Source: an optimization exercise on an open RTL-to-GDS flow (aim: small area). Production flows keep margins and buffers that such runs may drop. Function was checked by simulation only, so behaviour that the tests miss may differ from the original. Not every run is shown, and edits may drop behaviour that the tests do not exercise.

Figure 1. Clock nets (run 1).
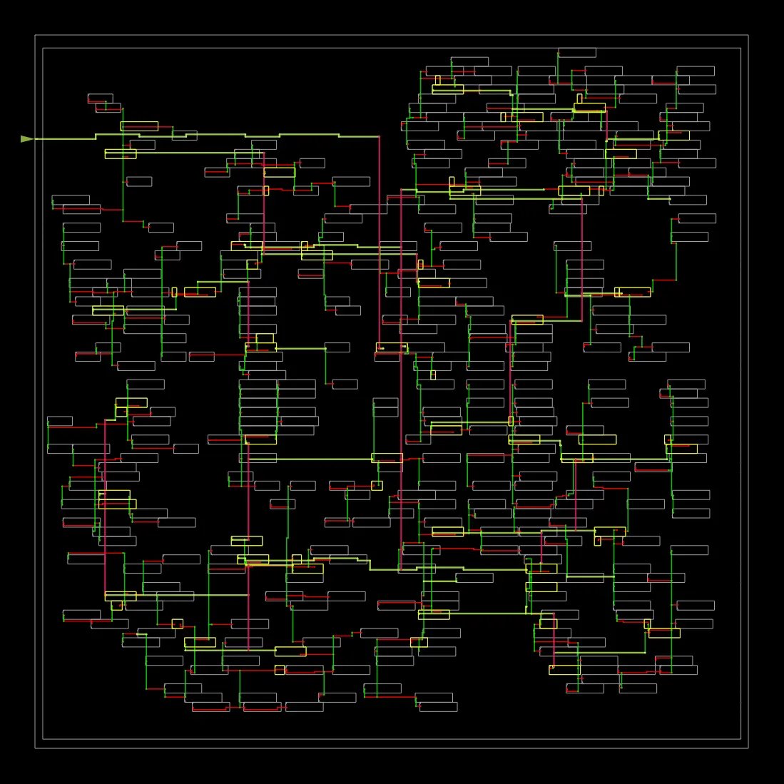
Figure 2. PDN straps and rails (run 1).
Pins as bars on the die edge.
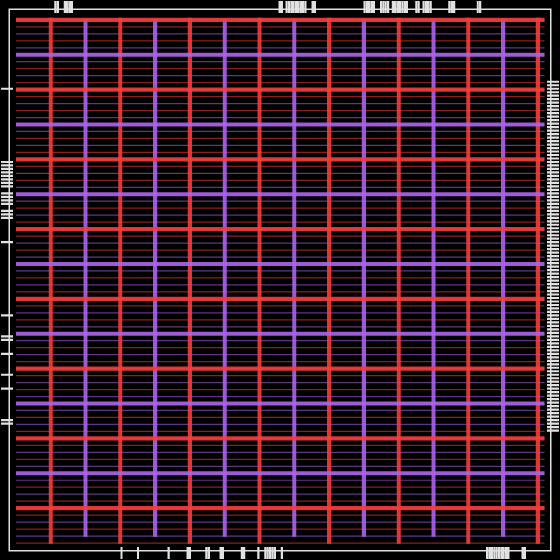
Figure 3. Wire density map (run 1).
The die is cut into 21 by 21 equal tiles; dark purple is low, yellow is high, scaled to the fullest tile. Values are wire area over tile area, all layers added.
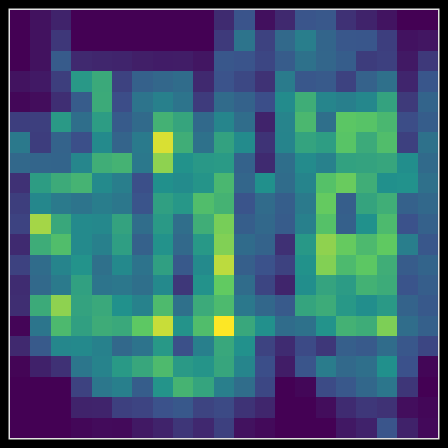
## design/flow/run.sh

```bash
#!/bin/bash
# synth_recipe.tcl (not shown) runs the flow's synth.tcl, then flattens the netlist and writes it again
# the make line also repeats each setting of config.mk as NAME=value (left out here)
make -C /OpenROAD-flow-scripts/flow DESIGN_CONFIG=/design/flow/config.mk WORK_HOME=/design/flow/orfs CLKGATE_MAP_FILE= SYNTH_SCRIPT=/design/flow/synth_recipe.tcl finish
```

## design/flow/config.mk

```make
export PLATFORM = sky130hd
export DESIGN_NAME = KamppherGuard
export DESIGN_NICKNAME = KamppherGuard
export VERILOG_FILES = /design/flow/design.v
export SDC_FILE = /design/flow/constraint.sdc
export NUM_CORES = 4
export LEC_CHECK = 0
export ABC_AREA = 1
export CAP_MARGIN = 20
export CORE_MARGIN = 2
export CORE_UTILIZATION = 40
export SLEW_MARGIN = 20
```

## design/flow/constraint.sdc

```tcl
create_clock -name core_clock -period 10.0 [get_ports {clock}]
set_input_delay 2.0000 -clock core_clock [delete_from_list [all_inputs] [get_ports {clock}]]
set_output_delay 2.0000 -clock core_clock [all_outputs]
set_load 0.01 [all_outputs]
```

## design/flow/design.v

```verilog
module SpiSlaveReceiver(
  input         clock,
  input         reset,
  input         io_Strobe,
  input  [7:0]  io_InputBuffer,
  input  [31:0] io_DataBlockSize,
  output        io_CommandReadFinished,
  output        io_ArgumentReadFinished,
  output        io_ReadSuccess,
  output [5:0]  io_Command,
  output [31:0] io_CommandArgument,
  output [31:0] io_WritingAddress,
  output        io_WaitingWriteToken
);
  function automatic [31:0] inc32(input [31:0] x);
    integer i;
    reg c;
    begin
      c = 1'b1;
      for (i = 0; i < 32; i = i + 1) begin
        inc32[i] = x[i] ^ c;
        c = c & x[i];
      end
    end
  endfunction
  function automatic [31:0] add32(input [31:0] a, input [31:0] b);
    integer i;
    reg c;
    begin
      c = 1'b0;
      for (i = 0; i < 32; i = i + 1) begin
        add32[i] = a[i] ^ b[i] ^ c;
        c = (a[i] & b[i]) | (c & (a[i] ^ b[i]));
      end
    end
  endfunction
  wire       stb = io_Strobe;
  wire [7:0] mo = io_InputBuffer;
  reg  [1:0]  state;
  reg  [1:0]  writestate;
  reg         isMultiple;
  reg         readSuccess;
  reg  [5:0]  command;
  reg  [31:0] argument;
  reg  [31:0] writingAddress;
  reg  [31:0] counter;
  wire s0 = state == 2'd0;
  wire s1 = state == 2'd1;
  wire s2 = state == 2'd2;
  wire s3 = state == 2'd3;
  wire w0 = writestate == 2'd0;
  wire w1 = writestate == 2'd1;
  wire w2 = writestate == 2'd2;
  wire cmdStart = ~mo[7] & mo[6];
  wire isCmd24 = command == 6'd24;
  wire isCmd25 = command == 6'd25;
  wire isWrite = isCmd24 | isCmd25;
  wire [31:0] counterInc = inc32(counter);
  wire blockEnd = counter == io_DataBlockSize;
  wire argLast = counter[1:0] == 2'd3;
  wire crcLast = counter == 32'd2;
  wire tokenOk = isMultiple ? (mo == 8'hfc) : (mo == 8'hfe);
  always @(posedge clock) begin
    if (reset) begin
      state <= 2'd0;
    end else if (stb) begin
      case (state)
        2'd0: if (cmdStart) state <= 2'd1;
        2'd1: if (argLast) state <= 2'd2;
        2'd2: state <= (mo[0] & isWrite) ? 2'd3 : 2'd0;
        2'd3: begin
          if (w0) begin
            if (mo == 8'hfd) state <= 2'd0;
          end else if (w2 & crcLast) begin
            state <= isMultiple ? 2'd3 : 2'd0;
          end
        end
      endcase
    end
    if (reset) begin
      writestate <= 2'd0;
    end else if (stb) begin
      if (s2) begin
        if (mo[0]) writestate <= 2'd0;
      end else if (s3) begin
        if (w0) begin
          if (tokenOk) writestate <= 2'd1;
        end else if (w1) begin
          if (blockEnd) writestate <= 2'd2;
        end else if (w2) begin
          if (crcLast) writestate <= 2'd0;
        end
      end
    end
    if (reset) begin
      readSuccess <= 1'b0;
    end else if (stb) begin
      if (s0) readSuccess <= 1'b0;
      else if (s2) readSuccess <= mo[0];
    end
    if (stb & s2 & mo[0]) isMultiple <= isCmd25;
    if (stb & s0 & cmdStart) command <= mo[5:0];
    if (stb & s1) begin
      case (counter[1:0])
        2'd0: argument[31:24] <= mo;
        2'd1: argument[23:16] <= mo;
        2'd2: argument[15:8] <= mo;
        2'd3: argument[7:0] <= mo;
      endcase
    end
    if (stb) begin
      if (s2) begin
        if (mo[0] & isWrite) writingAddress <= argument;
      end else if (s3 & w2 & crcLast) begin
        writingAddress <= add32(writingAddress, io_DataBlockSize);
      end
    end
    if (stb) begin
      if (s0) begin
        if (cmdStart) counter <= 32'd0;
      end else if (s1) begin
        counter <= counterInc;
      end else if (s3) begin
        if (w0) counter <= 32'd1;
        else if (w1) counter <= blockEnd ? 32'd1 : counterInc;
        else if (w2) counter <= crcLast ? 32'd0 : counterInc;
      end
    end
  end
  assign io_CommandReadFinished  = ~s0;
  assign io_ArgumentReadFinished = state[1];
  assign io_ReadSuccess          = readSuccess;
  assign io_Command              = command;
  assign io_CommandArgument      = argument;
  assign io_WritingAddress       = writingAddress;
  assign io_WaitingWriteToken    = w0;
endmodule
module SpiController(
  input         clock,
  input         reset,
  input  [5:0]  io_SlaveCommand,
  input  [31:0] io_SlaveCommandArgument,
  input         io_SlaveArgumentReadFinished,
  output [31:0] io_DataBlockSize
);
  reg [31:0] dataBlockSize;
  reg        arf1, arf2;
  wire load = io_SlaveArgumentReadFinished & arf1 & ~arf2 & (io_SlaveCommand == 6'd16);
  always @(posedge clock) begin
    arf1 <= io_SlaveArgumentReadFinished;
    arf2 <= arf1;
    if (reset | load)
      dataBlockSize <= reset ? 32'h200 : io_SlaveCommandArgument;
  end
  assign io_DataBlockSize = dataBlockSize;
endmodule
module SpiMasterReceiver(
  input         clock,
  input         reset,
  input         io_Strobe,
  input  [7:0]  io_InputBuffer,
  input  [31:0] io_DataBlockSize,
  input         io_CommandReadFinished,
  input  [5:0]  io_Command,
  output [31:0] io_DataBlocksCount,
  output        io_DataBlocksCountChanged,
  output        io_IsDataReading,
  output        io_IsBusy
);
  function automatic [31:0] inc32(input [31:0] x);
    integer i;
    reg c;
    begin
      c = 1'b1;
      for (i = 0; i < 32; i = i + 1) begin
        inc32[i] = x[i] ^ c;
        c = c & x[i];
      end
    end
  endfunction
  wire       stb = io_Strobe;
  wire [7:0] mi = io_InputBuffer;
  reg  [2:0]  state;
  reg  [31:0] counter;
  reg         initialized;
  reg         dataReading;
  reg         counterChanged;
  wire isCsd = (io_Command == 6'd9) | (io_Command == 6'd10);
  wire [31:0] counterInc = inc32(counter);
  wire packetEnd = counterInc == (isCsd ? 32'd16 : io_DataBlockSize);
  wire counterZero = counter == 32'd0;
  always @(posedge clock) begin
    if (reset) begin
      state <= 3'd1;
      counter <= 32'd0;
      initialized <= 1'b0;
      dataReading <= 1'b0;
    end else if (stb) begin
      initialized <= initialized | io_CommandReadFinished;
      case (state)
        3'd0: if (mi == 8'hff) state <= 3'd1;
        3'd1: begin
          counter <= 32'd0;
          if (initialized & ~mi[7]) begin
            if (io_Command == 6'd12) state <= 3'd0;
            else if (io_Command == 6'd8 || io_Command == 6'd58) state <= 3'd2;
            else if (io_Command == 6'd17 || io_Command == 6'd18 || isCsd) state <= 3'd3;
            else state <= 3'd1;
          end
        end
        3'd2: begin
          if (counter == 32'd3) state <= 3'd1;
          else counter <= counterInc;
        end
        3'd3: begin
          if (mi == 8'hfe) state <= 3'd4;
          else if (mi[7:5] == 3'd0) state <= 3'd1;
        end
        3'd4: begin
          dataReading <= 1'b1;
          state <= packetEnd ? 3'd6 : 3'd5;
        end
        3'd5: begin
          if (packetEnd) begin
            state <= 3'd6;
            counter <= 32'd0;
          end else begin
            counter <= counterInc;
          end
        end
        3'd6: begin
          dataReading <= 1'b0;
          if (counterZero) counter <= 32'd1;
          else state <= 3'd1;
        end
        default: ;
      endcase
    end
    if (reset) counterChanged <= ~counterZero;
    else if (stb) begin
      case (state)
        3'd1: counterChanged <= ~counterZero;
        3'd2: counterChanged <= counter != 32'd3;
        3'd5: counterChanged <= packetEnd ? ~counterZero : 1'b1;
        3'd6: counterChanged <= counterZero;
        default: counterChanged <= 1'b0;
      endcase
    end else counterChanged <= 1'b0;
  end
  assign io_DataBlocksCount = counter;
  assign io_DataBlocksCountChanged = counterChanged;
  assign io_IsDataReading = dataReading;
  assign io_IsBusy = state == 3'd0;
endmodule
module MBRProcessor(
  input         clock,
  input         reset,
  input         io_IsReading,
  input  [7:0]  io_Buffer,
  input  [31:0] io_MasterCommandArgument,
  input  [31:0] io_DataBlocksCount,
  input         io_DataBlocksCountChanged,
  output [31:0] io_Partition1Start,
  output [31:0] io_Partition2Start,
  output [31:0] io_Partition3Start,
  output [31:0] io_Partition4Start
);
  function automatic [31:0] add32(input [31:0] a, input [31:0] b);
    integer i;
    reg c;
    begin
      c = 1'b0;
      for (i = 0; i < 32; i = i + 1) begin
        add32[i] = a[i] ^ b[i] ^ c;
        c = (a[i] & b[i]) | (c & (a[i] ^ b[i]));
      end
    end
  endfunction
  reg        rd1, rd2;
  reg  [1:0] late;
  reg  [7:0] capBuf;
  reg  [3:0] capSel;
  reg  [7:0] pstart [0:15];
  wire [31:0] byteAddr = add32(io_MasterCommandArgument, io_DataBlocksCount);
  wire addrHit = (byteAddr[31:6] == 26'h7) &
                 ((byteAddr[3:0] == 4'd6) | (byteAddr[3:0] == 4'd7) |
                  (byteAddr[3:0] == 4'd8) | (byteAddr[3:0] == 4'd9));
  wire [1:0] addrByte = byteAddr[3:0] - 4'd6;
  wire trig = (io_IsReading & rd1 & ~rd2) | io_DataBlocksCountChanged;
  wire capture = io_IsReading & ~trig & (late == 2'd1);
  always @(posedge clock) begin
    rd1 <= io_IsReading;
    rd2 <= rd1;
    if (reset) begin
      late <= 2'd0;
    end else if (io_IsReading) begin
      if (trig) late <= addrHit ? 2'd3 : 2'd0;
      else if (late != 2'd0) late <= late - 2'd1;
    end
    if (io_IsReading & trig) begin
      capBuf <= io_Buffer;
      capSel <= {byteAddr[5:4], addrByte};
    end
  end
  wire [7:0] wdata = reset ? 8'h00 : capBuf;
  genvar gi;
  generate
    for (gi = 0; gi < 16; gi = gi + 1) begin : g_pstart
      always @(posedge clock) begin
        if (reset | (capture & (capSel == gi))) pstart[gi] <= wdata;
      end
    end
  endgenerate
  assign io_Partition1Start = {pstart[3], pstart[2], pstart[1], pstart[0]};
  assign io_Partition2Start = {pstart[7], pstart[6], pstart[5], pstart[4]};
  assign io_Partition3Start = {pstart[11], pstart[10], pstart[9], pstart[8]};
  assign io_Partition4Start = {pstart[15], pstart[14], pstart[13], pstart[12]};
endmodule
module AddressConverter(
  input  [31:0] io_InputPartition1Start,
  input  [31:0] io_InputPartition2Start,
  input  [31:0] io_InputPartition3Start,
  input  [31:0] io_InputPartition4Start,
  output [22:0] io_OutputPartition1Sector,
  output [22:0] io_OutputPartition2Sector,
  output [22:0] io_OutputPartition3Sector,
  output [22:0] io_OutputPartition4Sector,
  output [3:0]  io_OutputZero
);
  assign io_OutputPartition1Sector = io_InputPartition1Start[22:0];
  assign io_OutputPartition2Sector = io_InputPartition2Start[22:0];
  assign io_OutputPartition3Sector = io_InputPartition3Start[22:0];
  assign io_OutputPartition4Sector = io_InputPartition4Start[22:0];
  assign io_OutputZero = {io_InputPartition4Start[22:0] == 23'd0,
                          io_InputPartition3Start[22:0] == 23'd0,
                          io_InputPartition2Start[22:0] == 23'd0,
                          io_InputPartition1Start[22:0] == 23'd0};
endmodule
module WritingAddressVerifier(
  input  [5:0]  io_MasterCommand,
  input  [31:0] io_MasterWritingAddress,
  input         io_MasterCommandReadSuccess,
  input  [4:0]  io_PartitionWriteEnables,
  input  [22:0] io_Partition1Sector,
  input  [22:0] io_Partition2Sector,
  input  [22:0] io_Partition3Sector,
  input  [22:0] io_Partition4Sector,
  input  [3:0]  io_PartitionZero,
  output        io_IsOk,
  output [4:0]  io_WriteRegion
);
  function automatic lt23(input [22:0] a, input [22:0] b);
    integer i;
    reg c;
    begin
      c = 1'b0;
      for (i = 0; i < 23; i = i + 1)
        c = (~a[i] & b[i]) | (~a[i] & c) | (b[i] & c);
      lt23 = c;
    end
  endfunction
  wire [22:0] waHi = io_MasterWritingAddress[31:9];
  wire notMax = ~&io_MasterWritingAddress;
  wire lt1 = io_PartitionZero[0] ? notMax : lt23(waHi, io_Partition1Sector);
  wire lt2 = io_PartitionZero[1] ? notMax : lt23(waHi, io_Partition2Sector);
  wire lt3 = io_PartitionZero[2] ? notMax : lt23(waHi, io_Partition3Sector);
  wire lt4 = io_PartitionZero[3] ? notMax : lt23(waHi, io_Partition4Sector);
  wire inMBR = lt1;
  wire inP1 = ~lt1 & lt2;
  wire inP2 = ~lt2 & lt3;
  wire inP3 = ~lt3 & lt4;
  wire inP4 = ~lt4;
  wire [4:0] pwe = io_PartitionWriteEnables;
  wire writeCmd = ((io_MasterCommand == 6'd24) | (io_MasterCommand == 6'd25)) &
                  io_MasterCommandReadSuccess;
  assign io_IsOk = (~inMBR | pwe[0]) & (~inP1 | pwe[1]) & (~inP2 | pwe[2]) &
                   (~inP3 | pwe[3]) & (~inP4 | pwe[4]);
  assign io_WriteRegion = {5{writeCmd}} & {inP4, inP3, inP2, inP1, inMBR};
endmodule
module KamppherGuard(
  input         clock,
  input         reset,
  input  [7:0]  io_MOSIBuffer,
  input  [7:0]  io_MISOBuffer,
  input         io_BufferChanged,
  input  [4:0]  io_PartitionWriteEnables,
  output        io_IsOk,
  output [4:0]  io_WriteRegion,
  output [5:0]  io_Command,
  output        io_CommandReadFinished,
  output        io_ArgumentReadFinished,
  output        io_ReadSuccess,
  output        io_WaitingWriteToken,
  output        io_IsDataReading,
  output        io_IsBusy,
  output [31:0] io_DataBlockSize,
  output [31:0] io_Partition1Start,
  output [31:0] io_Partition2Start,
  output [31:0] io_Partition3Start,
  output [31:0] io_Partition4Start
);
  reg bc1, bc2;
  wire stb = io_BufferChanged & bc1 & ~bc2;
  always @(posedge clock) begin
    bc1 <= io_BufferChanged;
    bc2 <= bc1;
  end
  wire        slave_CommandReadFinished;
  wire        slave_ArgumentReadFinished;
  wire        slave_ReadSuccess;
  wire [5:0]  slave_Command;
  wire [31:0] slave_CommandArgument;
  wire [31:0] slave_WritingAddress;
  wire        slave_WaitingWriteToken;
  wire [31:0] ctrl_DataBlockSize;
  wire [31:0] master_DataBlocksCount;
  wire        master_DataBlocksCountChanged;
  wire        master_IsDataReading;
  wire        master_IsBusy;
  wire [31:0] mbr_p1, mbr_p2, mbr_p3, mbr_p4;
  wire [22:0] conv_s1, conv_s2, conv_s3, conv_s4;
  wire [3:0]  conv_zero;
  SpiSlaveReceiver slave (
    .clock(clock),
    .reset(reset),
    .io_Strobe(stb),
    .io_InputBuffer(io_MOSIBuffer),
    .io_DataBlockSize(ctrl_DataBlockSize),
    .io_CommandReadFinished(slave_CommandReadFinished),
    .io_ArgumentReadFinished(slave_ArgumentReadFinished),
    .io_ReadSuccess(slave_ReadSuccess),
    .io_Command(slave_Command),
    .io_CommandArgument(slave_CommandArgument),
    .io_WritingAddress(slave_WritingAddress),
    .io_WaitingWriteToken(slave_WaitingWriteToken)
  );
  SpiController ctrl (
    .clock(clock),
    .reset(reset),
    .io_SlaveCommand(slave_Command),
    .io_SlaveCommandArgument(slave_CommandArgument),
    .io_SlaveArgumentReadFinished(slave_ArgumentReadFinished),
    .io_DataBlockSize(ctrl_DataBlockSize)
  );
  SpiMasterReceiver master (
    .clock(clock),
    .reset(reset),
    .io_Strobe(stb),
    .io_InputBuffer(io_MISOBuffer),
    .io_DataBlockSize(ctrl_DataBlockSize),
    .io_CommandReadFinished(slave_CommandReadFinished),
    .io_Command(slave_Command),
    .io_DataBlocksCount(master_DataBlocksCount),
    .io_DataBlocksCountChanged(master_DataBlocksCountChanged),
    .io_IsDataReading(master_IsDataReading),
    .io_IsBusy(master_IsBusy)
  );
  MBRProcessor mbr (
    .clock(clock),
    .reset(reset),
    .io_IsReading(master_IsDataReading),
    .io_Buffer(io_MISOBuffer),
    .io_MasterCommandArgument(slave_CommandArgument),
    .io_DataBlocksCount(master_DataBlocksCount),
    .io_DataBlocksCountChanged(master_DataBlocksCountChanged),
    .io_Partition1Start(mbr_p1),
    .io_Partition2Start(mbr_p2),
    .io_Partition3Start(mbr_p3),
    .io_Partition4Start(mbr_p4)
  );
  AddressConverter conv (
    .io_InputPartition1Start(mbr_p1),
    .io_InputPartition2Start(mbr_p2),
    .io_InputPartition3Start(mbr_p3),
    .io_InputPartition4Start(mbr_p4),
    .io_OutputPartition1Sector(conv_s1),
    .io_OutputPartition2Sector(conv_s2),
    .io_OutputPartition3Sector(conv_s3),
    .io_OutputPartition4Sector(conv_s4),
    .io_OutputZero(conv_zero)
  );
  WritingAddressVerifier verif (
    .io_MasterCommand(slave_Command),
    .io_MasterWritingAddress(slave_WritingAddress),
    .io_MasterCommandReadSuccess(slave_ReadSuccess),
    .io_PartitionWriteEnables(io_PartitionWriteEnables),
    .io_Partition1Sector(conv_s1),
    .io_Partition2Sector(conv_s2),
    .io_Partition3Sector(conv_s3),
    .io_Partition4Sector(conv_s4),
    .io_PartitionZero(conv_zero),
    .io_IsOk(io_IsOk),
    .io_WriteRegion(io_WriteRegion)
  );
  assign io_Command              = slave_Command;
  assign io_CommandReadFinished  = slave_CommandReadFinished;
  assign io_ArgumentReadFinished = slave_ArgumentReadFinished;
  assign io_ReadSuccess          = slave_ReadSuccess;
  assign io_WaitingWriteToken    = slave_WaitingWriteToken;
  assign io_IsDataReading        = master_IsDataReading;
  assign io_IsBusy               = master_IsBusy;
  assign io_DataBlockSize        = ctrl_DataBlockSize;
  assign io_Partition1Start      = mbr_p1;
  assign io_Partition2Start      = mbr_p2;
  assign io_Partition3Start      = mbr_p3;
  assign io_Partition4Start      = mbr_p4;
endmodule
```

==> results.ini, run 1 <==
[route]
viasPerCell=5.19
drt_first_iter_violations=1094
dr_wl_met3_mm=3.79
dr_wl_met2_mm=23.9

[finish]
multi_input_area_share_pct=31.6
multi_input_cells=1021
fillers=3778
largest_class=flip-flops and latches
regMostFlops=mbr.pstart
diodes=0
utilization_pct=51.0

[timing]
layout_setup_ws_ns=-2.44
setup_viol=8
finalCritPeriodShare_pct=124
hold_viol=0
period_needed_ns=12.44

[worst_hold_path]
whs_endpoint=mbr.rd2
hold_depth=0

[worst_setup_path]
cp.required_ns=10.45
r2r_end=mbr.late[1]
cp.arrival_ns=12.88
criticalPathCategory=reg -> reg
cp_max_fo=2
r2r_cells=39
cp-endpoint=mbr.late[1]
critPathMaxStageDelay_ns=0.48

[yosys]
yosys_warnings=7
synth_top_cell_by_area=edfxtp_1
synth_top_area_share_pct=48.4
synth_flop_cell=edfxtp_1
synth_most_common_cell=nand2_1

[place]
pre_cts_ws_ns=-2.57
io_buffer_count=201

[global_route]
grt_overflow=0
grt_start_max_net_pins=74
grt_pass1_vias=12926

[outcome]
so_faults=setup timing
status=finished with violations

[die]
die_area_um2=44300

[cts]
cts_resized=10
cts_root_buffer=clkbuf_16

## Picture notes: Figure 1
total CTS buffers: 37
latest clock arrival within the worst-skew pair: 0.55 ns
clkbuf count: 49

## Picture notes: Figure 2
- VSS: red
- VDD: purple
- rows: 75
- signal pins: 202
Die Height: 211 um
Die Width: 211 um
CORE AREA: 42000 um^2

## Picture notes: Figure 3
- densest ninth of the die: east
- tiles over half the peak: 27%
- nearly empty tiles: 9.5%
- fullest tile: 0.54
drt wl/cell: 20.3 um
Post-Route WL: 50.6 mm
total track usage: 23.0%
via count: 12968

==> run 2, diff against run 1 <==
--- a/design/flow/design.v
+++ b/design/flow/design.v
@@ -24,13 +24,14 @@
     end
   endfunction
-  function automatic [31:0] add32(input [31:0] a, input [31:0] b);
+  function automatic [16:0] add16(input [15:0] a, input [15:0] b, input cin);
     integer i;
     reg c;
     begin
-      c = 1'b0;
-      for (i = 0; i < 32; i = i + 1) begin
-        add32[i] = a[i] ^ b[i] ^ c;
+      c = cin;
+      for (i = 0; i < 16; i = i + 1) begin
+        add16[i] = a[i] ^ b[i] ^ c;
         c = (a[i] & b[i]) | (c & (a[i] ^ b[i]));
       end
+      add16[16] = c;
     end
   endfunction
@@ -45,4 +46,5 @@
   reg  [31:0] writingAddress;
   reg  [31:0] counter;
+  reg         addCarry;
   wire s0 = state == 2'd0;
   wire s1 = state == 2'd1;
@@ -59,7 +61,10 @@
   wire blockEnd = counter == io_DataBlockSize;
   wire argLast = counter[1:0] == 2'd3;
-  wire crcLast = counter == 32'd2;
+  wire crcLast = counter[1];
+  wire [16:0] addLo = add16(writingAddress[15:0], io_DataBlockSize[15:0], 1'b0);
+  wire [16:0] addHi = add16(writingAddress[31:16], io_DataBlockSize[31:16], addCarry);
   wire tokenOk = isMultiple ? (mo == 8'hfc) : (mo == 8'hfe);
   always @(posedge clock) begin
+    addCarry <= addLo[16];
     if (reset) begin
       state <= 2'd0;
@@ -113,5 +118,5 @@
         if (mo[0] & isWrite) writingAddress <= argument;
       end else if (s3 & w2 & crcLast) begin
-        writingAddress <= add32(writingAddress, io_DataBlockSize);
+        writingAddress <= {addHi[15:0], addLo[15:0]};
       end
     end
@@ -210,5 +215,5 @@
         end
         3'd2: begin
-          if (counter == 32'd3) state <= 3'd1;
+          if (counter[1:0] == 2'd3) state <= 3'd1;
           else counter <= counterInc;
         end
@@ -231,5 +236,5 @@
         3'd6: begin
           dataReading <= 1'b0;
-          if (counterZero) counter <= 32'd1;
+          if (~counter[0]) counter <= 32'd1;
           else state <= 3'd1;
         end
@@ -241,7 +246,7 @@
       case (state)
         3'd1: counterChanged <= ~counterZero;
-        3'd2: counterChanged <= counter != 32'd3;
+        3'd2: counterChanged <= counter[1:0] != 2'd3;
         3'd5: counterChanged <= packetEnd ? ~counterZero : 1'b1;
-        3'd6: counterChanged <= counterZero;
+        3'd6: counterChanged <= ~counter[0];
         default: counterChanged <= 1'b0;
       endcase
@@ -266,13 +271,28 @@
   output [31:0] io_Partition4Start
 );
-  function automatic [31:0] add32(input [31:0] a, input [31:0] b);
+  function automatic [6:0] add6(input [5:0] a, input [5:0] b);
     integer i;
     reg c;
     begin
       c = 1'b0;
-      for (i = 0; i < 32; i = i + 1) begin
-        add32[i] = a[i] ^ b[i] ^ c;
+      for (i = 0; i < 6; i = i + 1) begin
+        add6[i] = a[i] ^ b[i] ^ c;
         c = (a[i] & b[i]) | (c & (a[i] ^ b[i]));
       end
+      add6[6] = c;
+    end
+  endfunction
+  function automatic is7(input [25:0] x, input [25:0] y, input cin);
+    integer i;
+    reg [25:0] k;
+    reg [25:0] p;
+    reg ok;
+    begin
+      k = 26'd7;
+      p = x ^ y;
+      ok = cin == (p[0] ^ k[0]);
+      for (i = 0; i < 25; i = i + 1)
+        ok = ok & ((k[i] ? (x[i] & y[i]) : (x[i] | y[i])) == (p[i + 1] ^ k[i + 1]));
+      is7 = ok;
     end
   endfunction
@@ -282,6 +302,7 @@
   reg  [3:0] capSel;
   reg  [7:0] pstart [0:15];
-  wire [31:0] byteAddr = add32(io_MasterCommandArgument, io_DataBlocksCount);
-  wire addrHit = (byteAddr[31:6] == 26'h7) &
+  wire [6:0] addrLo = add6(io_MasterCommandArgument[5:0], io_DataBlocksCount[5:0]);
+  wire [5:0] byteAddr = addrLo[5:0];
+  wire addrHit = is7(io_MasterCommandArgument[31:6], io_DataBlocksCount[31:6], addrLo[6]) &
                  ((byteAddr[3:0] == 4'd6) | (byteAddr[3:0] == 4'd7) |
                   (byteAddr[3:0] == 4'd8) | (byteAddr[3:0] == 4'd9));
Figure 4. Gate-type map (run 2).
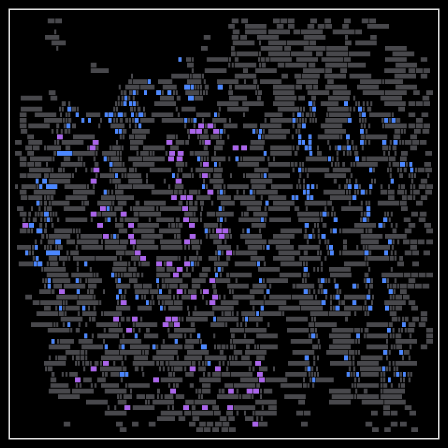
- aoi and oai cells: blue (cells 211; most used o21ai_0)
- xor and xnor cells: purple (cells 83; most used xnor2_1)

Figure 5. Routing view (run 2).
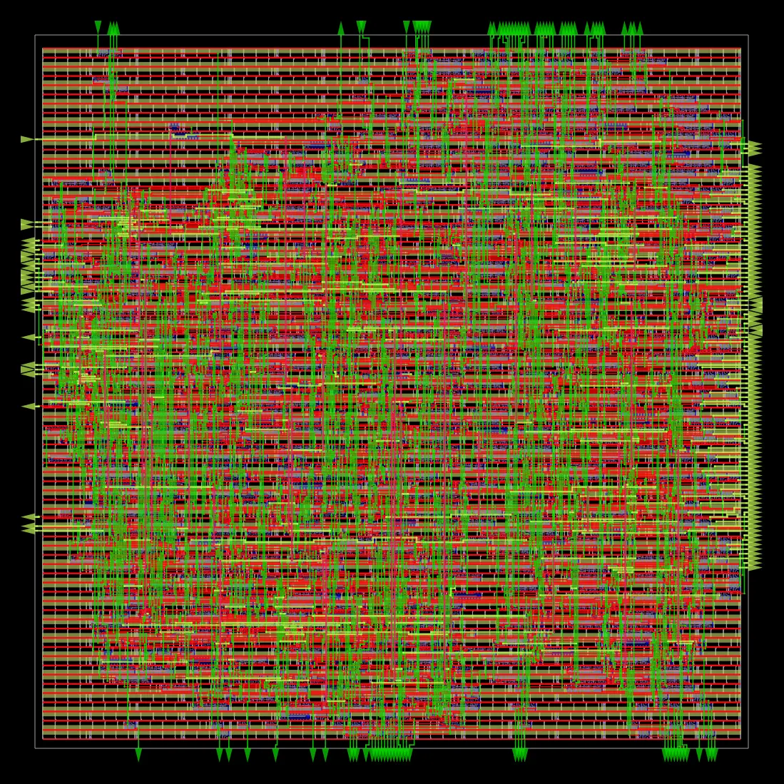
total track usage: 22.7%
via count: 12847
Post-Route WL: 50.7 mm

Figure 6. PDN straps and rails (run 2).
Pins as bars on the die edge.
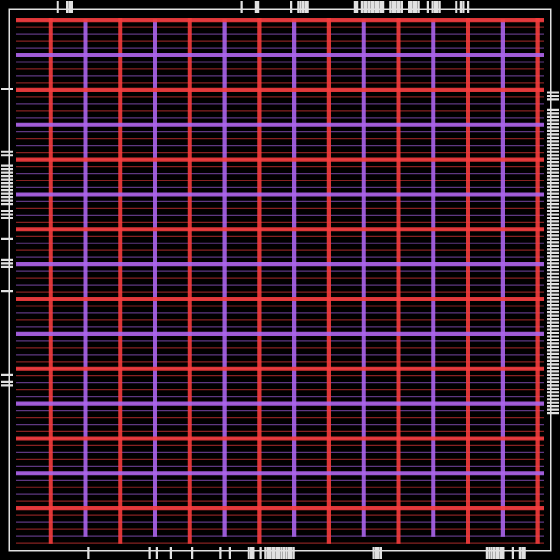
- VDD: purple
- VSS: red
- signal pins: 202
- rows: 75
Die Height: 211 um
Die Width: 211 um

Figure 7. Clock nets (run 2).
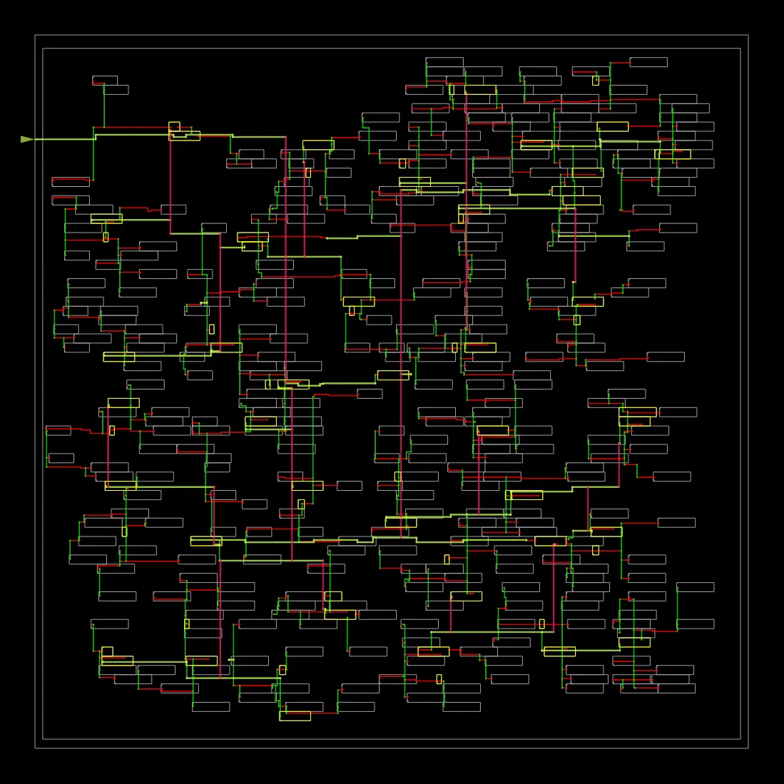
clock sinks: 327
Seq cells: 327
total CTS buffers: 38

==> results.ini, run 2 <==
[outcome]
status=complete, no violations

[worst_setup_path]
r2r_cells=41  ; +5.1%
criticalPathCategory=reg -> reg
cp-endpoint=master.counter[2]
critPathMaxStageDelay_ns=0.66  ; +0.18 ns
r2r_end=master.counter[2]
cp.required_ns=10.46  ; about the same
cp.arrival_ns=9.03  ; -3.85 ns

[finish]
clock_buffers=46  ; -6.1%
utilization_pct=49.9  ; -1.1 points
multi_input_area_share_pct=31.0  ; -0.61 points
diodes=0  ; unchanged
multi_input_cells=1019  ; -0.20%
regMostFlops=mbr.pstart
fillers=3871  ; +2.5%

[cts]
cts_root_buffer=clkbuf_16
cts_resized=0  ; -10

[timing]
setup_viol=0  ; -8
layout_setup_ws_ns=1.43  ; +3.86 ns
hold_viol=0  ; unchanged
period_needed_ns=8.57  ; -3.86 ns

[die]
die_area_um2=44400  ; +0.11%
core_um2=42000  ; unchanged

[place]
pre_cts_ws_ns=1.19  ; +3.76 ns
io_buffer_count=201  ; unchanged

[global_route]
grt_overflow=0  ; unchanged
grt_start_max_net_pins=71  ; -4.1%
grt_pass1_vias=12568  ; -2.8%

[worst_hold_path]
hold_depth=0  ; unchanged
whs_endpoint=bc2

[yosys]
synth_top_cell_by_area=edfxtp_1
yosys_warnings=7  ; unchanged
synth_top_area_share_pct=48.3  ; -0.057 points
synth_most_common_cell=nand2_1

[route]
dr_wl_met2_mm=23.8  ; -0.39%
viasPerCell=5.16  ; -0.53%
wl_per_cell_um=20.4  ; +0.50%
dr_wl_met3_mm=3.36  ; -12%

==> run 3, diff against run 2 <==
==> design/flow/flow/run.sh (new file) <==
#!/bin/bash
# The standard layout (standard.sh), with three changes to how it is made:
# - synthesis maps logic with the ABC script in flow/abc_area.script, which
#   recovers more area than ORFS's (registers are mapped before ABC runs,
#   so they are the standard synthesis's);
# - port buffers are the smallest buffer, buf_1;
# - clock tree synthesis uses larger sink clusters and no dummy loads.
set -euo pipefail
rm -rf scripts_local
cp -r "$FLOW_HOME/scripts" scripts_local
cp flow/abc_area.script scripts_local/abc_area.script
export BUFFER_PORTS_ARGS="-buffer_cell sky130_fd_sc_hd__buf_1"
export CTS_ARGS="-sink_clustering_enable -repair_clock_nets -dont_use_dummy_load -sink_clustering_size 24 -sink_clustering_max_diameter 60 -buf_list sky130_fd_sc_hd__clkbuf_16"
bash standard.sh SCRIPTS_DIR="$PWD/scripts_local" finish > standard.log 2>&1
==> design/flow/flow/abc_area.script (new file) <==
strash
dc2
strash
&get -n
&dch -f
&nf -R 1000
&put
topo
stime -c
dnsize -c
==> design/flow/standard.sh (new file) <==
#!/bin/bash
# synth_recipe.tcl (not shown) runs the flow's synth.tcl, then flattens the netlist and writes it again
# the make line also repeats each setting of config.mk as NAME=value (left out here)
make -C /OpenROAD-flow-scripts/flow DESIGN_CONFIG=/design/flow/config.mk WORK_HOME=/design/flow/orfs CLKGATE_MAP_FILE= SYNTH_SCRIPT=/design/flow/synth_recipe.tcl "${@:-finish}"
removed: design/flow/run.sh
Figure 8. Gate-type map (run 3).
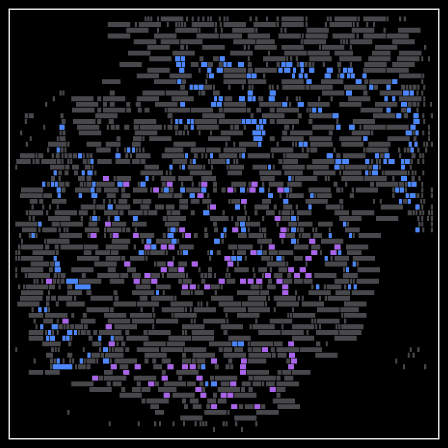
- xor and xnor cells: purple (cells 90; most used xor2_1)
- aoi and oai cells: blue (cells 233; most used a22oi_1)
multi-input logic portion of the cell area: 34.8%
final cell count without fillers: 2075
most common cell after layout, fill and taps aside: edfxtp_1

Figure 9. Routing view (run 3).
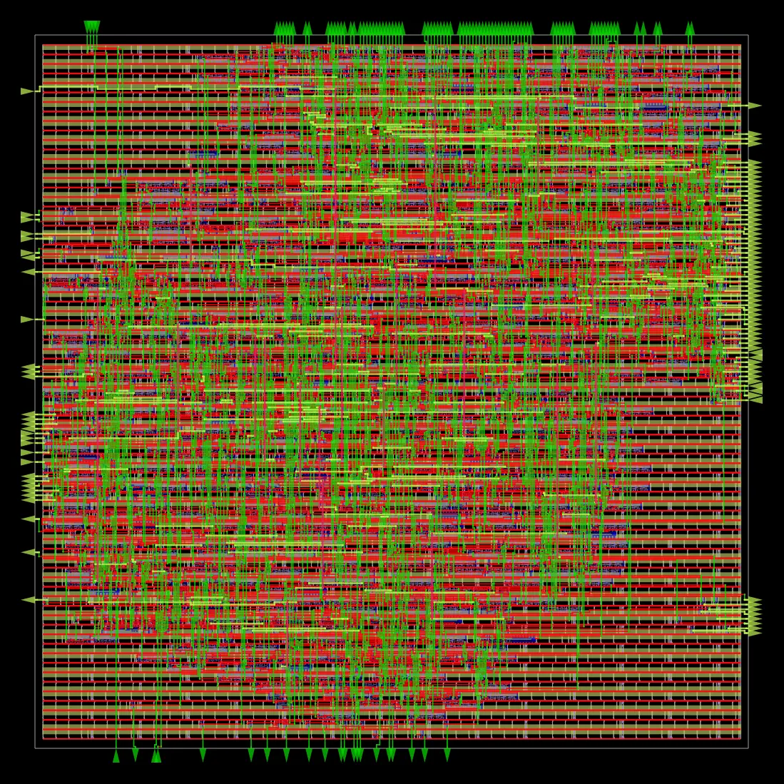
wire length on met2: 22.3 mm
via count: 11704
Post-Route WL: 47.5 mm
Max Used Layer: met4

Figure 10. Clock nets (run 3).
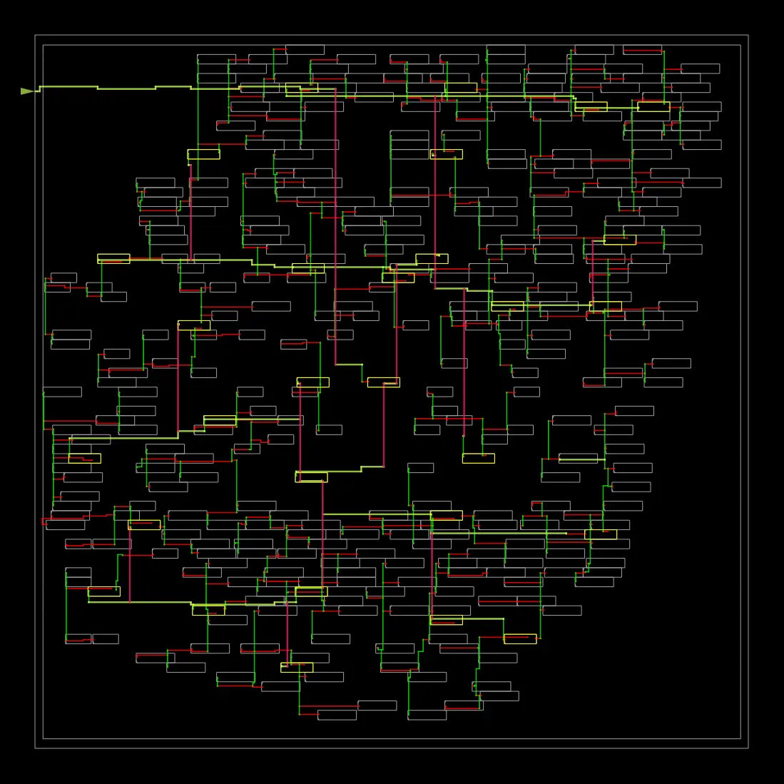
total CTS buffers: 29
clkbuf count: 29
latest clock arrival within the worst-skew pair: 0.58 ns
Fin Clk Skew: 0.0425 ns

Figure 11. Wire density map (run 3).
The die is cut into 20 by 20 equal tiles; dark purple is low, yellow is high, scaled to the fullest tile. Values are wire area over tile area, all layers added.
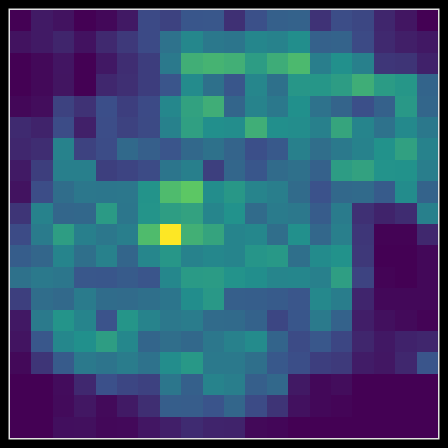
- fullest tile: 0.63
- emptiest ninth of the die: south-east
- nearly empty tiles: 9.5%
- densest ninth of the die: centre

==> results.ini, run 3 <==
[global_route]
grt_start_max_net_pins=84  ; +18%
track_usage_pct=22.2  ; -0.50 points
grt_overflow=0  ; unchanged
grt_pass1_vias=11281  ; -10%
grt_pass1_wl_mm=69.6

[route]
viasPerCell=5.64  ; +9.2%
firstDrtPassIters=6
wl_per_cell_um=22.9  ; +13%
dr_wl_met3_mm=3.38  ; +0.60%

[outcome]
status=complete, no violations

[worst_setup_path]
critPathMaxStageDelay_ns=0.64  ; -0.02 ns
crit_top_cell=ha_1
cp.arrival_ns=9.31  ; +0.28 ns
criticalPathCategory=reg -> reg
cp.required_ns=10.39  ; -0.07 ns
r2r_cells=38  ; -7.3%
cp_top_family=adder cells
cp-endpoint=master.state[1]
r2r_end=master.state[1]

[timing]
hold_viol=0  ; unchanged
layout_setup_ws_ns=1.08  ; -0.350 ns
setup_viol=0  ; unchanged

[finish]
multi_input_cells=864  ; -15%
fin_nets=1705
regMostFlops=mbr.pstart
fillers=3720  ; -3.9%
diodes=0  ; unchanged
nFlopsAndLatches=327  ; unchanged
utilization_pct=46.5  ; -3.4 points

[die]
fp.dieH_um=204  ; -3.1%
die_x_um=204  ; -3.1%
core_um2=39600  ; -5.7%

[cts]
cts_sinks=327  ; unchanged
cts_resized=0  ; unchanged
cts_root_buffer=clkbuf_16

[place]
io_buffer_count=201  ; unchanged
pre_cts_ws_ns=1.24  ; +0.0473 ns
hpwlAfterDp_mm=34.9

[yosys]
synth_most_common_cell=edfxtp_1
synth_top_area_share_pct=51.5  ; +3.2 points
yosys_warnings=7  ; unchanged
synth_top_cell_by_area=edfxtp_1

[worst_hold_path]
hold_depth=0  ; unchanged

==> run 4, diff against run 3 <==
--- a/design/flow/flow/run.sh
+++ b/design/flow/flow/run.sh
@@ -11,4 +11,4 @@
 cp flow/abc_area.script scripts_local/abc_area.script
 export BUFFER_PORTS_ARGS="-buffer_cell sky130_fd_sc_hd__buf_1"
-export CTS_ARGS="-sink_clustering_enable -repair_clock_nets -dont_use_dummy_load -sink_clustering_size 24 -sink_clustering_max_diameter 60 -buf_list sky130_fd_sc_hd__clkbuf_16"
+export CTS_ARGS="-sink_clustering_enable -repair_clock_nets -dont_use_dummy_load -sink_clustering_size 16 -sink_clustering_max_diameter 60 -buf_list sky130_fd_sc_hd__clkbuf_8"
 bash standard.sh SCRIPTS_DIR="$PWD/scripts_local" finish > standard.log 2>&1
==> design/flow/flow/abc_area.script (replaced) <==
strash
dc2
strash
&get -n
&deepsyn -T 40
&dch -f
&nf -R 1000
&put
topo
stime -c
dnsize -c
Figure 12. Wire density map (run 4).
The die is cut into 20 by 20 equal tiles; dark purple is low, yellow is high, scaled to the fullest tile. Values are wire area over tile area, all layers added.
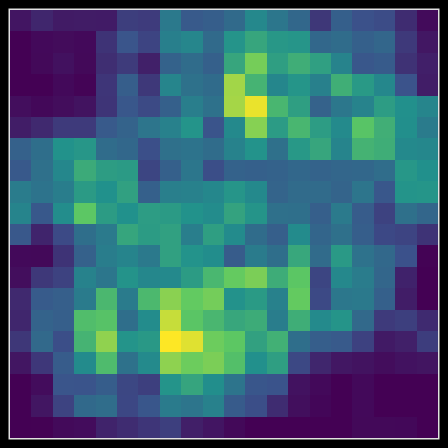
- nearly empty tiles: 6.8%
- tiles over half the peak: 25%
- fullest tile: 0.55
- mean over tiles: 0.19

Figure 13. Gate-type map (run 4).
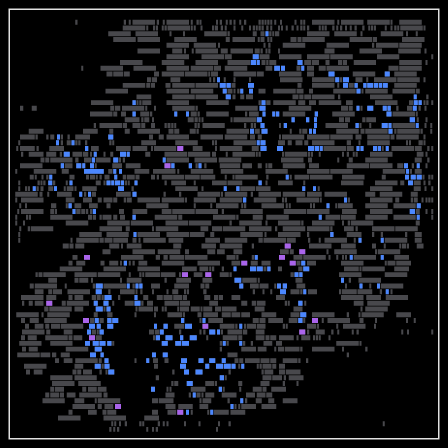
- aoi and oai cells: blue (cells 239; most used a21oi_1; where all over the die)
- xor and xnor cells: purple (cells 18; most used xnor2_1)

Figure 14. Routing view (run 4).
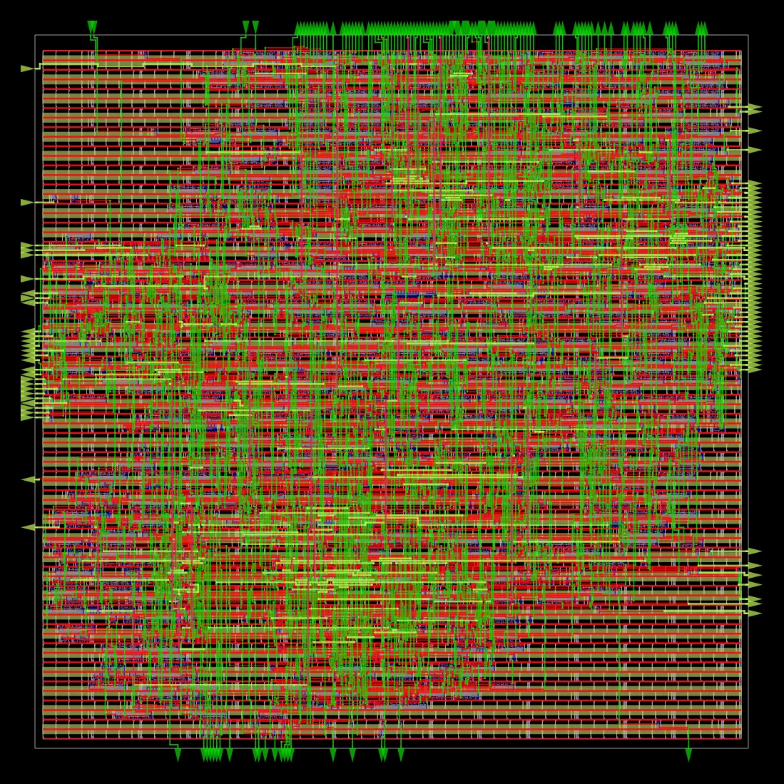
drt wl/cell: 24.2 um
Post-Route WL: 49.2 mm

Figure 15. Cell density map (run 4).
The die is cut into 20 by 20 equal tiles; dark purple is low, yellow is high, 0 to 100% covered.
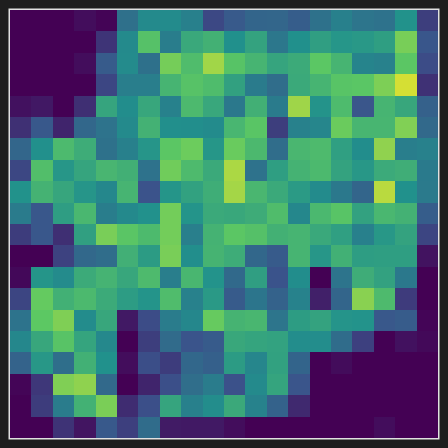
- tiles over 75% full: 6.5%
- emptiest ninth of the die: south-east
- nearly empty tiles: 14%
- mean over tiles: 42%
- fullest tile: 94%

==> results.ini, run 4 <==
[global_route]
grt_pass1_vias=11203  ; -0.69%

[worst_setup_path]
criticalPathCategory=reg -> out
cp.required_ns=8.00  ; -2.39 ns
r2r_end=master.counter[31]
crit_top_cell=maj3_1

[place]
pre_cts_ws_ns=1.15  ; -0.0893 ns
hpwlAfterDp_mm=37.9  ; +8.6%

[finish]
layout.cells.non_filler=2030  ; -2.2%
multi_input_area_share_pct=33.6  ; -1.1 points
fin_nets=1667  ; -2.2%
layout_commonest_cell=edfxtp_1
utilization_pct=45.9  ; -0.59 points

[timing]
hold_viol=0  ; unchanged
finClkSkew_ns=0.0862  ; +0.0437 ns

[outcome]
status=complete, no violations

[cts]
clk_latency_ns=0.64  ; +0.06 ns
cts_resized=0  ; unchanged
cts_sinks=327  ; unchanged
cts_root_buffer=clkbuf_8

[yosys]
synth_most_common_cell=edfxtp_1
yosys_warnings=7  ; unchanged

[route]
top_layer=met4
firstDrtPassIters=6  ; unchanged
vias=11539  ; -1.4%
dr_wl_met2_mm=23.1  ; +4.0%

==> run 5, diff against run 4 <==
==> design/flow/flow/abc_area.script (replaced) <==
strash
dc2
strash
&get -n
&dch -f
&nf -R 1000
&put
topo
stime -c
dnsize -c
Figure 16. Clock nets (run 5).
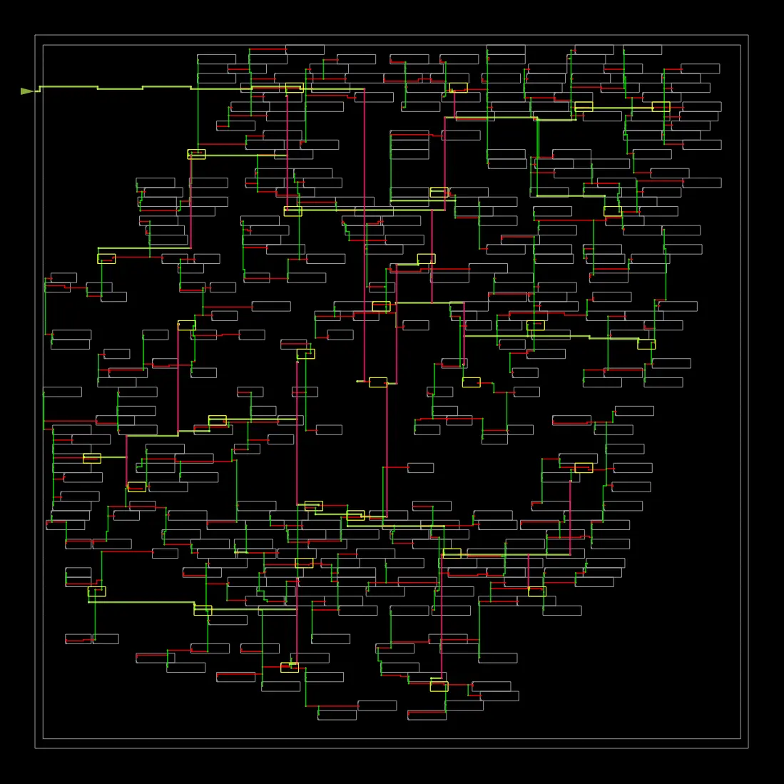
Fin Clk Skew: 0.0546 ns
clkbuf count: 30

Figure 17. PDN straps and rails (run 5).
Pins as bars on the die edge.
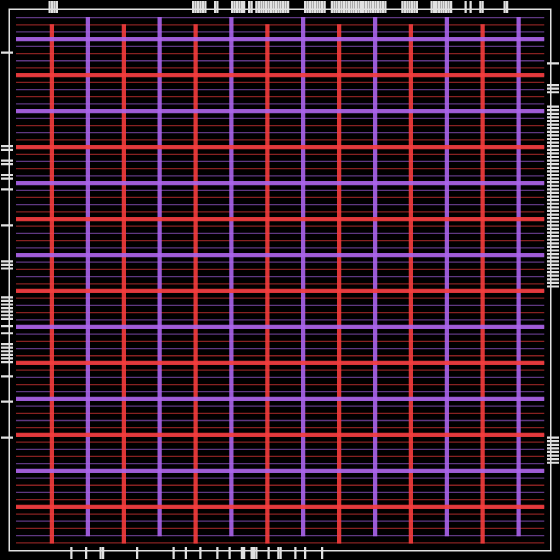
- VDD: purple
- VSS: red
- signal pins: 202
- met4 straps: 14
- met5 straps: 14

Figure 18. Wire density map (run 5).
The die is cut into 20 by 20 equal tiles; dark purple is low, yellow is high, scaled to the fullest tile. Values are wire area over tile area, all layers added.
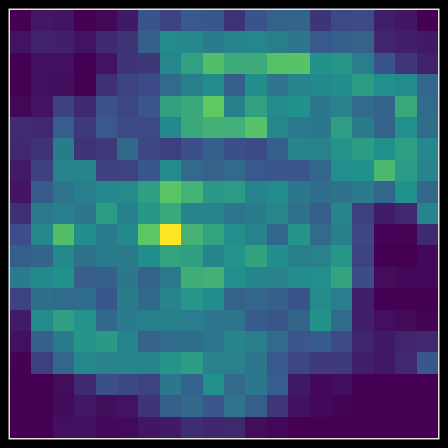
- fullest tile: 0.60
- tiles over half the peak: 14%
- nearly empty tiles: 10%
- mean over tiles: 0.18

Figure 19. Gate-type map (run 5).
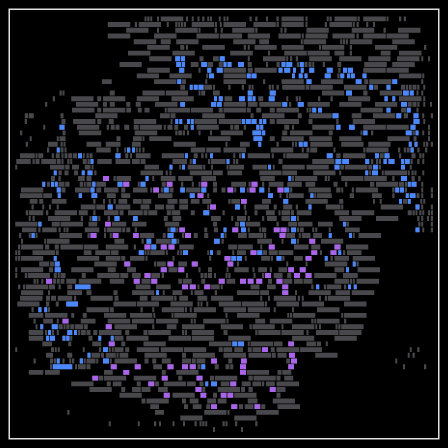
- aoi and oai cells: blue (cells 233; most used a22oi_1)
- xor and xnor cells: purple (cells 90; most used xor2_1)

==> results.ini, run 5 <==
[cts]
cts_resized=0  ; unchanged
cts_root_buffer=clkbuf_8
cts_sinks=327  ; unchanged

[finish]
drive_above_1_share_pct=4.19
utilization_pct=45.7  ; -0.20 points
layout.cells.non_filler=2076  ; +2.3%

[global_route]
grt_pass1_vias=11266  ; +0.56%
grt_pass1_wl_mm=69.5

[route]
wl_per_cell_um=22.9  ; -5.7%
firstDrtPassIters=5  ; -1
dr_wl_met2_mm=22.0  ; -4.9%
vias=11757  ; +1.9%
top_layer=met4

[worst_setup_path]
r2r_end=master.state[1]
criticalPathCategory=reg -> reg
cp.required_ns=10.44  ; +2.44 ns
critPathMaxStageDelay_ns=0.66

[worst_hold_path]
hold_depth=0

[yosys]
yosys_warnings=7  ; unchanged
synth_most_common_cell=edfxtp_1
syn-mean-instance-area_um2=12.4

[timing]
hold_viol=0  ; unchanged

[place]
pre_cts_ws_ns=1.24  ; +0.0893 ns

[outcome]
status=complete, no violations

==> run 6, diff against run 5 <==
--- a/design/flow/flow/run.sh
+++ b/design/flow/flow/run.sh
@@ -11,4 +11,4 @@
 cp flow/abc_area.script scripts_local/abc_area.script
 export BUFFER_PORTS_ARGS="-buffer_cell sky130_fd_sc_hd__buf_1"
-export CTS_ARGS="-sink_clustering_enable -repair_clock_nets -dont_use_dummy_load -sink_clustering_size 16 -sink_clustering_max_diameter 60 -buf_list sky130_fd_sc_hd__clkbuf_8"
+export CTS_ARGS="-sink_clustering_enable -repair_clock_nets -dont_use_dummy_load -sink_clustering_size 8 -sink_clustering_max_diameter 40 -buf_list sky130_fd_sc_hd__clkbuf_4"
 bash standard.sh SCRIPTS_DIR="$PWD/scripts_local" finish > standard.log 2>&1
==> design/flow/flow/abc_area.script (replaced) <==
strash
dc2
strash
&get -n
&deepsyn -T 40
&dch -f
&nf -R 1000
&put
topo
stime -c
dnsize -c
Figure 20. Gate-type map (run 6).
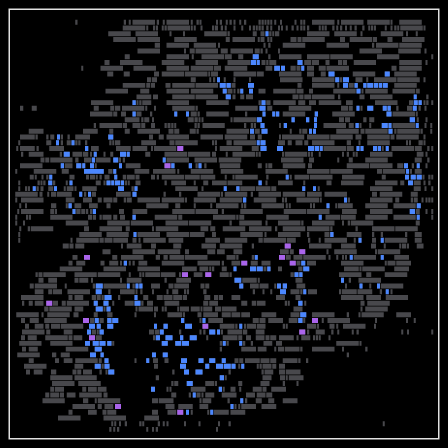
- xor and xnor cells: purple (cells 18; most used xnor2_1)
- aoi and oai cells: blue (cells 239; most used a21oi_1; where all over the die)
final cell count without fillers: 2058
multi-input logic portion of the cell area: 33.6%

Figure 21. Routing view (run 6).
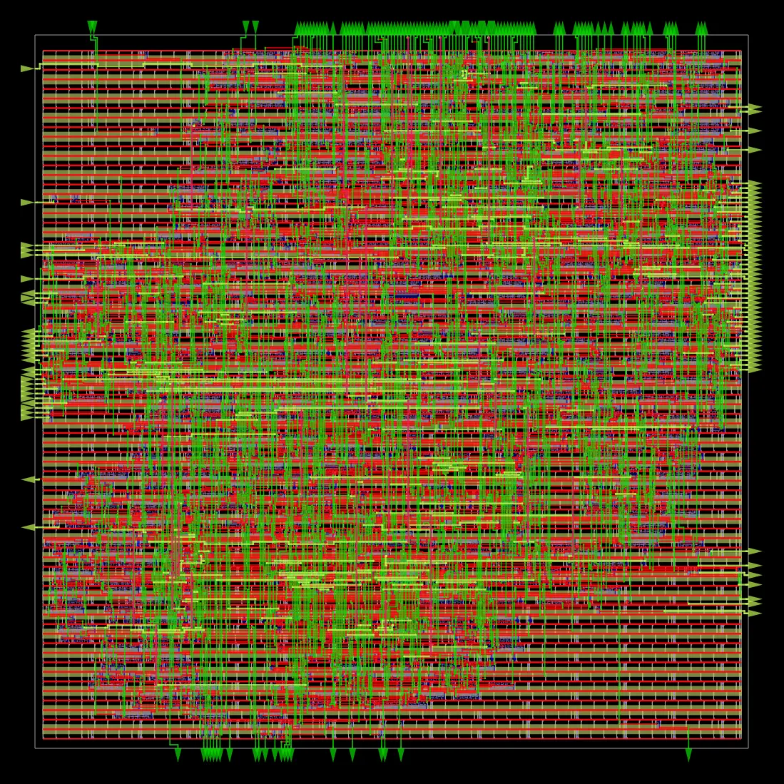
wire length on met2: 23.2 mm
DR WL met3: 3.56 mm
drt wl/cell: 24.2 um

Figure 22. Cell density map (run 6).
The die is cut into 20 by 20 equal tiles; dark purple is low, yellow is high, 0 to 100% covered.
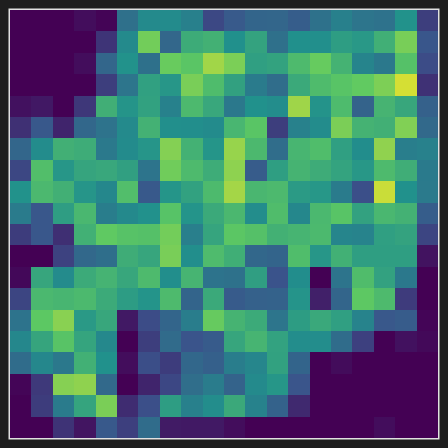
- mean over tiles: 42%
- emptiest ninth of the die: south-east
- tiles over 75% full: 7.0%
- fullest tile: 94%
- nearly empty tiles: 14%

Figure 23. PDN straps and rails (run 6).
Pins as bars on the die edge.
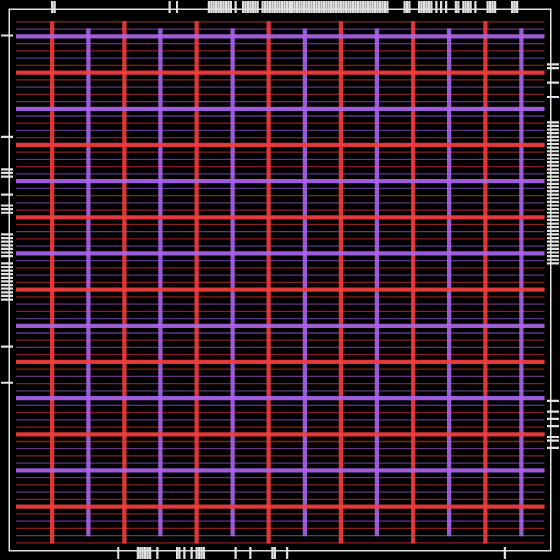
- VSS: red
- VDD: purple
- signal pins: 202
- met4 straps: 14
CORE AREA: 38900 um^2

==> results.ini, run 6 <==
[outcome]
status=complete, no violations

[place]
pre_cts_ws_ns=1.15  ; -0.0893 ns

[finish]
multi_input_area_um2=6010
clock_buffers=55  ; +83%
drive_above_1_share_pct=5.07  ; +0.88 points
utilization_pct=45.9  ; +0.22 points

[yosys]
synth_most_common_cell=edfxtp_1
yosys_warnings=7  ; unchanged
netlist_top_cells_area=edfxtp_1 (52%), ha_1 (7.4%), dfxtp_1 (6.6%)
synth_fa_ha_area_share_pct=13.9
synth-xor-area-share_pct=0.995
syn-mean-instance-area_um2=12.5  ; +1.4%

[worst_setup_path]
criticalPathCategory=reg -> out
cp-start-kind=register
critPathMaxStageDelay_ns=0.42  ; -0.24 ns
r2r_end=master.counter[5]
cp.required_ns=8.00  ; -2.44 ns
cp-startpoint=mbr.pstart[0][0]

[route]
top_layer=met4
vias=11663  ; -0.80%
firstDrtPassIters=7  ; +2

[global_route]
grt_util_met1_pct=33.8
grt_pass1_wl_mm=73.3  ; +5.5%
grt_pass1_vias=11424  ; +1.4%

[cts]
cts_root_buffer=clkbuf_4
cts_sinks=327  ; unchanged
cts_resized=0  ; unchanged

[worst_hold_path]
whs_endpoint=mbr.rd2
hold_depth=0  ; unchanged

[die]
fp.dieH_um=203
start_util_pct=40.7

[timing]
hold_viol=0  ; unchanged
finClkSkew_ns=0.143  ; +0.0879 ns

==> run 7, diff against run 6 <==
==> design/flow/flow/run.sh (replaced) <==
#!/bin/bash
# The standard layout (standard.sh), with three changes to how it is made:
# - synthesis maps logic with the ABC script in flow/abc_area.script, which
#   recovers more area than ORFS's (registers are mapped before ABC runs,
#   so they are the standard synthesis's);
#   ABC also maps the adders (ADDER_MAP_FILE is left empty), instead of
#   Yosys's full- and half-adder extraction;
# - port buffers are the smallest buffer, buf_1;
# - clock tree synthesis uses larger sink clusters and no dummy loads.
set -euo pipefail
rm -rf scripts_local
cp -r "$FLOW_HOME/scripts" scripts_local
cp flow/abc_area.script scripts_local/abc_area.script
export BUFFER_PORTS_ARGS="-buffer_cell sky130_fd_sc_hd__buf_1"
export CTS_ARGS="-sink_clustering_enable -repair_clock_nets -dont_use_dummy_load -sink_clustering_size 20 -sink_clustering_max_diameter 60 -buf_list sky130_fd_sc_hd__clkbuf_8"
bash standard.sh SCRIPTS_DIR="$PWD/scripts_local" ADDER_MAP_FILE= finish > standard.log 2>&1
==> design/flow/flow/abc_area.script (replaced) <==
strash
dc2
strash
&get -n
&deepsyn -T 40
&dch -f
&nf -R 1000
&put
strash
&get -n
&dch -f
&nf -R 1000
&put
topo
stime -c
dnsize -c
Figure 24. Gate-type map (run 7).
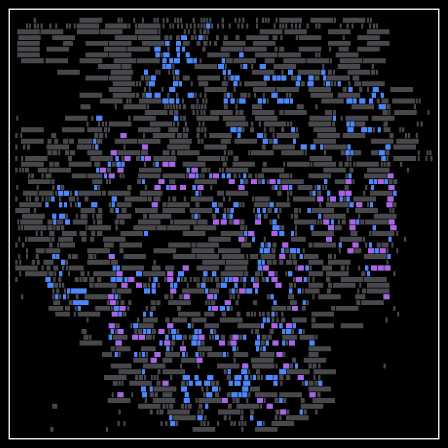
- aoi and oai cells: blue (cells 342; most used o21ai_0)
- xor and xnor cells: purple (cells 117; most used xnor2_1)
multi-input logic portion of the cell area: 35.0%
final cell count without fillers: 2197

Figure 25. Clock nets (run 7).
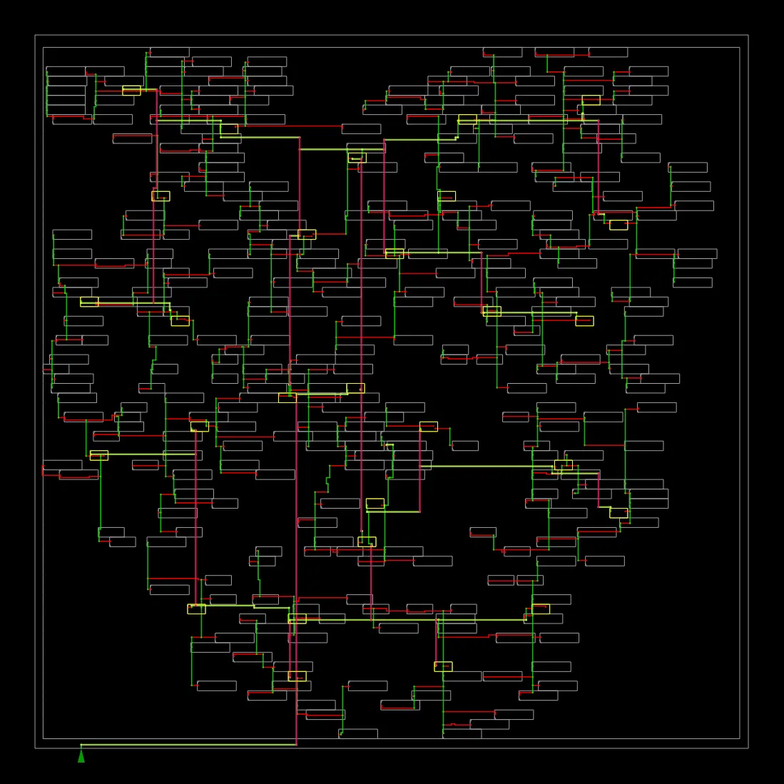
latest clock arrival within the worst-skew pair: 0.65 ns
Fin Clk Skew: 0.115 ns

Figure 26. Wire density map (run 7).
The die is cut into 20 by 20 equal tiles; dark purple is low, yellow is high, scaled to the fullest tile. Values are wire area over tile area, all layers added.
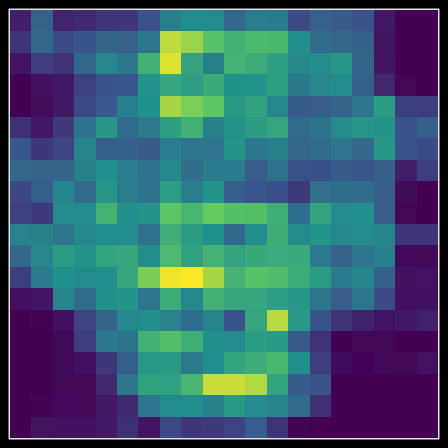
- mean over tiles: 0.20
- tiles over half the peak: 26%
- emptiest ninth of the die: south-east
- fullest tile: 0.57
- nearly empty tiles: 11%
drt wl/cell: 22.3 um
total track usage: 23.6%
Post-Route WL: 49.1 mm
via count: 12594

Figure 27. Routing view (run 7).
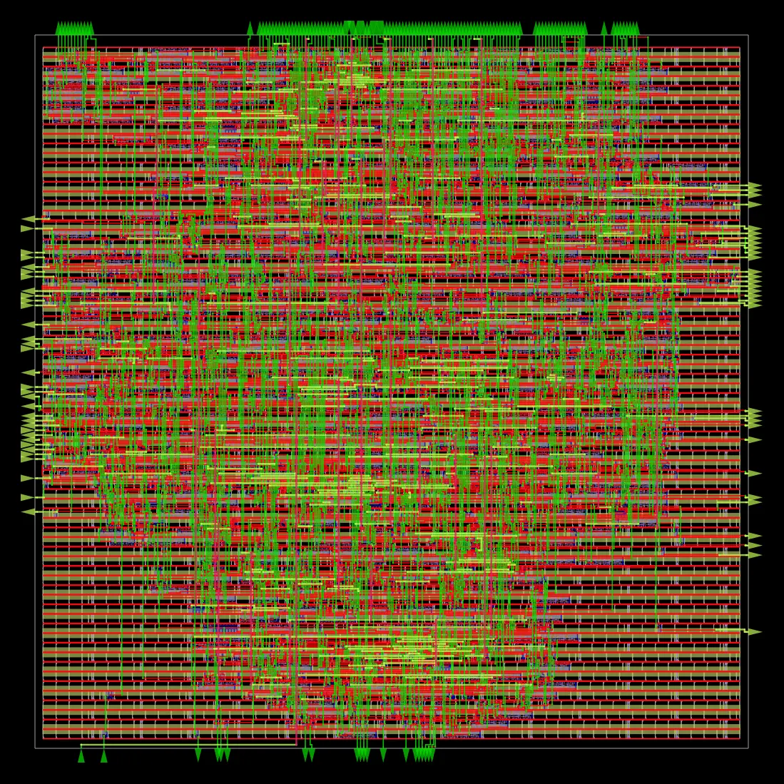
met1 WL: 21.6 mm
DR WL met3: 3.62 mm

==> results.ini, run 7 <==
[cts]
cts_sinks=327  ; unchanged
cts_resized=0  ; unchanged

[die]
core_um2=38600  ; -0.69%
fp.dieH_um=202  ; -0.48%
start_util_pct=40.6  ; -0.12 points

[worst_hold_path]
hold_depth=0  ; unchanged
whs_endpoint=bc2

[finish]
utilization_pct=45.8  ; -0.13 points
clock_buffers=28  ; -49%
multi_input_area_um2=6190  ; +3.1%

[worst_setup_path]
cp.required_ns=8.00  ; about the same
r2r_end=master.counter[4]
cp-startpoint=slave.writingAddress[10]
cp-start-kind=register

[yosys]
netlist_top_cells_area=edfxtp_1 (53%), dfxtp_1 (6.6%), xnor2_1 (4.2%)
synth-xor-area-share_pct=6.53  ; +5.5 points
yosys_warnings=7  ; unchanged
synth_fa_ha_area_share_pct=0.957  ; -13 points
syn-mean-instance-area_um2=11.0  ; -13%

[timing]
hold_viol=0  ; unchanged

[place]
pre_cts_ws_ns=3.50  ; +2.35 ns

[global_route]
grt_pass1_wl_mm=73.6  ; +0.41%
grt_pass1_vias=11934  ; +4.5%
grt_util_met1_pct=33.7  ; -0.15 points

[route]
top_layer=met4
firstDrtPassIters=8  ; +1

[outcome]
status=complete, no violations

==> run 8, diff against run 7 <==
--- a/design/flow/flow/run.sh
+++ b/design/flow/flow/run.sh
@@ -13,4 +13,4 @@
 cp flow/abc_area.script scripts_local/abc_area.script
 export BUFFER_PORTS_ARGS="-buffer_cell sky130_fd_sc_hd__buf_1"
-export CTS_ARGS="-sink_clustering_enable -repair_clock_nets -dont_use_dummy_load -sink_clustering_size 20 -sink_clustering_max_diameter 60 -buf_list sky130_fd_sc_hd__clkbuf_8"
+export CTS_ARGS="-sink_clustering_enable -repair_clock_nets -dont_use_dummy_load -sink_clustering_size 20 -sink_clustering_max_diameter 45 -buf_list sky130_fd_sc_hd__clkbuf_8"
 bash standard.sh SCRIPTS_DIR="$PWD/scripts_local" ADDER_MAP_FILE= finish > standard.log 2>&1
Figure 28. Clock nets (run 8).
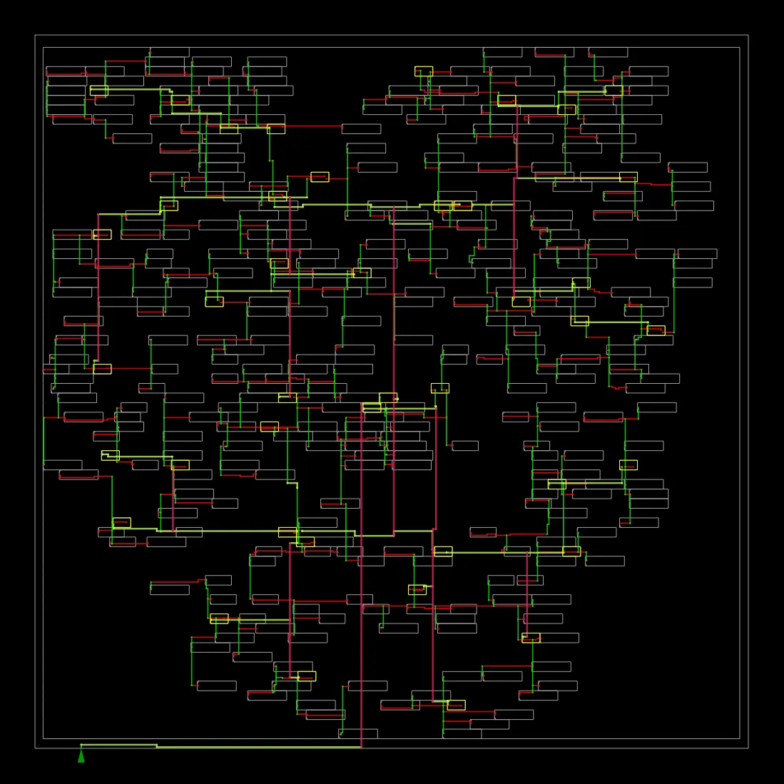
latest clock arrival within the worst-skew pair: 0.61 ns
total CTS buffers: 42
Fin Clk Skew: 0.0946 ns
clkbuf count: 42

Figure 29. Cell density map (run 8).
The die is cut into 20 by 20 equal tiles; dark purple is low, yellow is high, 0 to 100% covered.
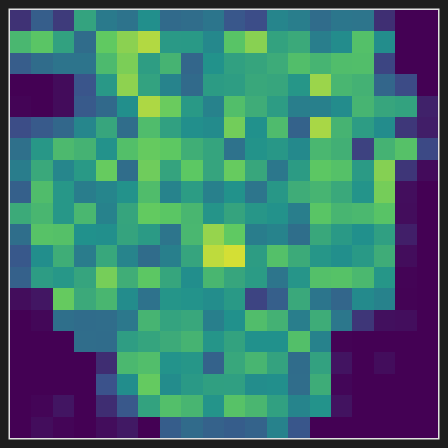
- nearly empty tiles: 16%
- tiles over 75% full: 6.2%
- mean over tiles: 42%
- fullest tile: 94%

Figure 30. Wire density map (run 8).
The die is cut into 20 by 20 equal tiles; dark purple is low, yellow is high, scaled to the fullest tile. Values are wire area over tile area, all layers added.
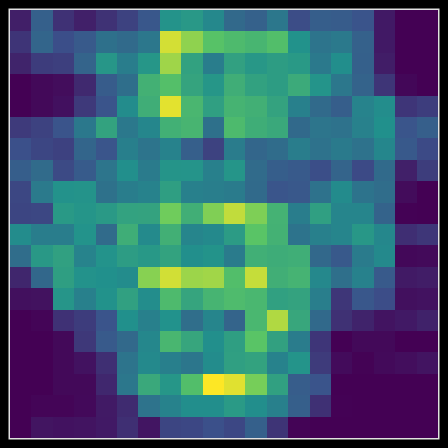
- emptiest ninth of the die: south-east
- nearly empty tiles: 12%
- mean over tiles: 0.20
- fullest tile: 0.56
- tiles over half the peak: 28%
Post-Route WL: 49.5 mm
drt wl/cell: 22.4 um
via count: 12824
total track usage: 23.9%

Figure 31. Routing view (run 8).
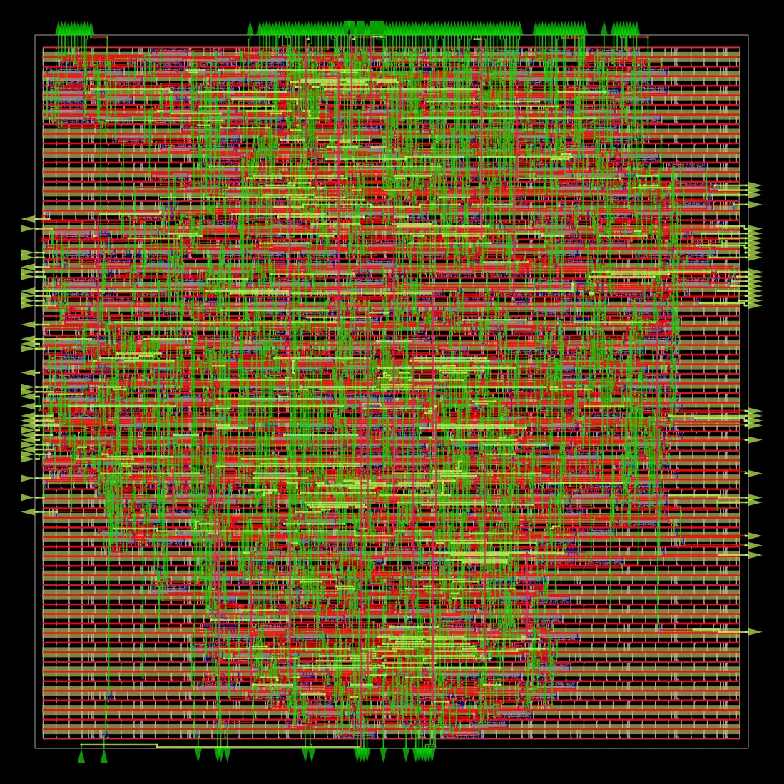
wire length on met2: 22.6 mm
met1 WL: 21.5 mm
DR WL met3: 4.19 mm

==> results.ini, run 8 <==
[outcome]
status=complete, no violations

[worst_setup_path]
cp-start-kind=register
cp.required_ns=8.00  ; about the same
r2r_end=master.counter[1]
cp-startpoint=slave.writingAddress[10]

[route]
top_layer=met4
firstDrtPassIters=5  ; -3

[global_route]
grt_pass1_wl_mm=74.3  ; +0.97%
grt_pass1_vias=12067  ; +1.1%
grt_util_met1_pct=33.8  ; +0.16 points

[yosys]
synth-xor-area-share_pct=6.53  ; unchanged
syn-mean-instance-area_um2=11.0  ; unchanged
yosys_warnings=7  ; unchanged
synth_fa_ha_area_share_pct=0.957  ; unchanged

[worst_hold_path]
hold_depth=0  ; unchanged
whs_endpoint=ctrl.arf2

[die]
core_um2=38600  ; unchanged
fp.dieH_um=202  ; unchanged

[finish]
multi_input_area_um2=6190  ; unchanged
utilization_pct=46.3  ; +0.50 points
layout.cells.non_filler=2211  ; +0.64%
multi_input_area_share_pct=34.6  ; -0.38 points

[place]
pre_cts_ws_ns=3.50  ; unchanged

[timing]
hold_viol=0  ; unchanged

==> run 9, diff against run 8 <==
--- a/design/flow/flow/run.sh
+++ b/design/flow/flow/run.sh
@@ -13,4 +13,4 @@
 cp flow/abc_area.script scripts_local/abc_area.script
 export BUFFER_PORTS_ARGS="-buffer_cell sky130_fd_sc_hd__buf_1"
-export CTS_ARGS="-sink_clustering_enable -repair_clock_nets -dont_use_dummy_load -sink_clustering_size 20 -sink_clustering_max_diameter 45 -buf_list sky130_fd_sc_hd__clkbuf_8"
+export CTS_ARGS="-sink_clustering_enable -repair_clock_nets -dont_use_dummy_load -sink_clustering_size 18 -sink_clustering_max_diameter 50 -buf_list sky130_fd_sc_hd__clkbuf_8"
 bash standard.sh SCRIPTS_DIR="$PWD/scripts_local" ADDER_MAP_FILE= finish > standard.log 2>&1
Figure 32. Gate-type map (run 9).
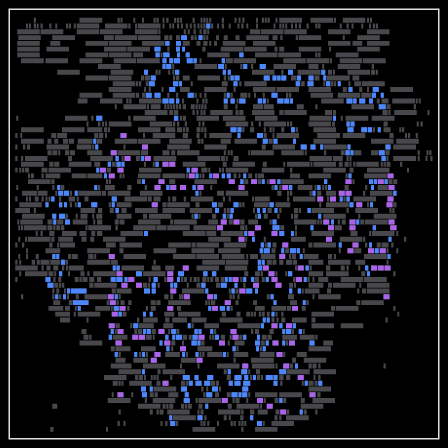
- aoi and oai cells: blue (cells 342; most used o21ai_0)
- xor and xnor cells: purple (cells 117; most used xnor2_1)
final cell count without fillers: 2208
multi-input logic portion of the cell area: 34.7%

Figure 33. Routing view (run 9).
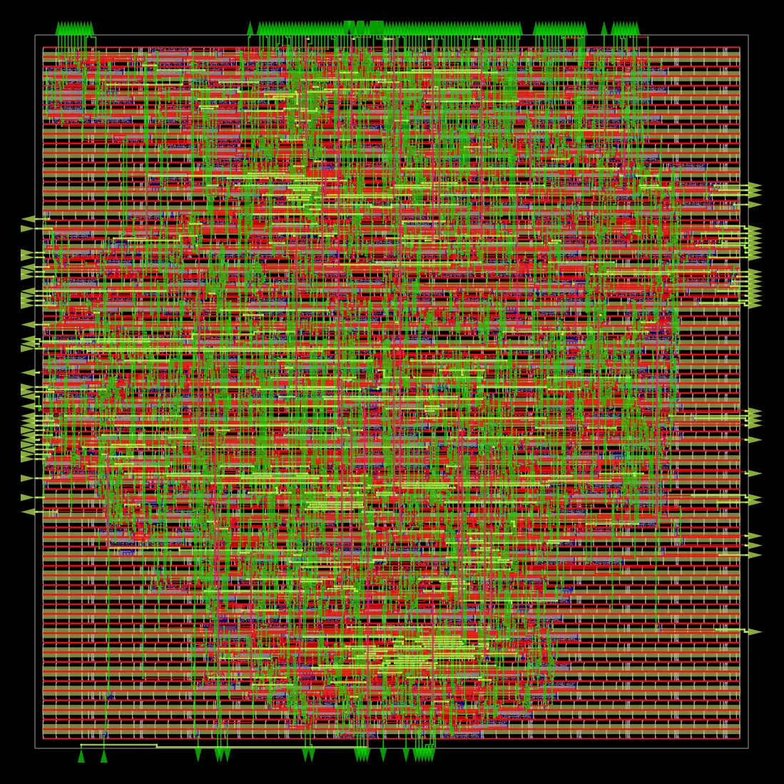
met1 WL: 21.3 mm
DR WL met3: 4.16 mm

Figure 34. Clock nets (run 9).
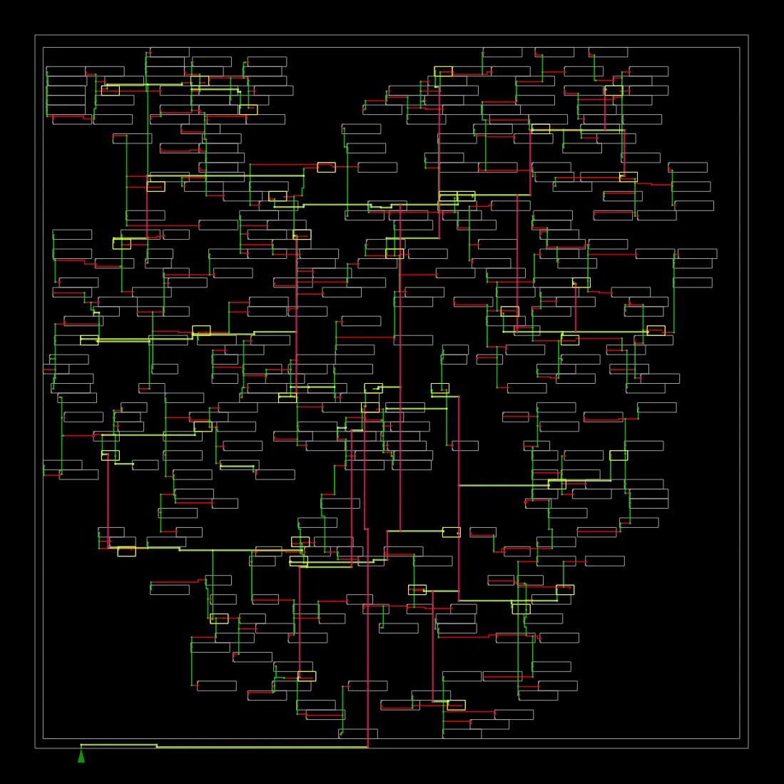
latest clock arrival within the worst-skew pair: 0.62 ns
total CTS buffers: 39
clkbuf count: 39

Figure 35. Cell density map (run 9).
The die is cut into 20 by 20 equal tiles; dark purple is low, yellow is high, 0 to 100% covered.
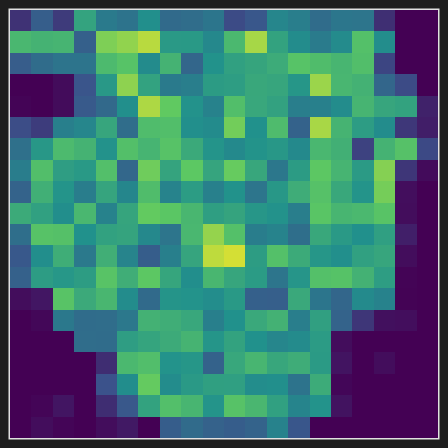
- tiles over 75% full: 4.8%
- emptiest ninth of the die: south-east
- fullest tile: 94%
- mean over tiles: 42%
final design utilization: 46.2%
CORE AREA: 38600 um^2
Initial Util: 40.6%

==> results.ini, run 9 <==
[worst_setup_path]
cp.required_ns=8.00  ; about the same
r2r_end=master.counter[1]
cp_top_family=compound AO/OA/AOI/OAI gates
cp-start-kind=register
cp-startpoint=slave.writingAddress[10]
cp_max_fo=6

[timing]
holdWs_ns=0.312
hold_viol=0  ; unchanged
finClkSkew_ns=0.0972  ; +0.00266 ns

[yosys]
synth_compound_gate_area_share_pct=14.7
synth-xor-area-share_pct=6.53  ; unchanged
yosys_warnings=7  ; unchanged
syn_inst=1433
yosysUniqueCellTypes=54
syn_area_um2=15700

[route]
firstDrtPassIters=7  ; +2
vias=12657  ; -1.3%
dr_wl_met2_mm=22.3  ; -1.4%
wl_per_cell_um=22.3  ; -0.34%
drc_errors=0
top_layer=met4
drt_wl_total_mm=49.3  ; -0.48%

[global_route]
grt_util_met1_pct=33.6  ; -0.22 points
grt_use_met3_pct=4.27
grt_pass1_wl_mm=74.1  ; -0.34%
grt_pass1_vias=12033  ; -0.28%
track_usage_pct=23.8  ; about the same

[outcome]
status=complete, no violations

[finish]
drive_above_1_share_pct=3.91
multi_input_cells=1037
largest_class=flip-flops and latches
layout_commonest_cell=edfxtp_1
seq_share_pct=52.1

[die]
fp.dieH_um=202  ; unchanged

[cts]
ctsLongestPathBuffers=3

[place]
placed_cells=2169
pre_cts_ws_ns=3.50  ; unchanged

[worst_hold_path]
hold_depth=0  ; unchanged

==> run 10, diff against run 9 <==
--- a/design/flow/flow/run.sh
+++ b/design/flow/flow/run.sh
@@ -13,4 +13,4 @@
 cp flow/abc_area.script scripts_local/abc_area.script
 export BUFFER_PORTS_ARGS="-buffer_cell sky130_fd_sc_hd__buf_1"
-export CTS_ARGS="-sink_clustering_enable -repair_clock_nets -dont_use_dummy_load -sink_clustering_size 18 -sink_clustering_max_diameter 50 -buf_list sky130_fd_sc_hd__clkbuf_8"
+export CTS_ARGS="-sink_clustering_enable -repair_clock_nets -dont_use_dummy_load -sink_clustering_size 16 -sink_clustering_max_diameter 60 -buf_list sky130_fd_sc_hd__clkbuf_8"
 bash standard.sh SCRIPTS_DIR="$PWD/scripts_local" ADDER_MAP_FILE= finish > standard.log 2>&1
--- a/design/flow/config.mk
+++ b/design/flow/config.mk
@@ -9,4 +9,4 @@
 export CAP_MARGIN = 20
 export CORE_MARGIN = 2
-export CORE_UTILIZATION = 40
+export CORE_UTILIZATION = 50
 export SLEW_MARGIN = 20
Figure 36. Gate-type map (run 10).
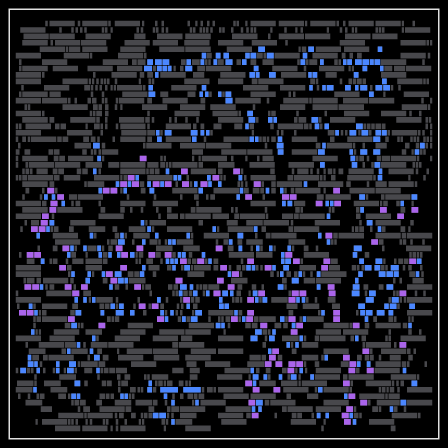
- aoi and oai cells: blue (cells 342; most used o21ai_0; where all over the die)
- xor and xnor cells: purple (cells 117; most used xnor2_1)

Figure 37. Wire density map (run 10).
The die is cut into 36 by 36 equal tiles; dark purple is low, yellow is high, scaled to the fullest tile. Values are wire area over tile area, all layers added.
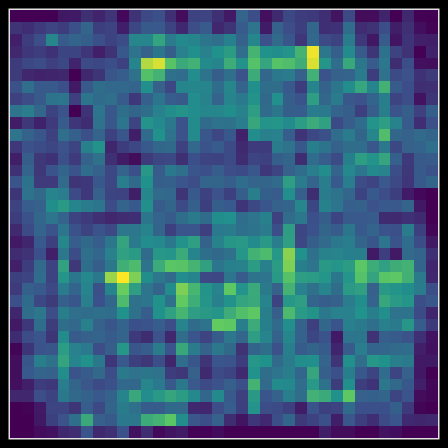
- tiles over half the peak: 13%
- emptiest ninth of the die: north-west
- mean over tiles: 0.24
- fullest tile: 0.74
- nearly empty tiles: 3.2%

Figure 38. Cell density map (run 10).
The die is cut into 18 by 18 equal tiles; dark purple is low, yellow is high, 0 to 100% covered.
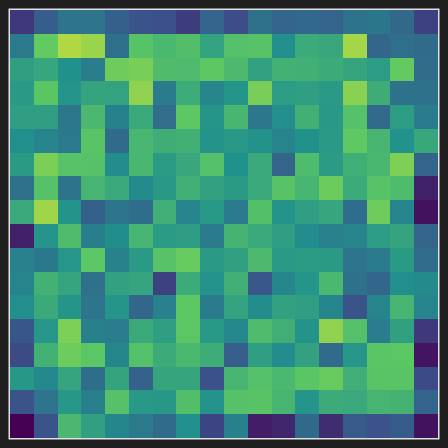
- mean over tiles: 52%
- nearly empty tiles: 0.30%
- fullest tile: 88%
- tiles over 75% full: 6.2%
CORE AREA: 30700 um^2
final design utilization: 57.3%
Initial Util: 51.0%

Figure 39. Clock nets (run 10).
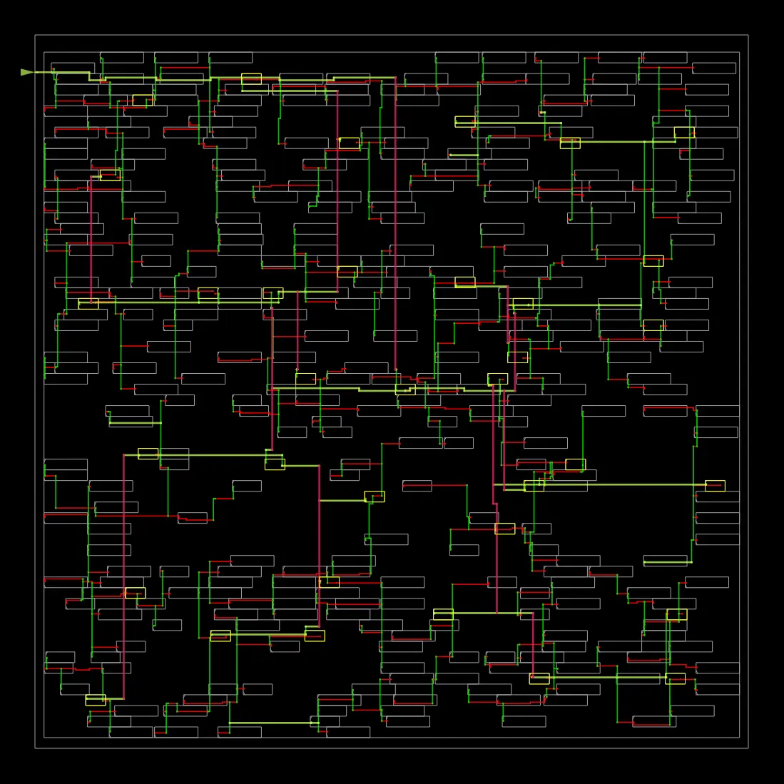
clkbuf count: 35
latest clock arrival within the worst-skew pair: 0.56 ns
total CTS buffers: 35
Fin Clk Skew: 0.0596 ns

==> results.ini, run 10 <==
[route]
top_layer=met4
dr_wl_met2_mm=22.5  ; +1.0%
wl_per_cell_um=23.0  ; +3.0%
drt_wl_total_mm=47.9  ; -2.8%
drc_errors=0  ; unchanged

[finish]
multi_input_area_share_pct=35.1  ; +0.35 points
largest_class=flip-flops and latches
seq_share_pct=52.8  ; +0.63 points
multi_input_cells=1037  ; unchanged
drive_above_1_share_pct=3.62  ; -0.29 points
layout_commonest_cell=edfxtp_1
layout.cells.non_filler=2083  ; -5.7%

[outcome]
status=complete, no violations

[timing]
hold_viol=0  ; unchanged

[yosys]
yosysUniqueCellTypes=54  ; unchanged
synth_compound_gate_area_share_pct=14.7  ; unchanged
yosys_warnings=7  ; unchanged
syn_area_um2=15700  ; unchanged
synth-xor-area-share_pct=6.53  ; unchanged

[worst_setup_path]
cp-startpoint=slave.writingAddress[10]
cp.required_ns=8.00  ; about the same
cp_top_family=compound AO/OA/AOI/OAI gates

[global_route]
grt_pass1_vias=11713  ; -2.7%
grt_pass1_wl_mm=72.3  ; -2.4%
track_usage_pct=28.9  ; +5.1 points
grt_util_met1_pct=41.4  ; +7.8 points

[worst_hold_path]
hold_depth=0  ; unchanged

[place]
placed_cells=2047  ; -5.6%

[die]
fp.dieH_um=181  ; -10%

==> run 11, diff against run 10 <==
==> design/flow/flow/abc_area.script (replaced) <==
strash
dc2
strash
&get -n
&deepsyn -T 40
&dch -f
&nf -R 1000
&put
topo
stime -c
dnsize -c
--- a/design/flow/config.mk
+++ b/design/flow/config.mk
@@ -9,4 +9,4 @@
 export CAP_MARGIN = 20
 export CORE_MARGIN = 2
-export CORE_UTILIZATION = 50
+export CORE_UTILIZATION = 40
 export SLEW_MARGIN = 20
Figure 40. Routing view (run 11).
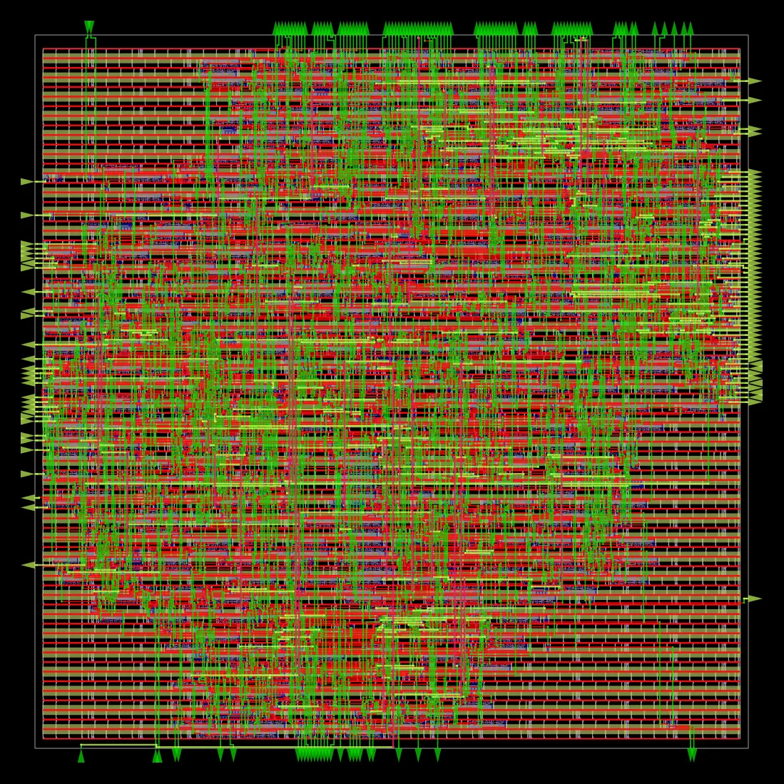
drt wl/cell: 21.8 um
total track usage: 23.0%
met1 WL: 21.1 mm

Figure 41. Wire density map (run 11).
The die is cut into 20 by 20 equal tiles; dark purple is low, yellow is high, scaled to the fullest tile. Values are wire area over tile area, all layers added.
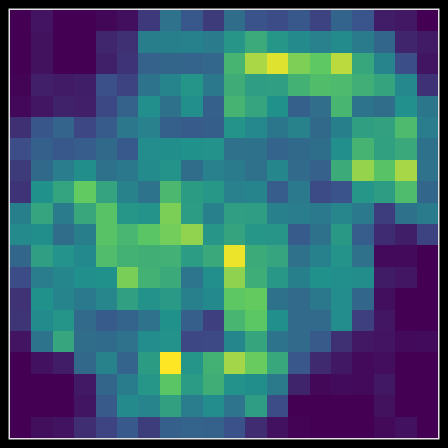
- densest ninth of the die: centre
- fullest tile: 0.53
- nearly empty tiles: 10%
- mean over tiles: 0.19

Figure 42. Cell density map (run 11).
The die is cut into 20 by 20 equal tiles; dark purple is low, yellow is high, 0 to 100% covered.
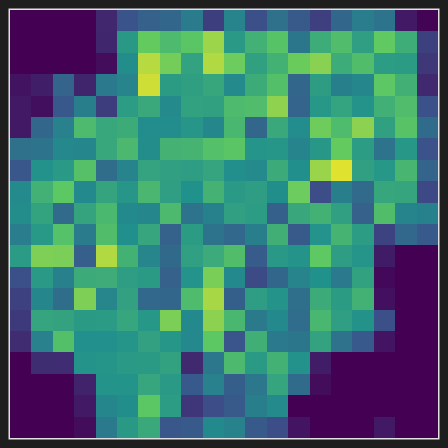
- fullest tile: 96%
- mean over tiles: 42%
- nearly empty tiles: 14%
- tiles over 75% full: 6.2%

Figure 43. Clock nets (run 11).
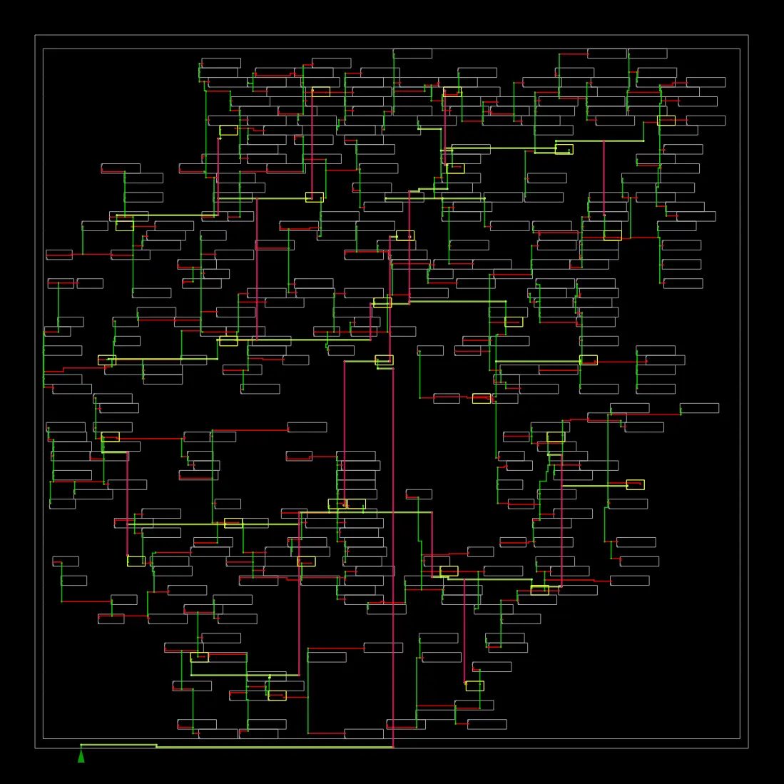
latest clock arrival within the worst-skew pair: 0.67 ns
clkbuf count: 30
Fin Clk Skew: 0.101 ns

==> results.ini, run 11 <==
[outcome]
status=complete, no violations

[finish]
seq_share_pct=52.4  ; -0.38 points
drive_above_1_share_pct=3.43  ; -0.19 points
final_area_um2=17800
layout_commonest_cell=edfxtp_1
largest_class=flip-flops and latches
multi_input_cells=1044  ; +0.68%
multi_input_area_share_pct=35.1  ; about the same
layout.cells.non_filler=2210  ; +6.1%
multi_input_area_um2=6230
utilization_pct=45.8  ; -11 points

[route]
dr_wl_met2_mm=22.6  ; +0.50%
drc_errors=0  ; unchanged
drt_wl_total_mm=48.3  ; +0.76%
top_layer=met4

[die]
core_um2=38700  ; +26%
start_util_pct=40.7  ; -10 points
fp.dieH_um=202  ; +12%

[global_route]
grt_pass1_wl_mm=72.5  ; +0.25%
grt_util_met1_pct=32.2  ; -9.2 points
grt_pass1_vias=11919  ; +1.8%
grt_use_met3_pct=2.83

[yosys]
synthArstFlopShare_pct=0
syn-mean-instance-area_um2=10.9
syn_inst=1445
yosysUniqueCellTypes=59  ; +9.3%
synth_fa_ha_area_share_pct=0.572
syn_area_um2=15800  ; +0.39%
synth-xor-area-share_pct=5.95  ; -0.58 points
synth_compound_gate_area_share_pct=16.0  ; +1.3 points

[cts]
ctsLongestPathBuffers=3
numCtsBuffers=30  ; -14%
cts_hold_buf=0

[worst_setup_path]
cp.required_ns=10.43  ; +2.43 ns
cp_top_family=simple AND/OR/NAND/NOR gates
cp-startpoint=master.counter[0]

[worst_hold_path]
hold_depth=0  ; unchanged
whs_endpoint=bc2

[timing]
hold_viol=0  ; unchanged
drv_slew=0
relSlewSlack_pct=29.2

[place]
placed_cells=2178  ; +6.4%

==> run 12, diff against run 11 <==
==> design/flow/flow/abc_area.script (replaced) <==
strash
dc2
strash
&get -n
&deepsyn -T 40
&dch -f
&nf -R 1000
&put
strash
&get -n
&dch -f
&nf -R 1000
&put
topo
stime -c
dnsize -c
Figure 44. Routing view (run 12).
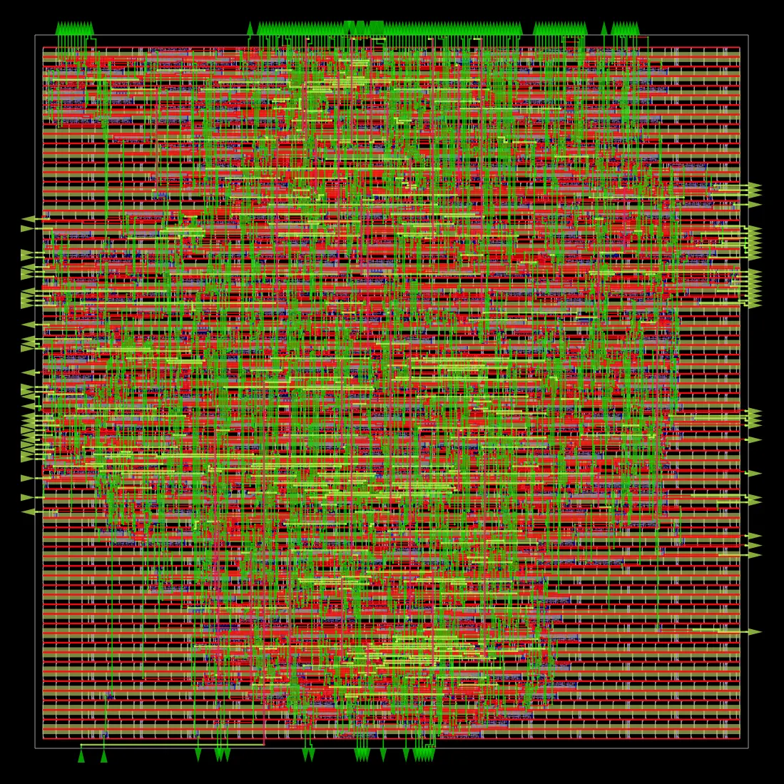
met1 WL: 21.8 mm
DR WL met3: 3.80 mm

Figure 45. PDN straps and rails (run 12).
Pins as bars on the die edge.
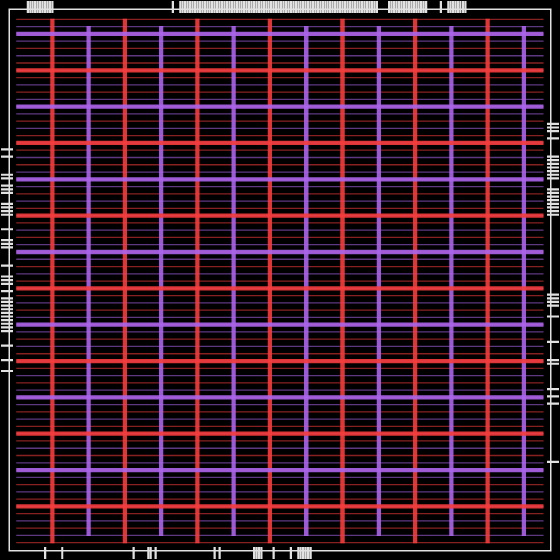
- VSS: red
- VDD: purple
- signal pins: 202
- met4 straps: 14

Figure 46. Cell density map (run 12).
The die is cut into 20 by 20 equal tiles; dark purple is low, yellow is high, 0 to 100% covered.
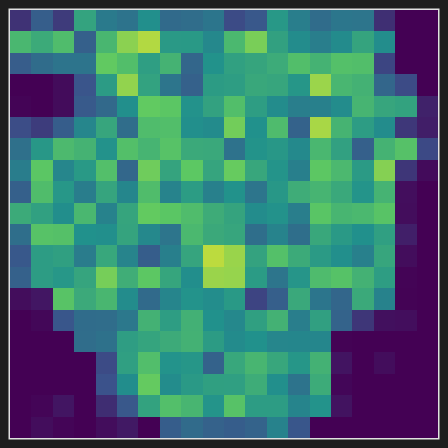
- tiles over 75% full: 4.8%
- fullest tile: 90%
- emptiest ninth of the die: south-east

Figure 47. Clock nets (run 12).
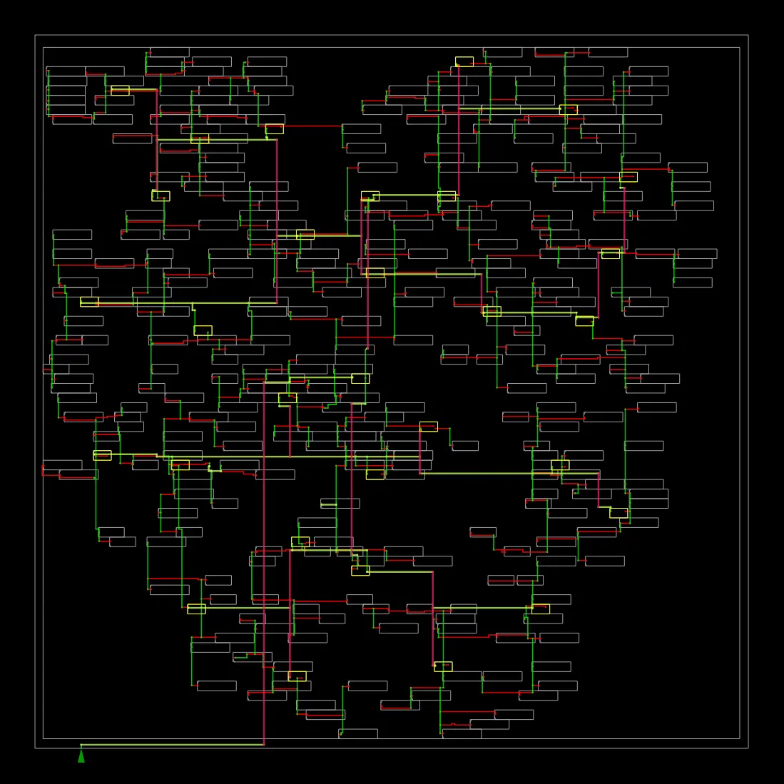
Fin Clk Skew: 0.0794 ns
latest clock arrival within the worst-skew pair: 0.64 ns
total CTS buffers: 30

==> results.ini, run 12 <==
[route]
drc_errors=0  ; unchanged
wl_per_cell_um=22.4  ; +2.5%
dr_wl_met2_mm=22.5  ; -0.73%
drt_wl_total_mm=49.2  ; +2.0%
top_layer=met4

[global_route]
grt_pass1_vias=11929  ; +0.084%
grt_util_met1_pct=33.9  ; +1.7 points
grt_pass1_wl_mm=74.0  ; +2.1%
grt_use_met3_pct=3.26  ; +0.43 points
track_usage_pct=23.6  ; +0.63 points

[yosys]
synth_compound_gate_area_share_pct=14.7  ; -1.3 points
synth-xor-area-share_pct=6.53  ; +0.58 points
yosysUniqueCellTypes=54  ; -8.5%
synth_edf_count=275
syn_inst=1433  ; -0.83%
syn_area_um2=15700  ; -0.39%
synth_fa_ha_area_share_pct=0.957  ; +0.38 points
syn-mean-instance-area_um2=11.0  ; +0.45%
synthArstFlopShare_pct=0  ; unchanged

[finish]
final_area_um2=17700  ; -0.22%
drive_above_1_share_pct=3.39  ; -0.039 points
multi_input_area_um2=6190  ; -0.52%
layout_common_cells=edfxtp_1 (275), buf_1 (200), nand2_1 (152)
regMostFlops=mbr.pstart
utilization_pct=45.8  ; about the same
largest_class=flip-flops and latches
multi_input_cells=1037  ; -0.67%
layout_commonest_cell=edfxtp_1
seq_share_pct=52.5  ; +0.11 points
clock_buffers=30  ; unchanged
layout.cells.non_filler=2199  ; -0.50%
multi_input_area_share_pct=35.0  ; -0.11 points

[die]
fp.dieH_um=202  ; -0.19%
core_um2=38600  ; -0.23%
start_util_pct=40.6  ; -0.064 points

[worst_hold_path]
hold_depth=0  ; unchanged
whs_endpoint=ctrl.arf2

[outcome]
status=complete, no violations

[timing]
relSlewSlack_pct=30.2  ; +1.1 points
drv_slew=0  ; unchanged
hold_viol=0  ; unchanged

[cts]
ctsLongestPathBuffers=3  ; unchanged
cts_hold_buf=0  ; unchanged

[worst_setup_path]
cp_top_family=compound AO/OA/AOI/OAI gates
cp-startpoint=slave.writingAddress[10]
crit_top_cell=a21oi_1
cp.required_ns=8.00  ; -2.43 ns
cp.arrival_ns=5.20

[place]
place.gp.congestion=0.952
placed_cells=2169  ; -0.41%
io_buffer_count=201

==> run 13, diff against run 12 <==
--- a/design/flow/design.v
+++ b/design/flow/design.v
@@ -40,5 +40,4 @@
   reg  [1:0]  state;
   reg  [1:0]  writestate;
-  reg         isMultiple;
   reg         readSuccess;
   reg  [5:0]  command;
@@ -58,4 +57,5 @@
   wire isCmd25 = command == 6'd25;
   wire isWrite = isCmd24 | isCmd25;
+  wire isMultiple = isCmd25;
   wire [31:0] counterInc = inc32(counter);
   wire blockEnd = counter == io_DataBlockSize;
@@ -104,5 +104,4 @@
       else if (s2) readSuccess <= mo[0];
     end
-    if (stb & s2 & mo[0]) isMultiple <= isCmd25;
     if (stb & s0 & cmdStart) command <= mo[5:0];
     if (stb & s1) begin
@@ -189,6 +188,6 @@
   reg  [31:0] counter;
   reg         initialized;
-  reg         dataReading;
   reg         counterChanged;
+  wire dataReading = (state == 3'd5) | ((state == 3'd6) & ~counter[0]);
   wire isCsd = (io_Command == 6'd9) | (io_Command == 6'd10);
   wire [31:0] counterInc = inc32(counter);
@@ -200,5 +199,4 @@
       counter <= 32'd0;
       initialized <= 1'b0;
-      dataReading <= 1'b0;
     end else if (stb) begin
       initialized <= initialized | io_CommandReadFinished;
@@ -223,5 +221,4 @@
         end
         3'd4: begin
-          dataReading <= 1'b1;
           state <= packetEnd ? 3'd6 : 3'd5;
         end
@@ -235,5 +232,4 @@
         end
         3'd6: begin
-          dataReading <= 1'b0;
           if (~counter[0]) counter <= 32'd1;
           else state <= 3'd1;
Figure 48. PDN straps and rails (run 13).
Pins as bars on the die edge.
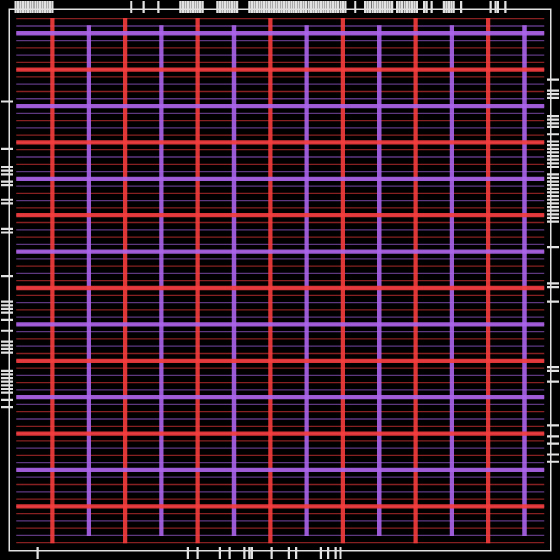
- VSS: red
- VDD: purple
- met4 straps: 14
- rows: 72
- signal pins: 202

Figure 49. Routing view (run 13).
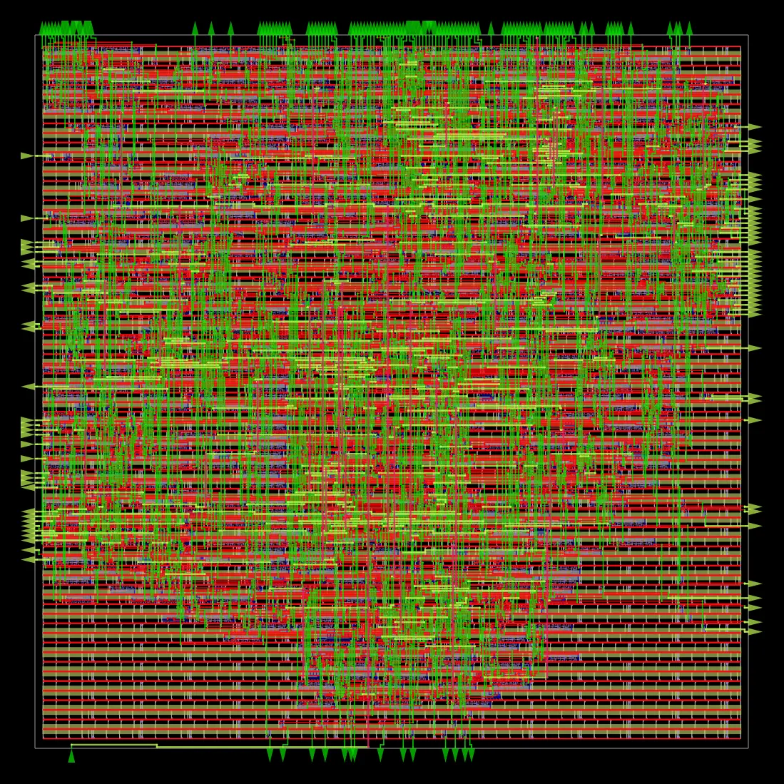
met1 WL: 22.9 mm
DR WL met3: 3.71 mm
total track usage: 25.1%
drt wl/cell: 23.8 um

Figure 50. Wire density map (run 13).
The die is cut into 20 by 20 equal tiles; dark purple is low, yellow is high, scaled to the fullest tile. Values are wire area over tile area, all layers added.
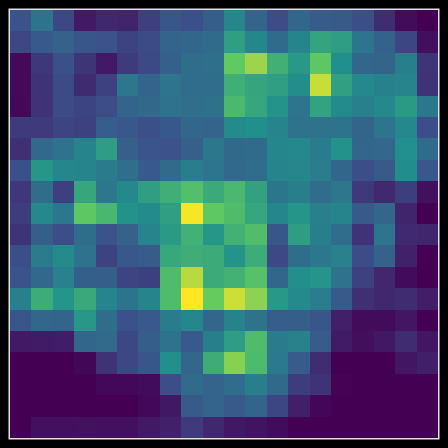
- fullest tile: 0.65
- mean over tiles: 0.20
- emptiest ninth of the die: south-east
- nearly empty tiles: 10%

Figure 51. Cell density map (run 13).
The die is cut into 20 by 20 equal tiles; dark purple is low, yellow is high, 0 to 100% covered.
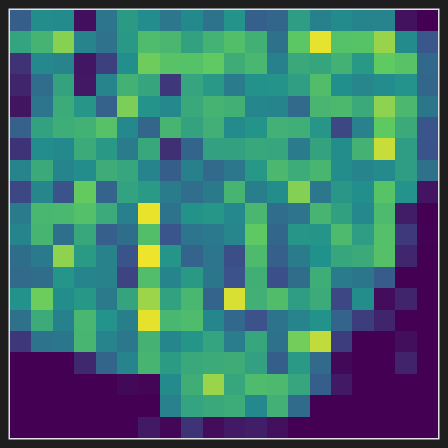
- fullest tile: 98%
- mean over tiles: 42%
- tiles over 75% full: 5.8%

==> results.ini, run 13 <==
[finish]
layout_commonest_cell=edfxtp_1
clock_buffers=35  ; +17%
drive_above_1_share_pct=3.46  ; +0.072 points
multi_input_area_share_pct=35.0  ; about the same
utilization_pct=45.8  ; -0.058 points
regMostFlops=mbr.pstart

[yosys]
syn-mean-instance-area_um2=11.2  ; +2.2%
synth_edf_count=274  ; -0.36%
syn_inst=1398  ; -2.4%
synth-xor-area-share_pct=5.76  ; -0.77 points
synth_fa_ha_area_share_pct=1.53  ; +0.58 points

[route]
dr_wl_met2_mm=23.7  ; +5.7%
drc_errors=0  ; unchanged

[place]
place.gp.congestion=0.939  ; -1.3%

[die]
fp.dieH_um=202  ; -0.13%
start_util_pct=40.5  ; -0.11 points

[global_route]
grt_pass1_vias=11958  ; +0.24%
grt_pass1_wl_mm=76.7  ; +3.6%
grt_util_met1_pct=36.3  ; +2.4 points

[timing]
finClkSkew_ns=0.0489  ; -0.0304 ns
hold_viol=0  ; unchanged

[worst_setup_path]
cp_top_family=adder cells
cp.required_ns=8.00  ; about the same

[worst_hold_path]
hold_depth=0  ; unchanged

[outcome]
status=complete, no violations

==> run 14, diff against run 13 <==
--- a/design/flow/config.mk
+++ b/design/flow/config.mk
@@ -7,6 +7,6 @@
 export LEC_CHECK = 0
 export ABC_AREA = 1
-export CAP_MARGIN = 20
+export CAP_MARGIN = 5
 export CORE_MARGIN = 2
 export CORE_UTILIZATION = 40
-export SLEW_MARGIN = 20
+export SLEW_MARGIN = 5
Figure 52. PDN straps and rails (run 14).
Pins as bars on the die edge.
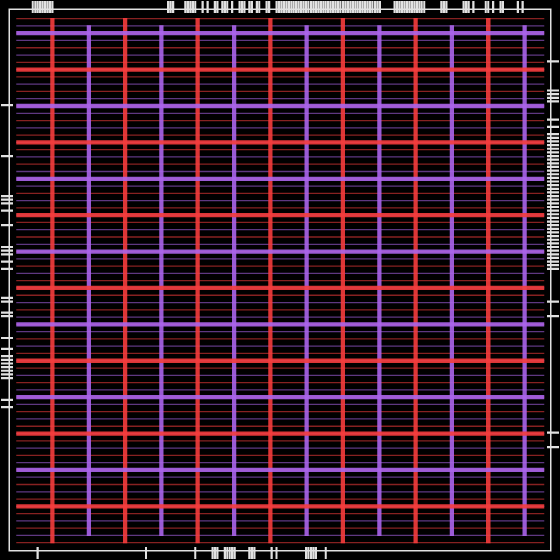
- VDD: purple
- VSS: red
- met4 straps: 14
- signal pins: 202
- met1 rails: 73

Figure 53. Wire density map (run 14).
The die is cut into 20 by 20 equal tiles; dark purple is low, yellow is high, scaled to the fullest tile. Values are wire area over tile area, all layers added.
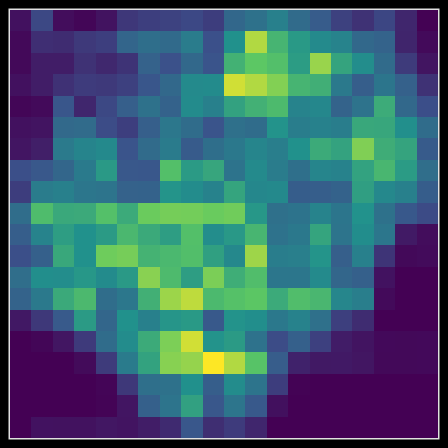
- densest ninth of the die: centre
- tiles over half the peak: 26%
- mean over tiles: 0.20
- nearly empty tiles: 12%
- fullest tile: 0.58
- emptiest ninth of the die: south-east

Figure 54. Cell density map (run 14).
The die is cut into 20 by 20 equal tiles; dark purple is low, yellow is high, 0 to 100% covered.
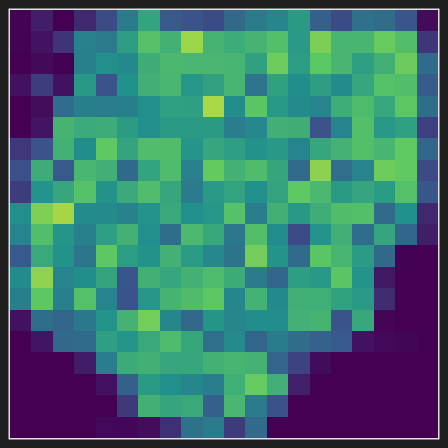
- mean over tiles: 42%
- nearly empty tiles: 16%
- tiles over 75% full: 4.3%
- emptiest ninth of the die: south-east
- fullest tile: 87%
CORE AREA: 38600 um^2
Initial Util: 40.5%
final design utilization: 45.6%

Figure 55. Routing view (run 14).
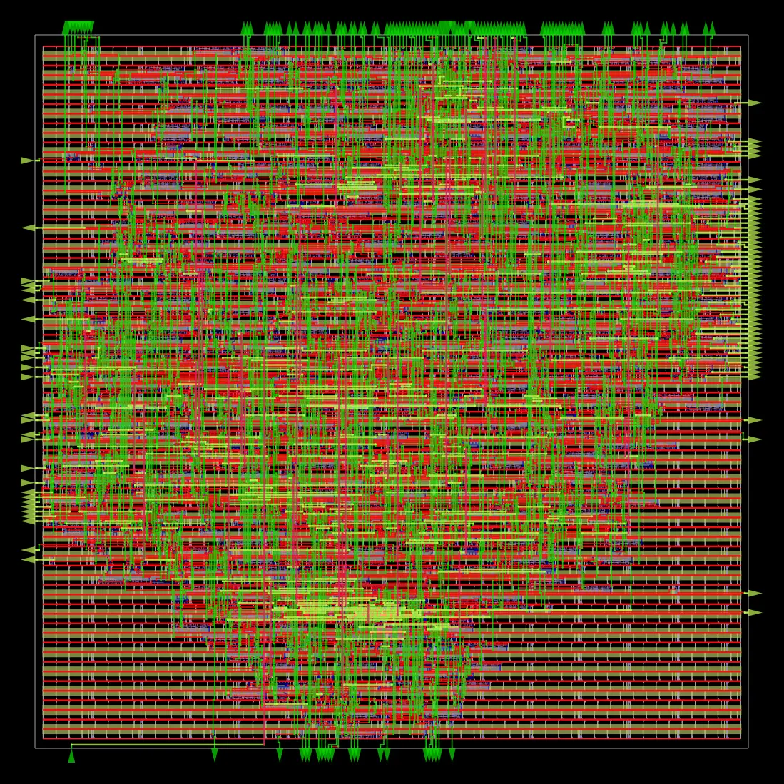
drt wl/cell: 22.6 um
via count: 12764
total track usage: 23.6%

==> results.ini, run 14 <==
[finish]
largest_register_ffs=128
final_area_um2=17600
regMostFlops=mbr.pstart
register_area_um2=9250
clock_buffers=31  ; -11%
drive_above_1_share_pct=3.42  ; -0.044 points
multi_input_area_share_pct=35.1  ; +0.11 points
layout_commonest_cell=edfxtp_1
fin_nets=1693
nonClockBufferCount=217
area_delta_synth_final_pct=12.7

[worst_setup_path]
cp.required_ns=8.00  ; about the same
cp_top_family=adder cells
worst_setup_path_end_kind=output pin

[global_route]
grt_util_met1_pct=32.9  ; -3.4 points
grt_pass1_vias=11932  ; -0.22%
grt_pass1_wl_mm=73.6  ; -4.1%
grt_overflow=0

[worst_hold_path]
hold_depth=0  ; unchanged

[yosys]
synth_top_family_by_area=simple AND/OR/NAND/NOR gates
synth_edf_count=274  ; unchanged
synth_top_area_share_pct=52.6
syn-mean-instance-area_um2=11.0  ; -1.5%
synth_fa_ha_area_share_pct=1.98  ; +0.45 points
synth-xor-area-share_pct=6.16  ; +0.39 points
syn_inst=1419  ; +1.5%

[timing]
finClkSkew_ns=0.0442  ; -0.00477 ns
hold_viol=0  ; unchanged

[cts]
cts_setup_buffers=0

[outcome]
status=complete, no violations

[route]
dr_wl_met2_mm=22.5  ; -5.2%
drc_errors=0  ; unchanged
viasPerCell=5.84
top_layer=met4
wl_met1_mm=21.1  ; -7.9%
dr_wl_met3_mm=4.15  ; +12%

[die]
rows=72
die_area_um2=40700
fp.dieH_um=202  ; about the same

[place]
place.gp.congestion=0.930  ; -0.95%
pre_cts_ws_ns=1.95

==> run 15, diff against run 14 <==
--- a/design/flow/flow/run.sh
+++ b/design/flow/flow/run.sh
@@ -13,4 +13,4 @@
 cp flow/abc_area.script scripts_local/abc_area.script
 export BUFFER_PORTS_ARGS="-buffer_cell sky130_fd_sc_hd__buf_1"
-export CTS_ARGS="-sink_clustering_enable -repair_clock_nets -dont_use_dummy_load -sink_clustering_size 16 -sink_clustering_max_diameter 60 -buf_list sky130_fd_sc_hd__clkbuf_8"
+export CTS_ARGS="-sink_clustering_enable -repair_clock_nets -dont_use_dummy_load -sink_clustering_size 24 -sink_clustering_max_diameter 60 -buf_list \"sky130_fd_sc_hd__clkbuf_8 sky130_fd_sc_hd__clkbuf_16\""
 bash standard.sh SCRIPTS_DIR="$PWD/scripts_local" ADDER_MAP_FILE= finish > standard.log 2>&1
--- a/design/flow/config.mk
+++ b/design/flow/config.mk
@@ -7,6 +7,6 @@
 export LEC_CHECK = 0
 export ABC_AREA = 1
-export CAP_MARGIN = 5
+export CAP_MARGIN = 20
 export CORE_MARGIN = 2
 export CORE_UTILIZATION = 40
-export SLEW_MARGIN = 5
+export SLEW_MARGIN = 20
Figure 56. Wire density map (run 15).
The die is cut into 20 by 20 equal tiles; dark purple is low, yellow is high, scaled to the fullest tile. Values are wire area over tile area, all layers added.
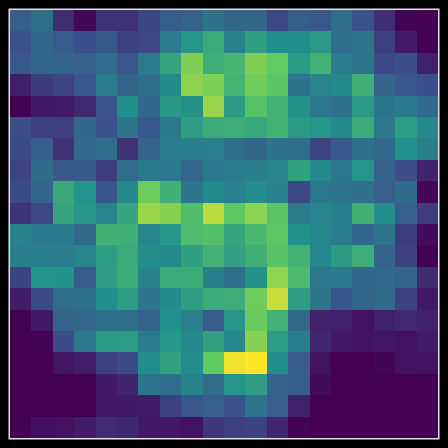
- mean over tiles: 0.20
- nearly empty tiles: 10%
- tiles over half the peak: 25%
- emptiest ninth of the die: south-east
- fullest tile: 0.56
total track usage: 24.1%
drt wl/cell: 22.7 um
Post-Route WL: 49.8 mm

Figure 57. Routing view (run 15).
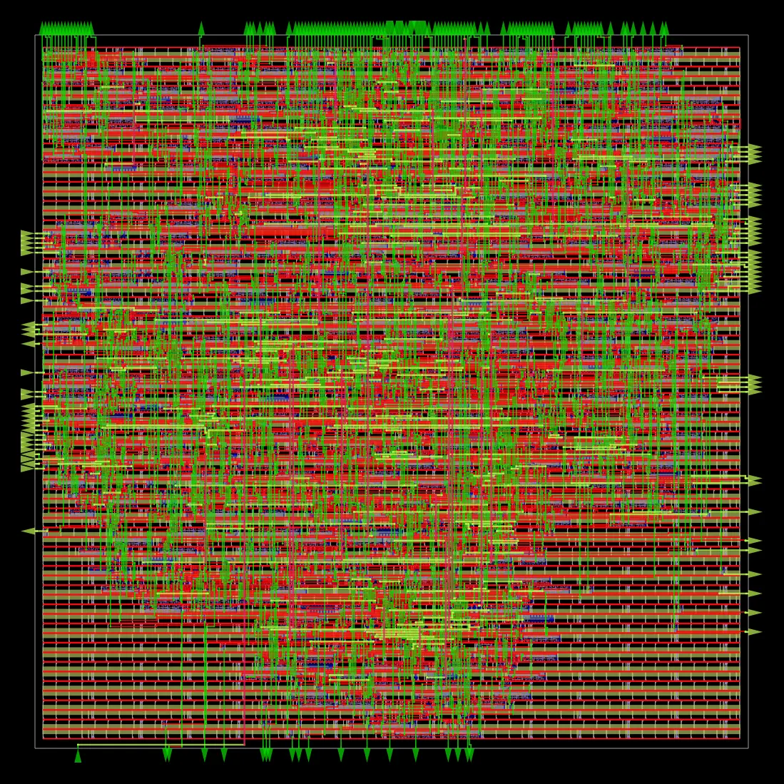
wire length on met2: 22.1 mm
met1 WL: 22.8 mm
DR WL met3: 3.81 mm

Figure 58. Gate-type map (run 15).
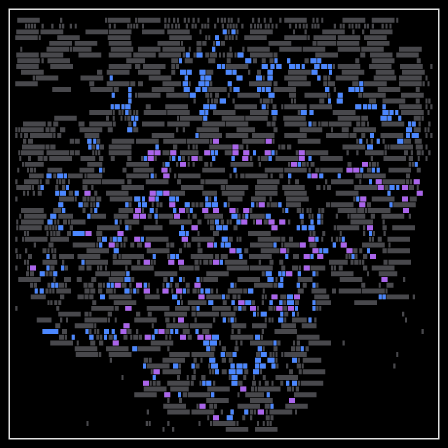
- aoi and oai cells: blue (cells 348; most used o21ai_0; where all over the die)
- xor and xnor cells: purple (cells 110; most used xnor2_1)

Figure 59. PDN straps and rails (run 15).
Pins as bars on the die edge.
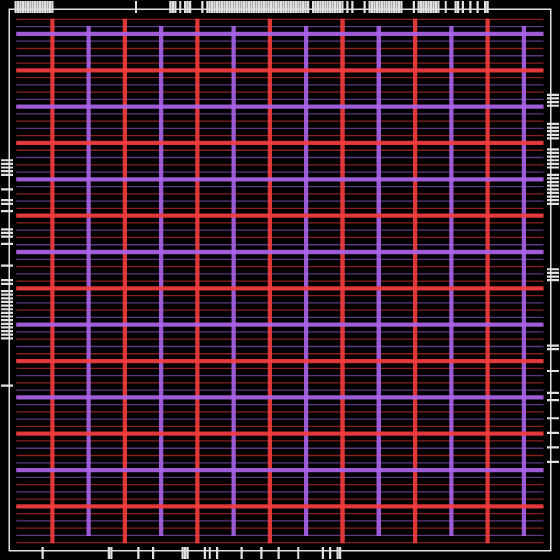
- VSS: red
- VDD: purple
- rows: 72
- met1 rails: 73
- signal pins: 202
- met5 straps: 14

==> results.ini, run 15 <==
[finish]
nonClockBufferCount=227  ; +4.6%
final_area_um2=18100  ; +2.8%
layout_commonest_cell=edfxtp_1
utilization_pct=46.9  ; +1.3 points
fin_nets=1703  ; +0.59%
clock_buffers=30  ; -3.2%
regMostFlops=mbr.pstart
largest_register_ffs=128  ; unchanged
register_area_um2=9250  ; unchanged
area_delta_synth_final_pct=15.5

[route]
drc_errors=0  ; unchanged
vias=12764  ; unchanged
viasPerCell=5.82  ; -0.41%
top_layer=met4

[timing]
finalCritPeriodShare_pct=81.6
finClkSkew_ns=0.0602  ; +0.0160 ns
fmax_mhz=123
setup_viol=0
hold_viol=0  ; unchanged

[yosys]
synth_top_family_by_area=simple AND/OR/NAND/NOR gates
synth_fa_ha_area_share_pct=1.47  ; -0.52 points
syn-mean-instance-area_um2=11.1  ; +0.23%
syn_inst=1420  ; +0.070%
synth_top_area_share_pct=52.4  ; -0.16 points
synth_edf_count=274  ; unchanged
synth-xor-area-share_pct=6.14  ; -0.018 points

[outcome]
status=complete, no violations

[cts]
cts_setup_buffers=0  ; unchanged
ctsLongestPathBuffers=3

[die]
start_util_pct=40.6  ; +0.12 points
fp.dieH_um=202  ; +0.15%
core_um2=38600  ; unchanged
die_area_um2=40800  ; +0.29%
rows=72  ; unchanged

[global_route]
grt_pass1_vias=11988  ; +0.47%
grt_util_met1_pct=35.5  ; +2.6 points
grt_pass1_wl_mm=75.1  ; +2.1%
grt_overflow=0  ; unchanged
grt_use_met3_pct=3.42

[worst_setup_path]
cp_top_family=adder cells
crit_buf_inv=2
cp.required_ns=8.00  ; about the same
worst_setup_path_end_kind=output pin

[place]
pre_cts_ws_ns=2.47  ; +0.520 ns
place.gp.congestion=0.953  ; +2.4%

[worst_hold_path]
hold_depth=0  ; unchanged

## what the ideal ports hide
The flow's constraints put no driver on any port. The routed layouts listed below were extracted and timed again, unchanged, in two steps. Step 1: set_driving_cell puts a clkbuf_16 on clock and a buf_2 on each other input, an assumption about the parent block. Step 2 also shifts input and output timing later by t, the mid clock arrival at the registers, as if the neighbouring blocks saw the same clock. Slacks: ideal / step 1 / step 2; pairs: ideal / step 1.
run | t (ns) | slack for setup (ns) | clock arrival spread, ns | slew at the worst register clock pin (ns) | worst slew at a driven data input, ns
run 1 | 0.595 | -2.435 / -2.435 / -2.435 | 0.019 / 0.019 | 0.07 / 0.07 | 0.04
run 2 | 0.593 | 1.426 / 1.426 / 1.426 | 0.023 / 0.023 | 0.06 / 0.06 | 0.04
run 3 | 0.607 | 1.076 / 1.076 / 1.076 | 0.043 / 0.042 | 0.08 / 0.08 | 0.05
run 4 | 0.648 | 0.972 / 0.919 / 0.981 | 0.086 / 0.086 | 0.11 / 0.11 | 0.06
run 5 | 0.651 | 1.078 / 1.078 / 1.078 | 0.055 / 0.055 | 0.10 / 0.10 | 0.05
run 6 | 0.819 | 0.819 / 0.768 / 0.978 | 0.145 / 0.145 | 0.10 / 0.10 | 0.05
run 7 | 0.642 | 2.768 / 2.720 / 3.284 | 0.123 / 0.124 | 0.12 / 0.12 | 0.04
run 8 | 0.614 | 2.869 / 2.822 / 3.332 | 0.100 / 0.100 | 0.09 / 0.09 | 0.04
run 9 | 0.611 | 2.814 / 2.768 / 3.301 | 0.097 / 0.097 | 0.11 / 0.11 | 0.04
run 10 | 0.578 | 2.938 / 2.889 / 3.274 | 0.061 / 0.060 | 0.10 / 0.10 | 0.03
run 11 | 0.664 | 2.796 / 2.796 / 2.796 | 0.101 / 0.101 | 0.11 / 0.11 | 0.04
run 12 | 0.648 | 2.802 / 2.754 / 3.335 | 0.080 / 0.080 | 0.11 / 0.11 | 0.04
run 13 | 0.627 | 2.638 / 2.592 / 2.771 | 0.067 / 0.067 | 0.10 / 0.10 | 0.04
run 14 | 0.661 | 1.268 / 1.215 / 1.876 | 0.045 / 0.045 | 0.10 / 0.10 | 0.05
run 15 | 0.623 | 1.837 / 1.785 / 2.328 | 0.081 / 0.081 | 0.09 / 0.09 | 0.03
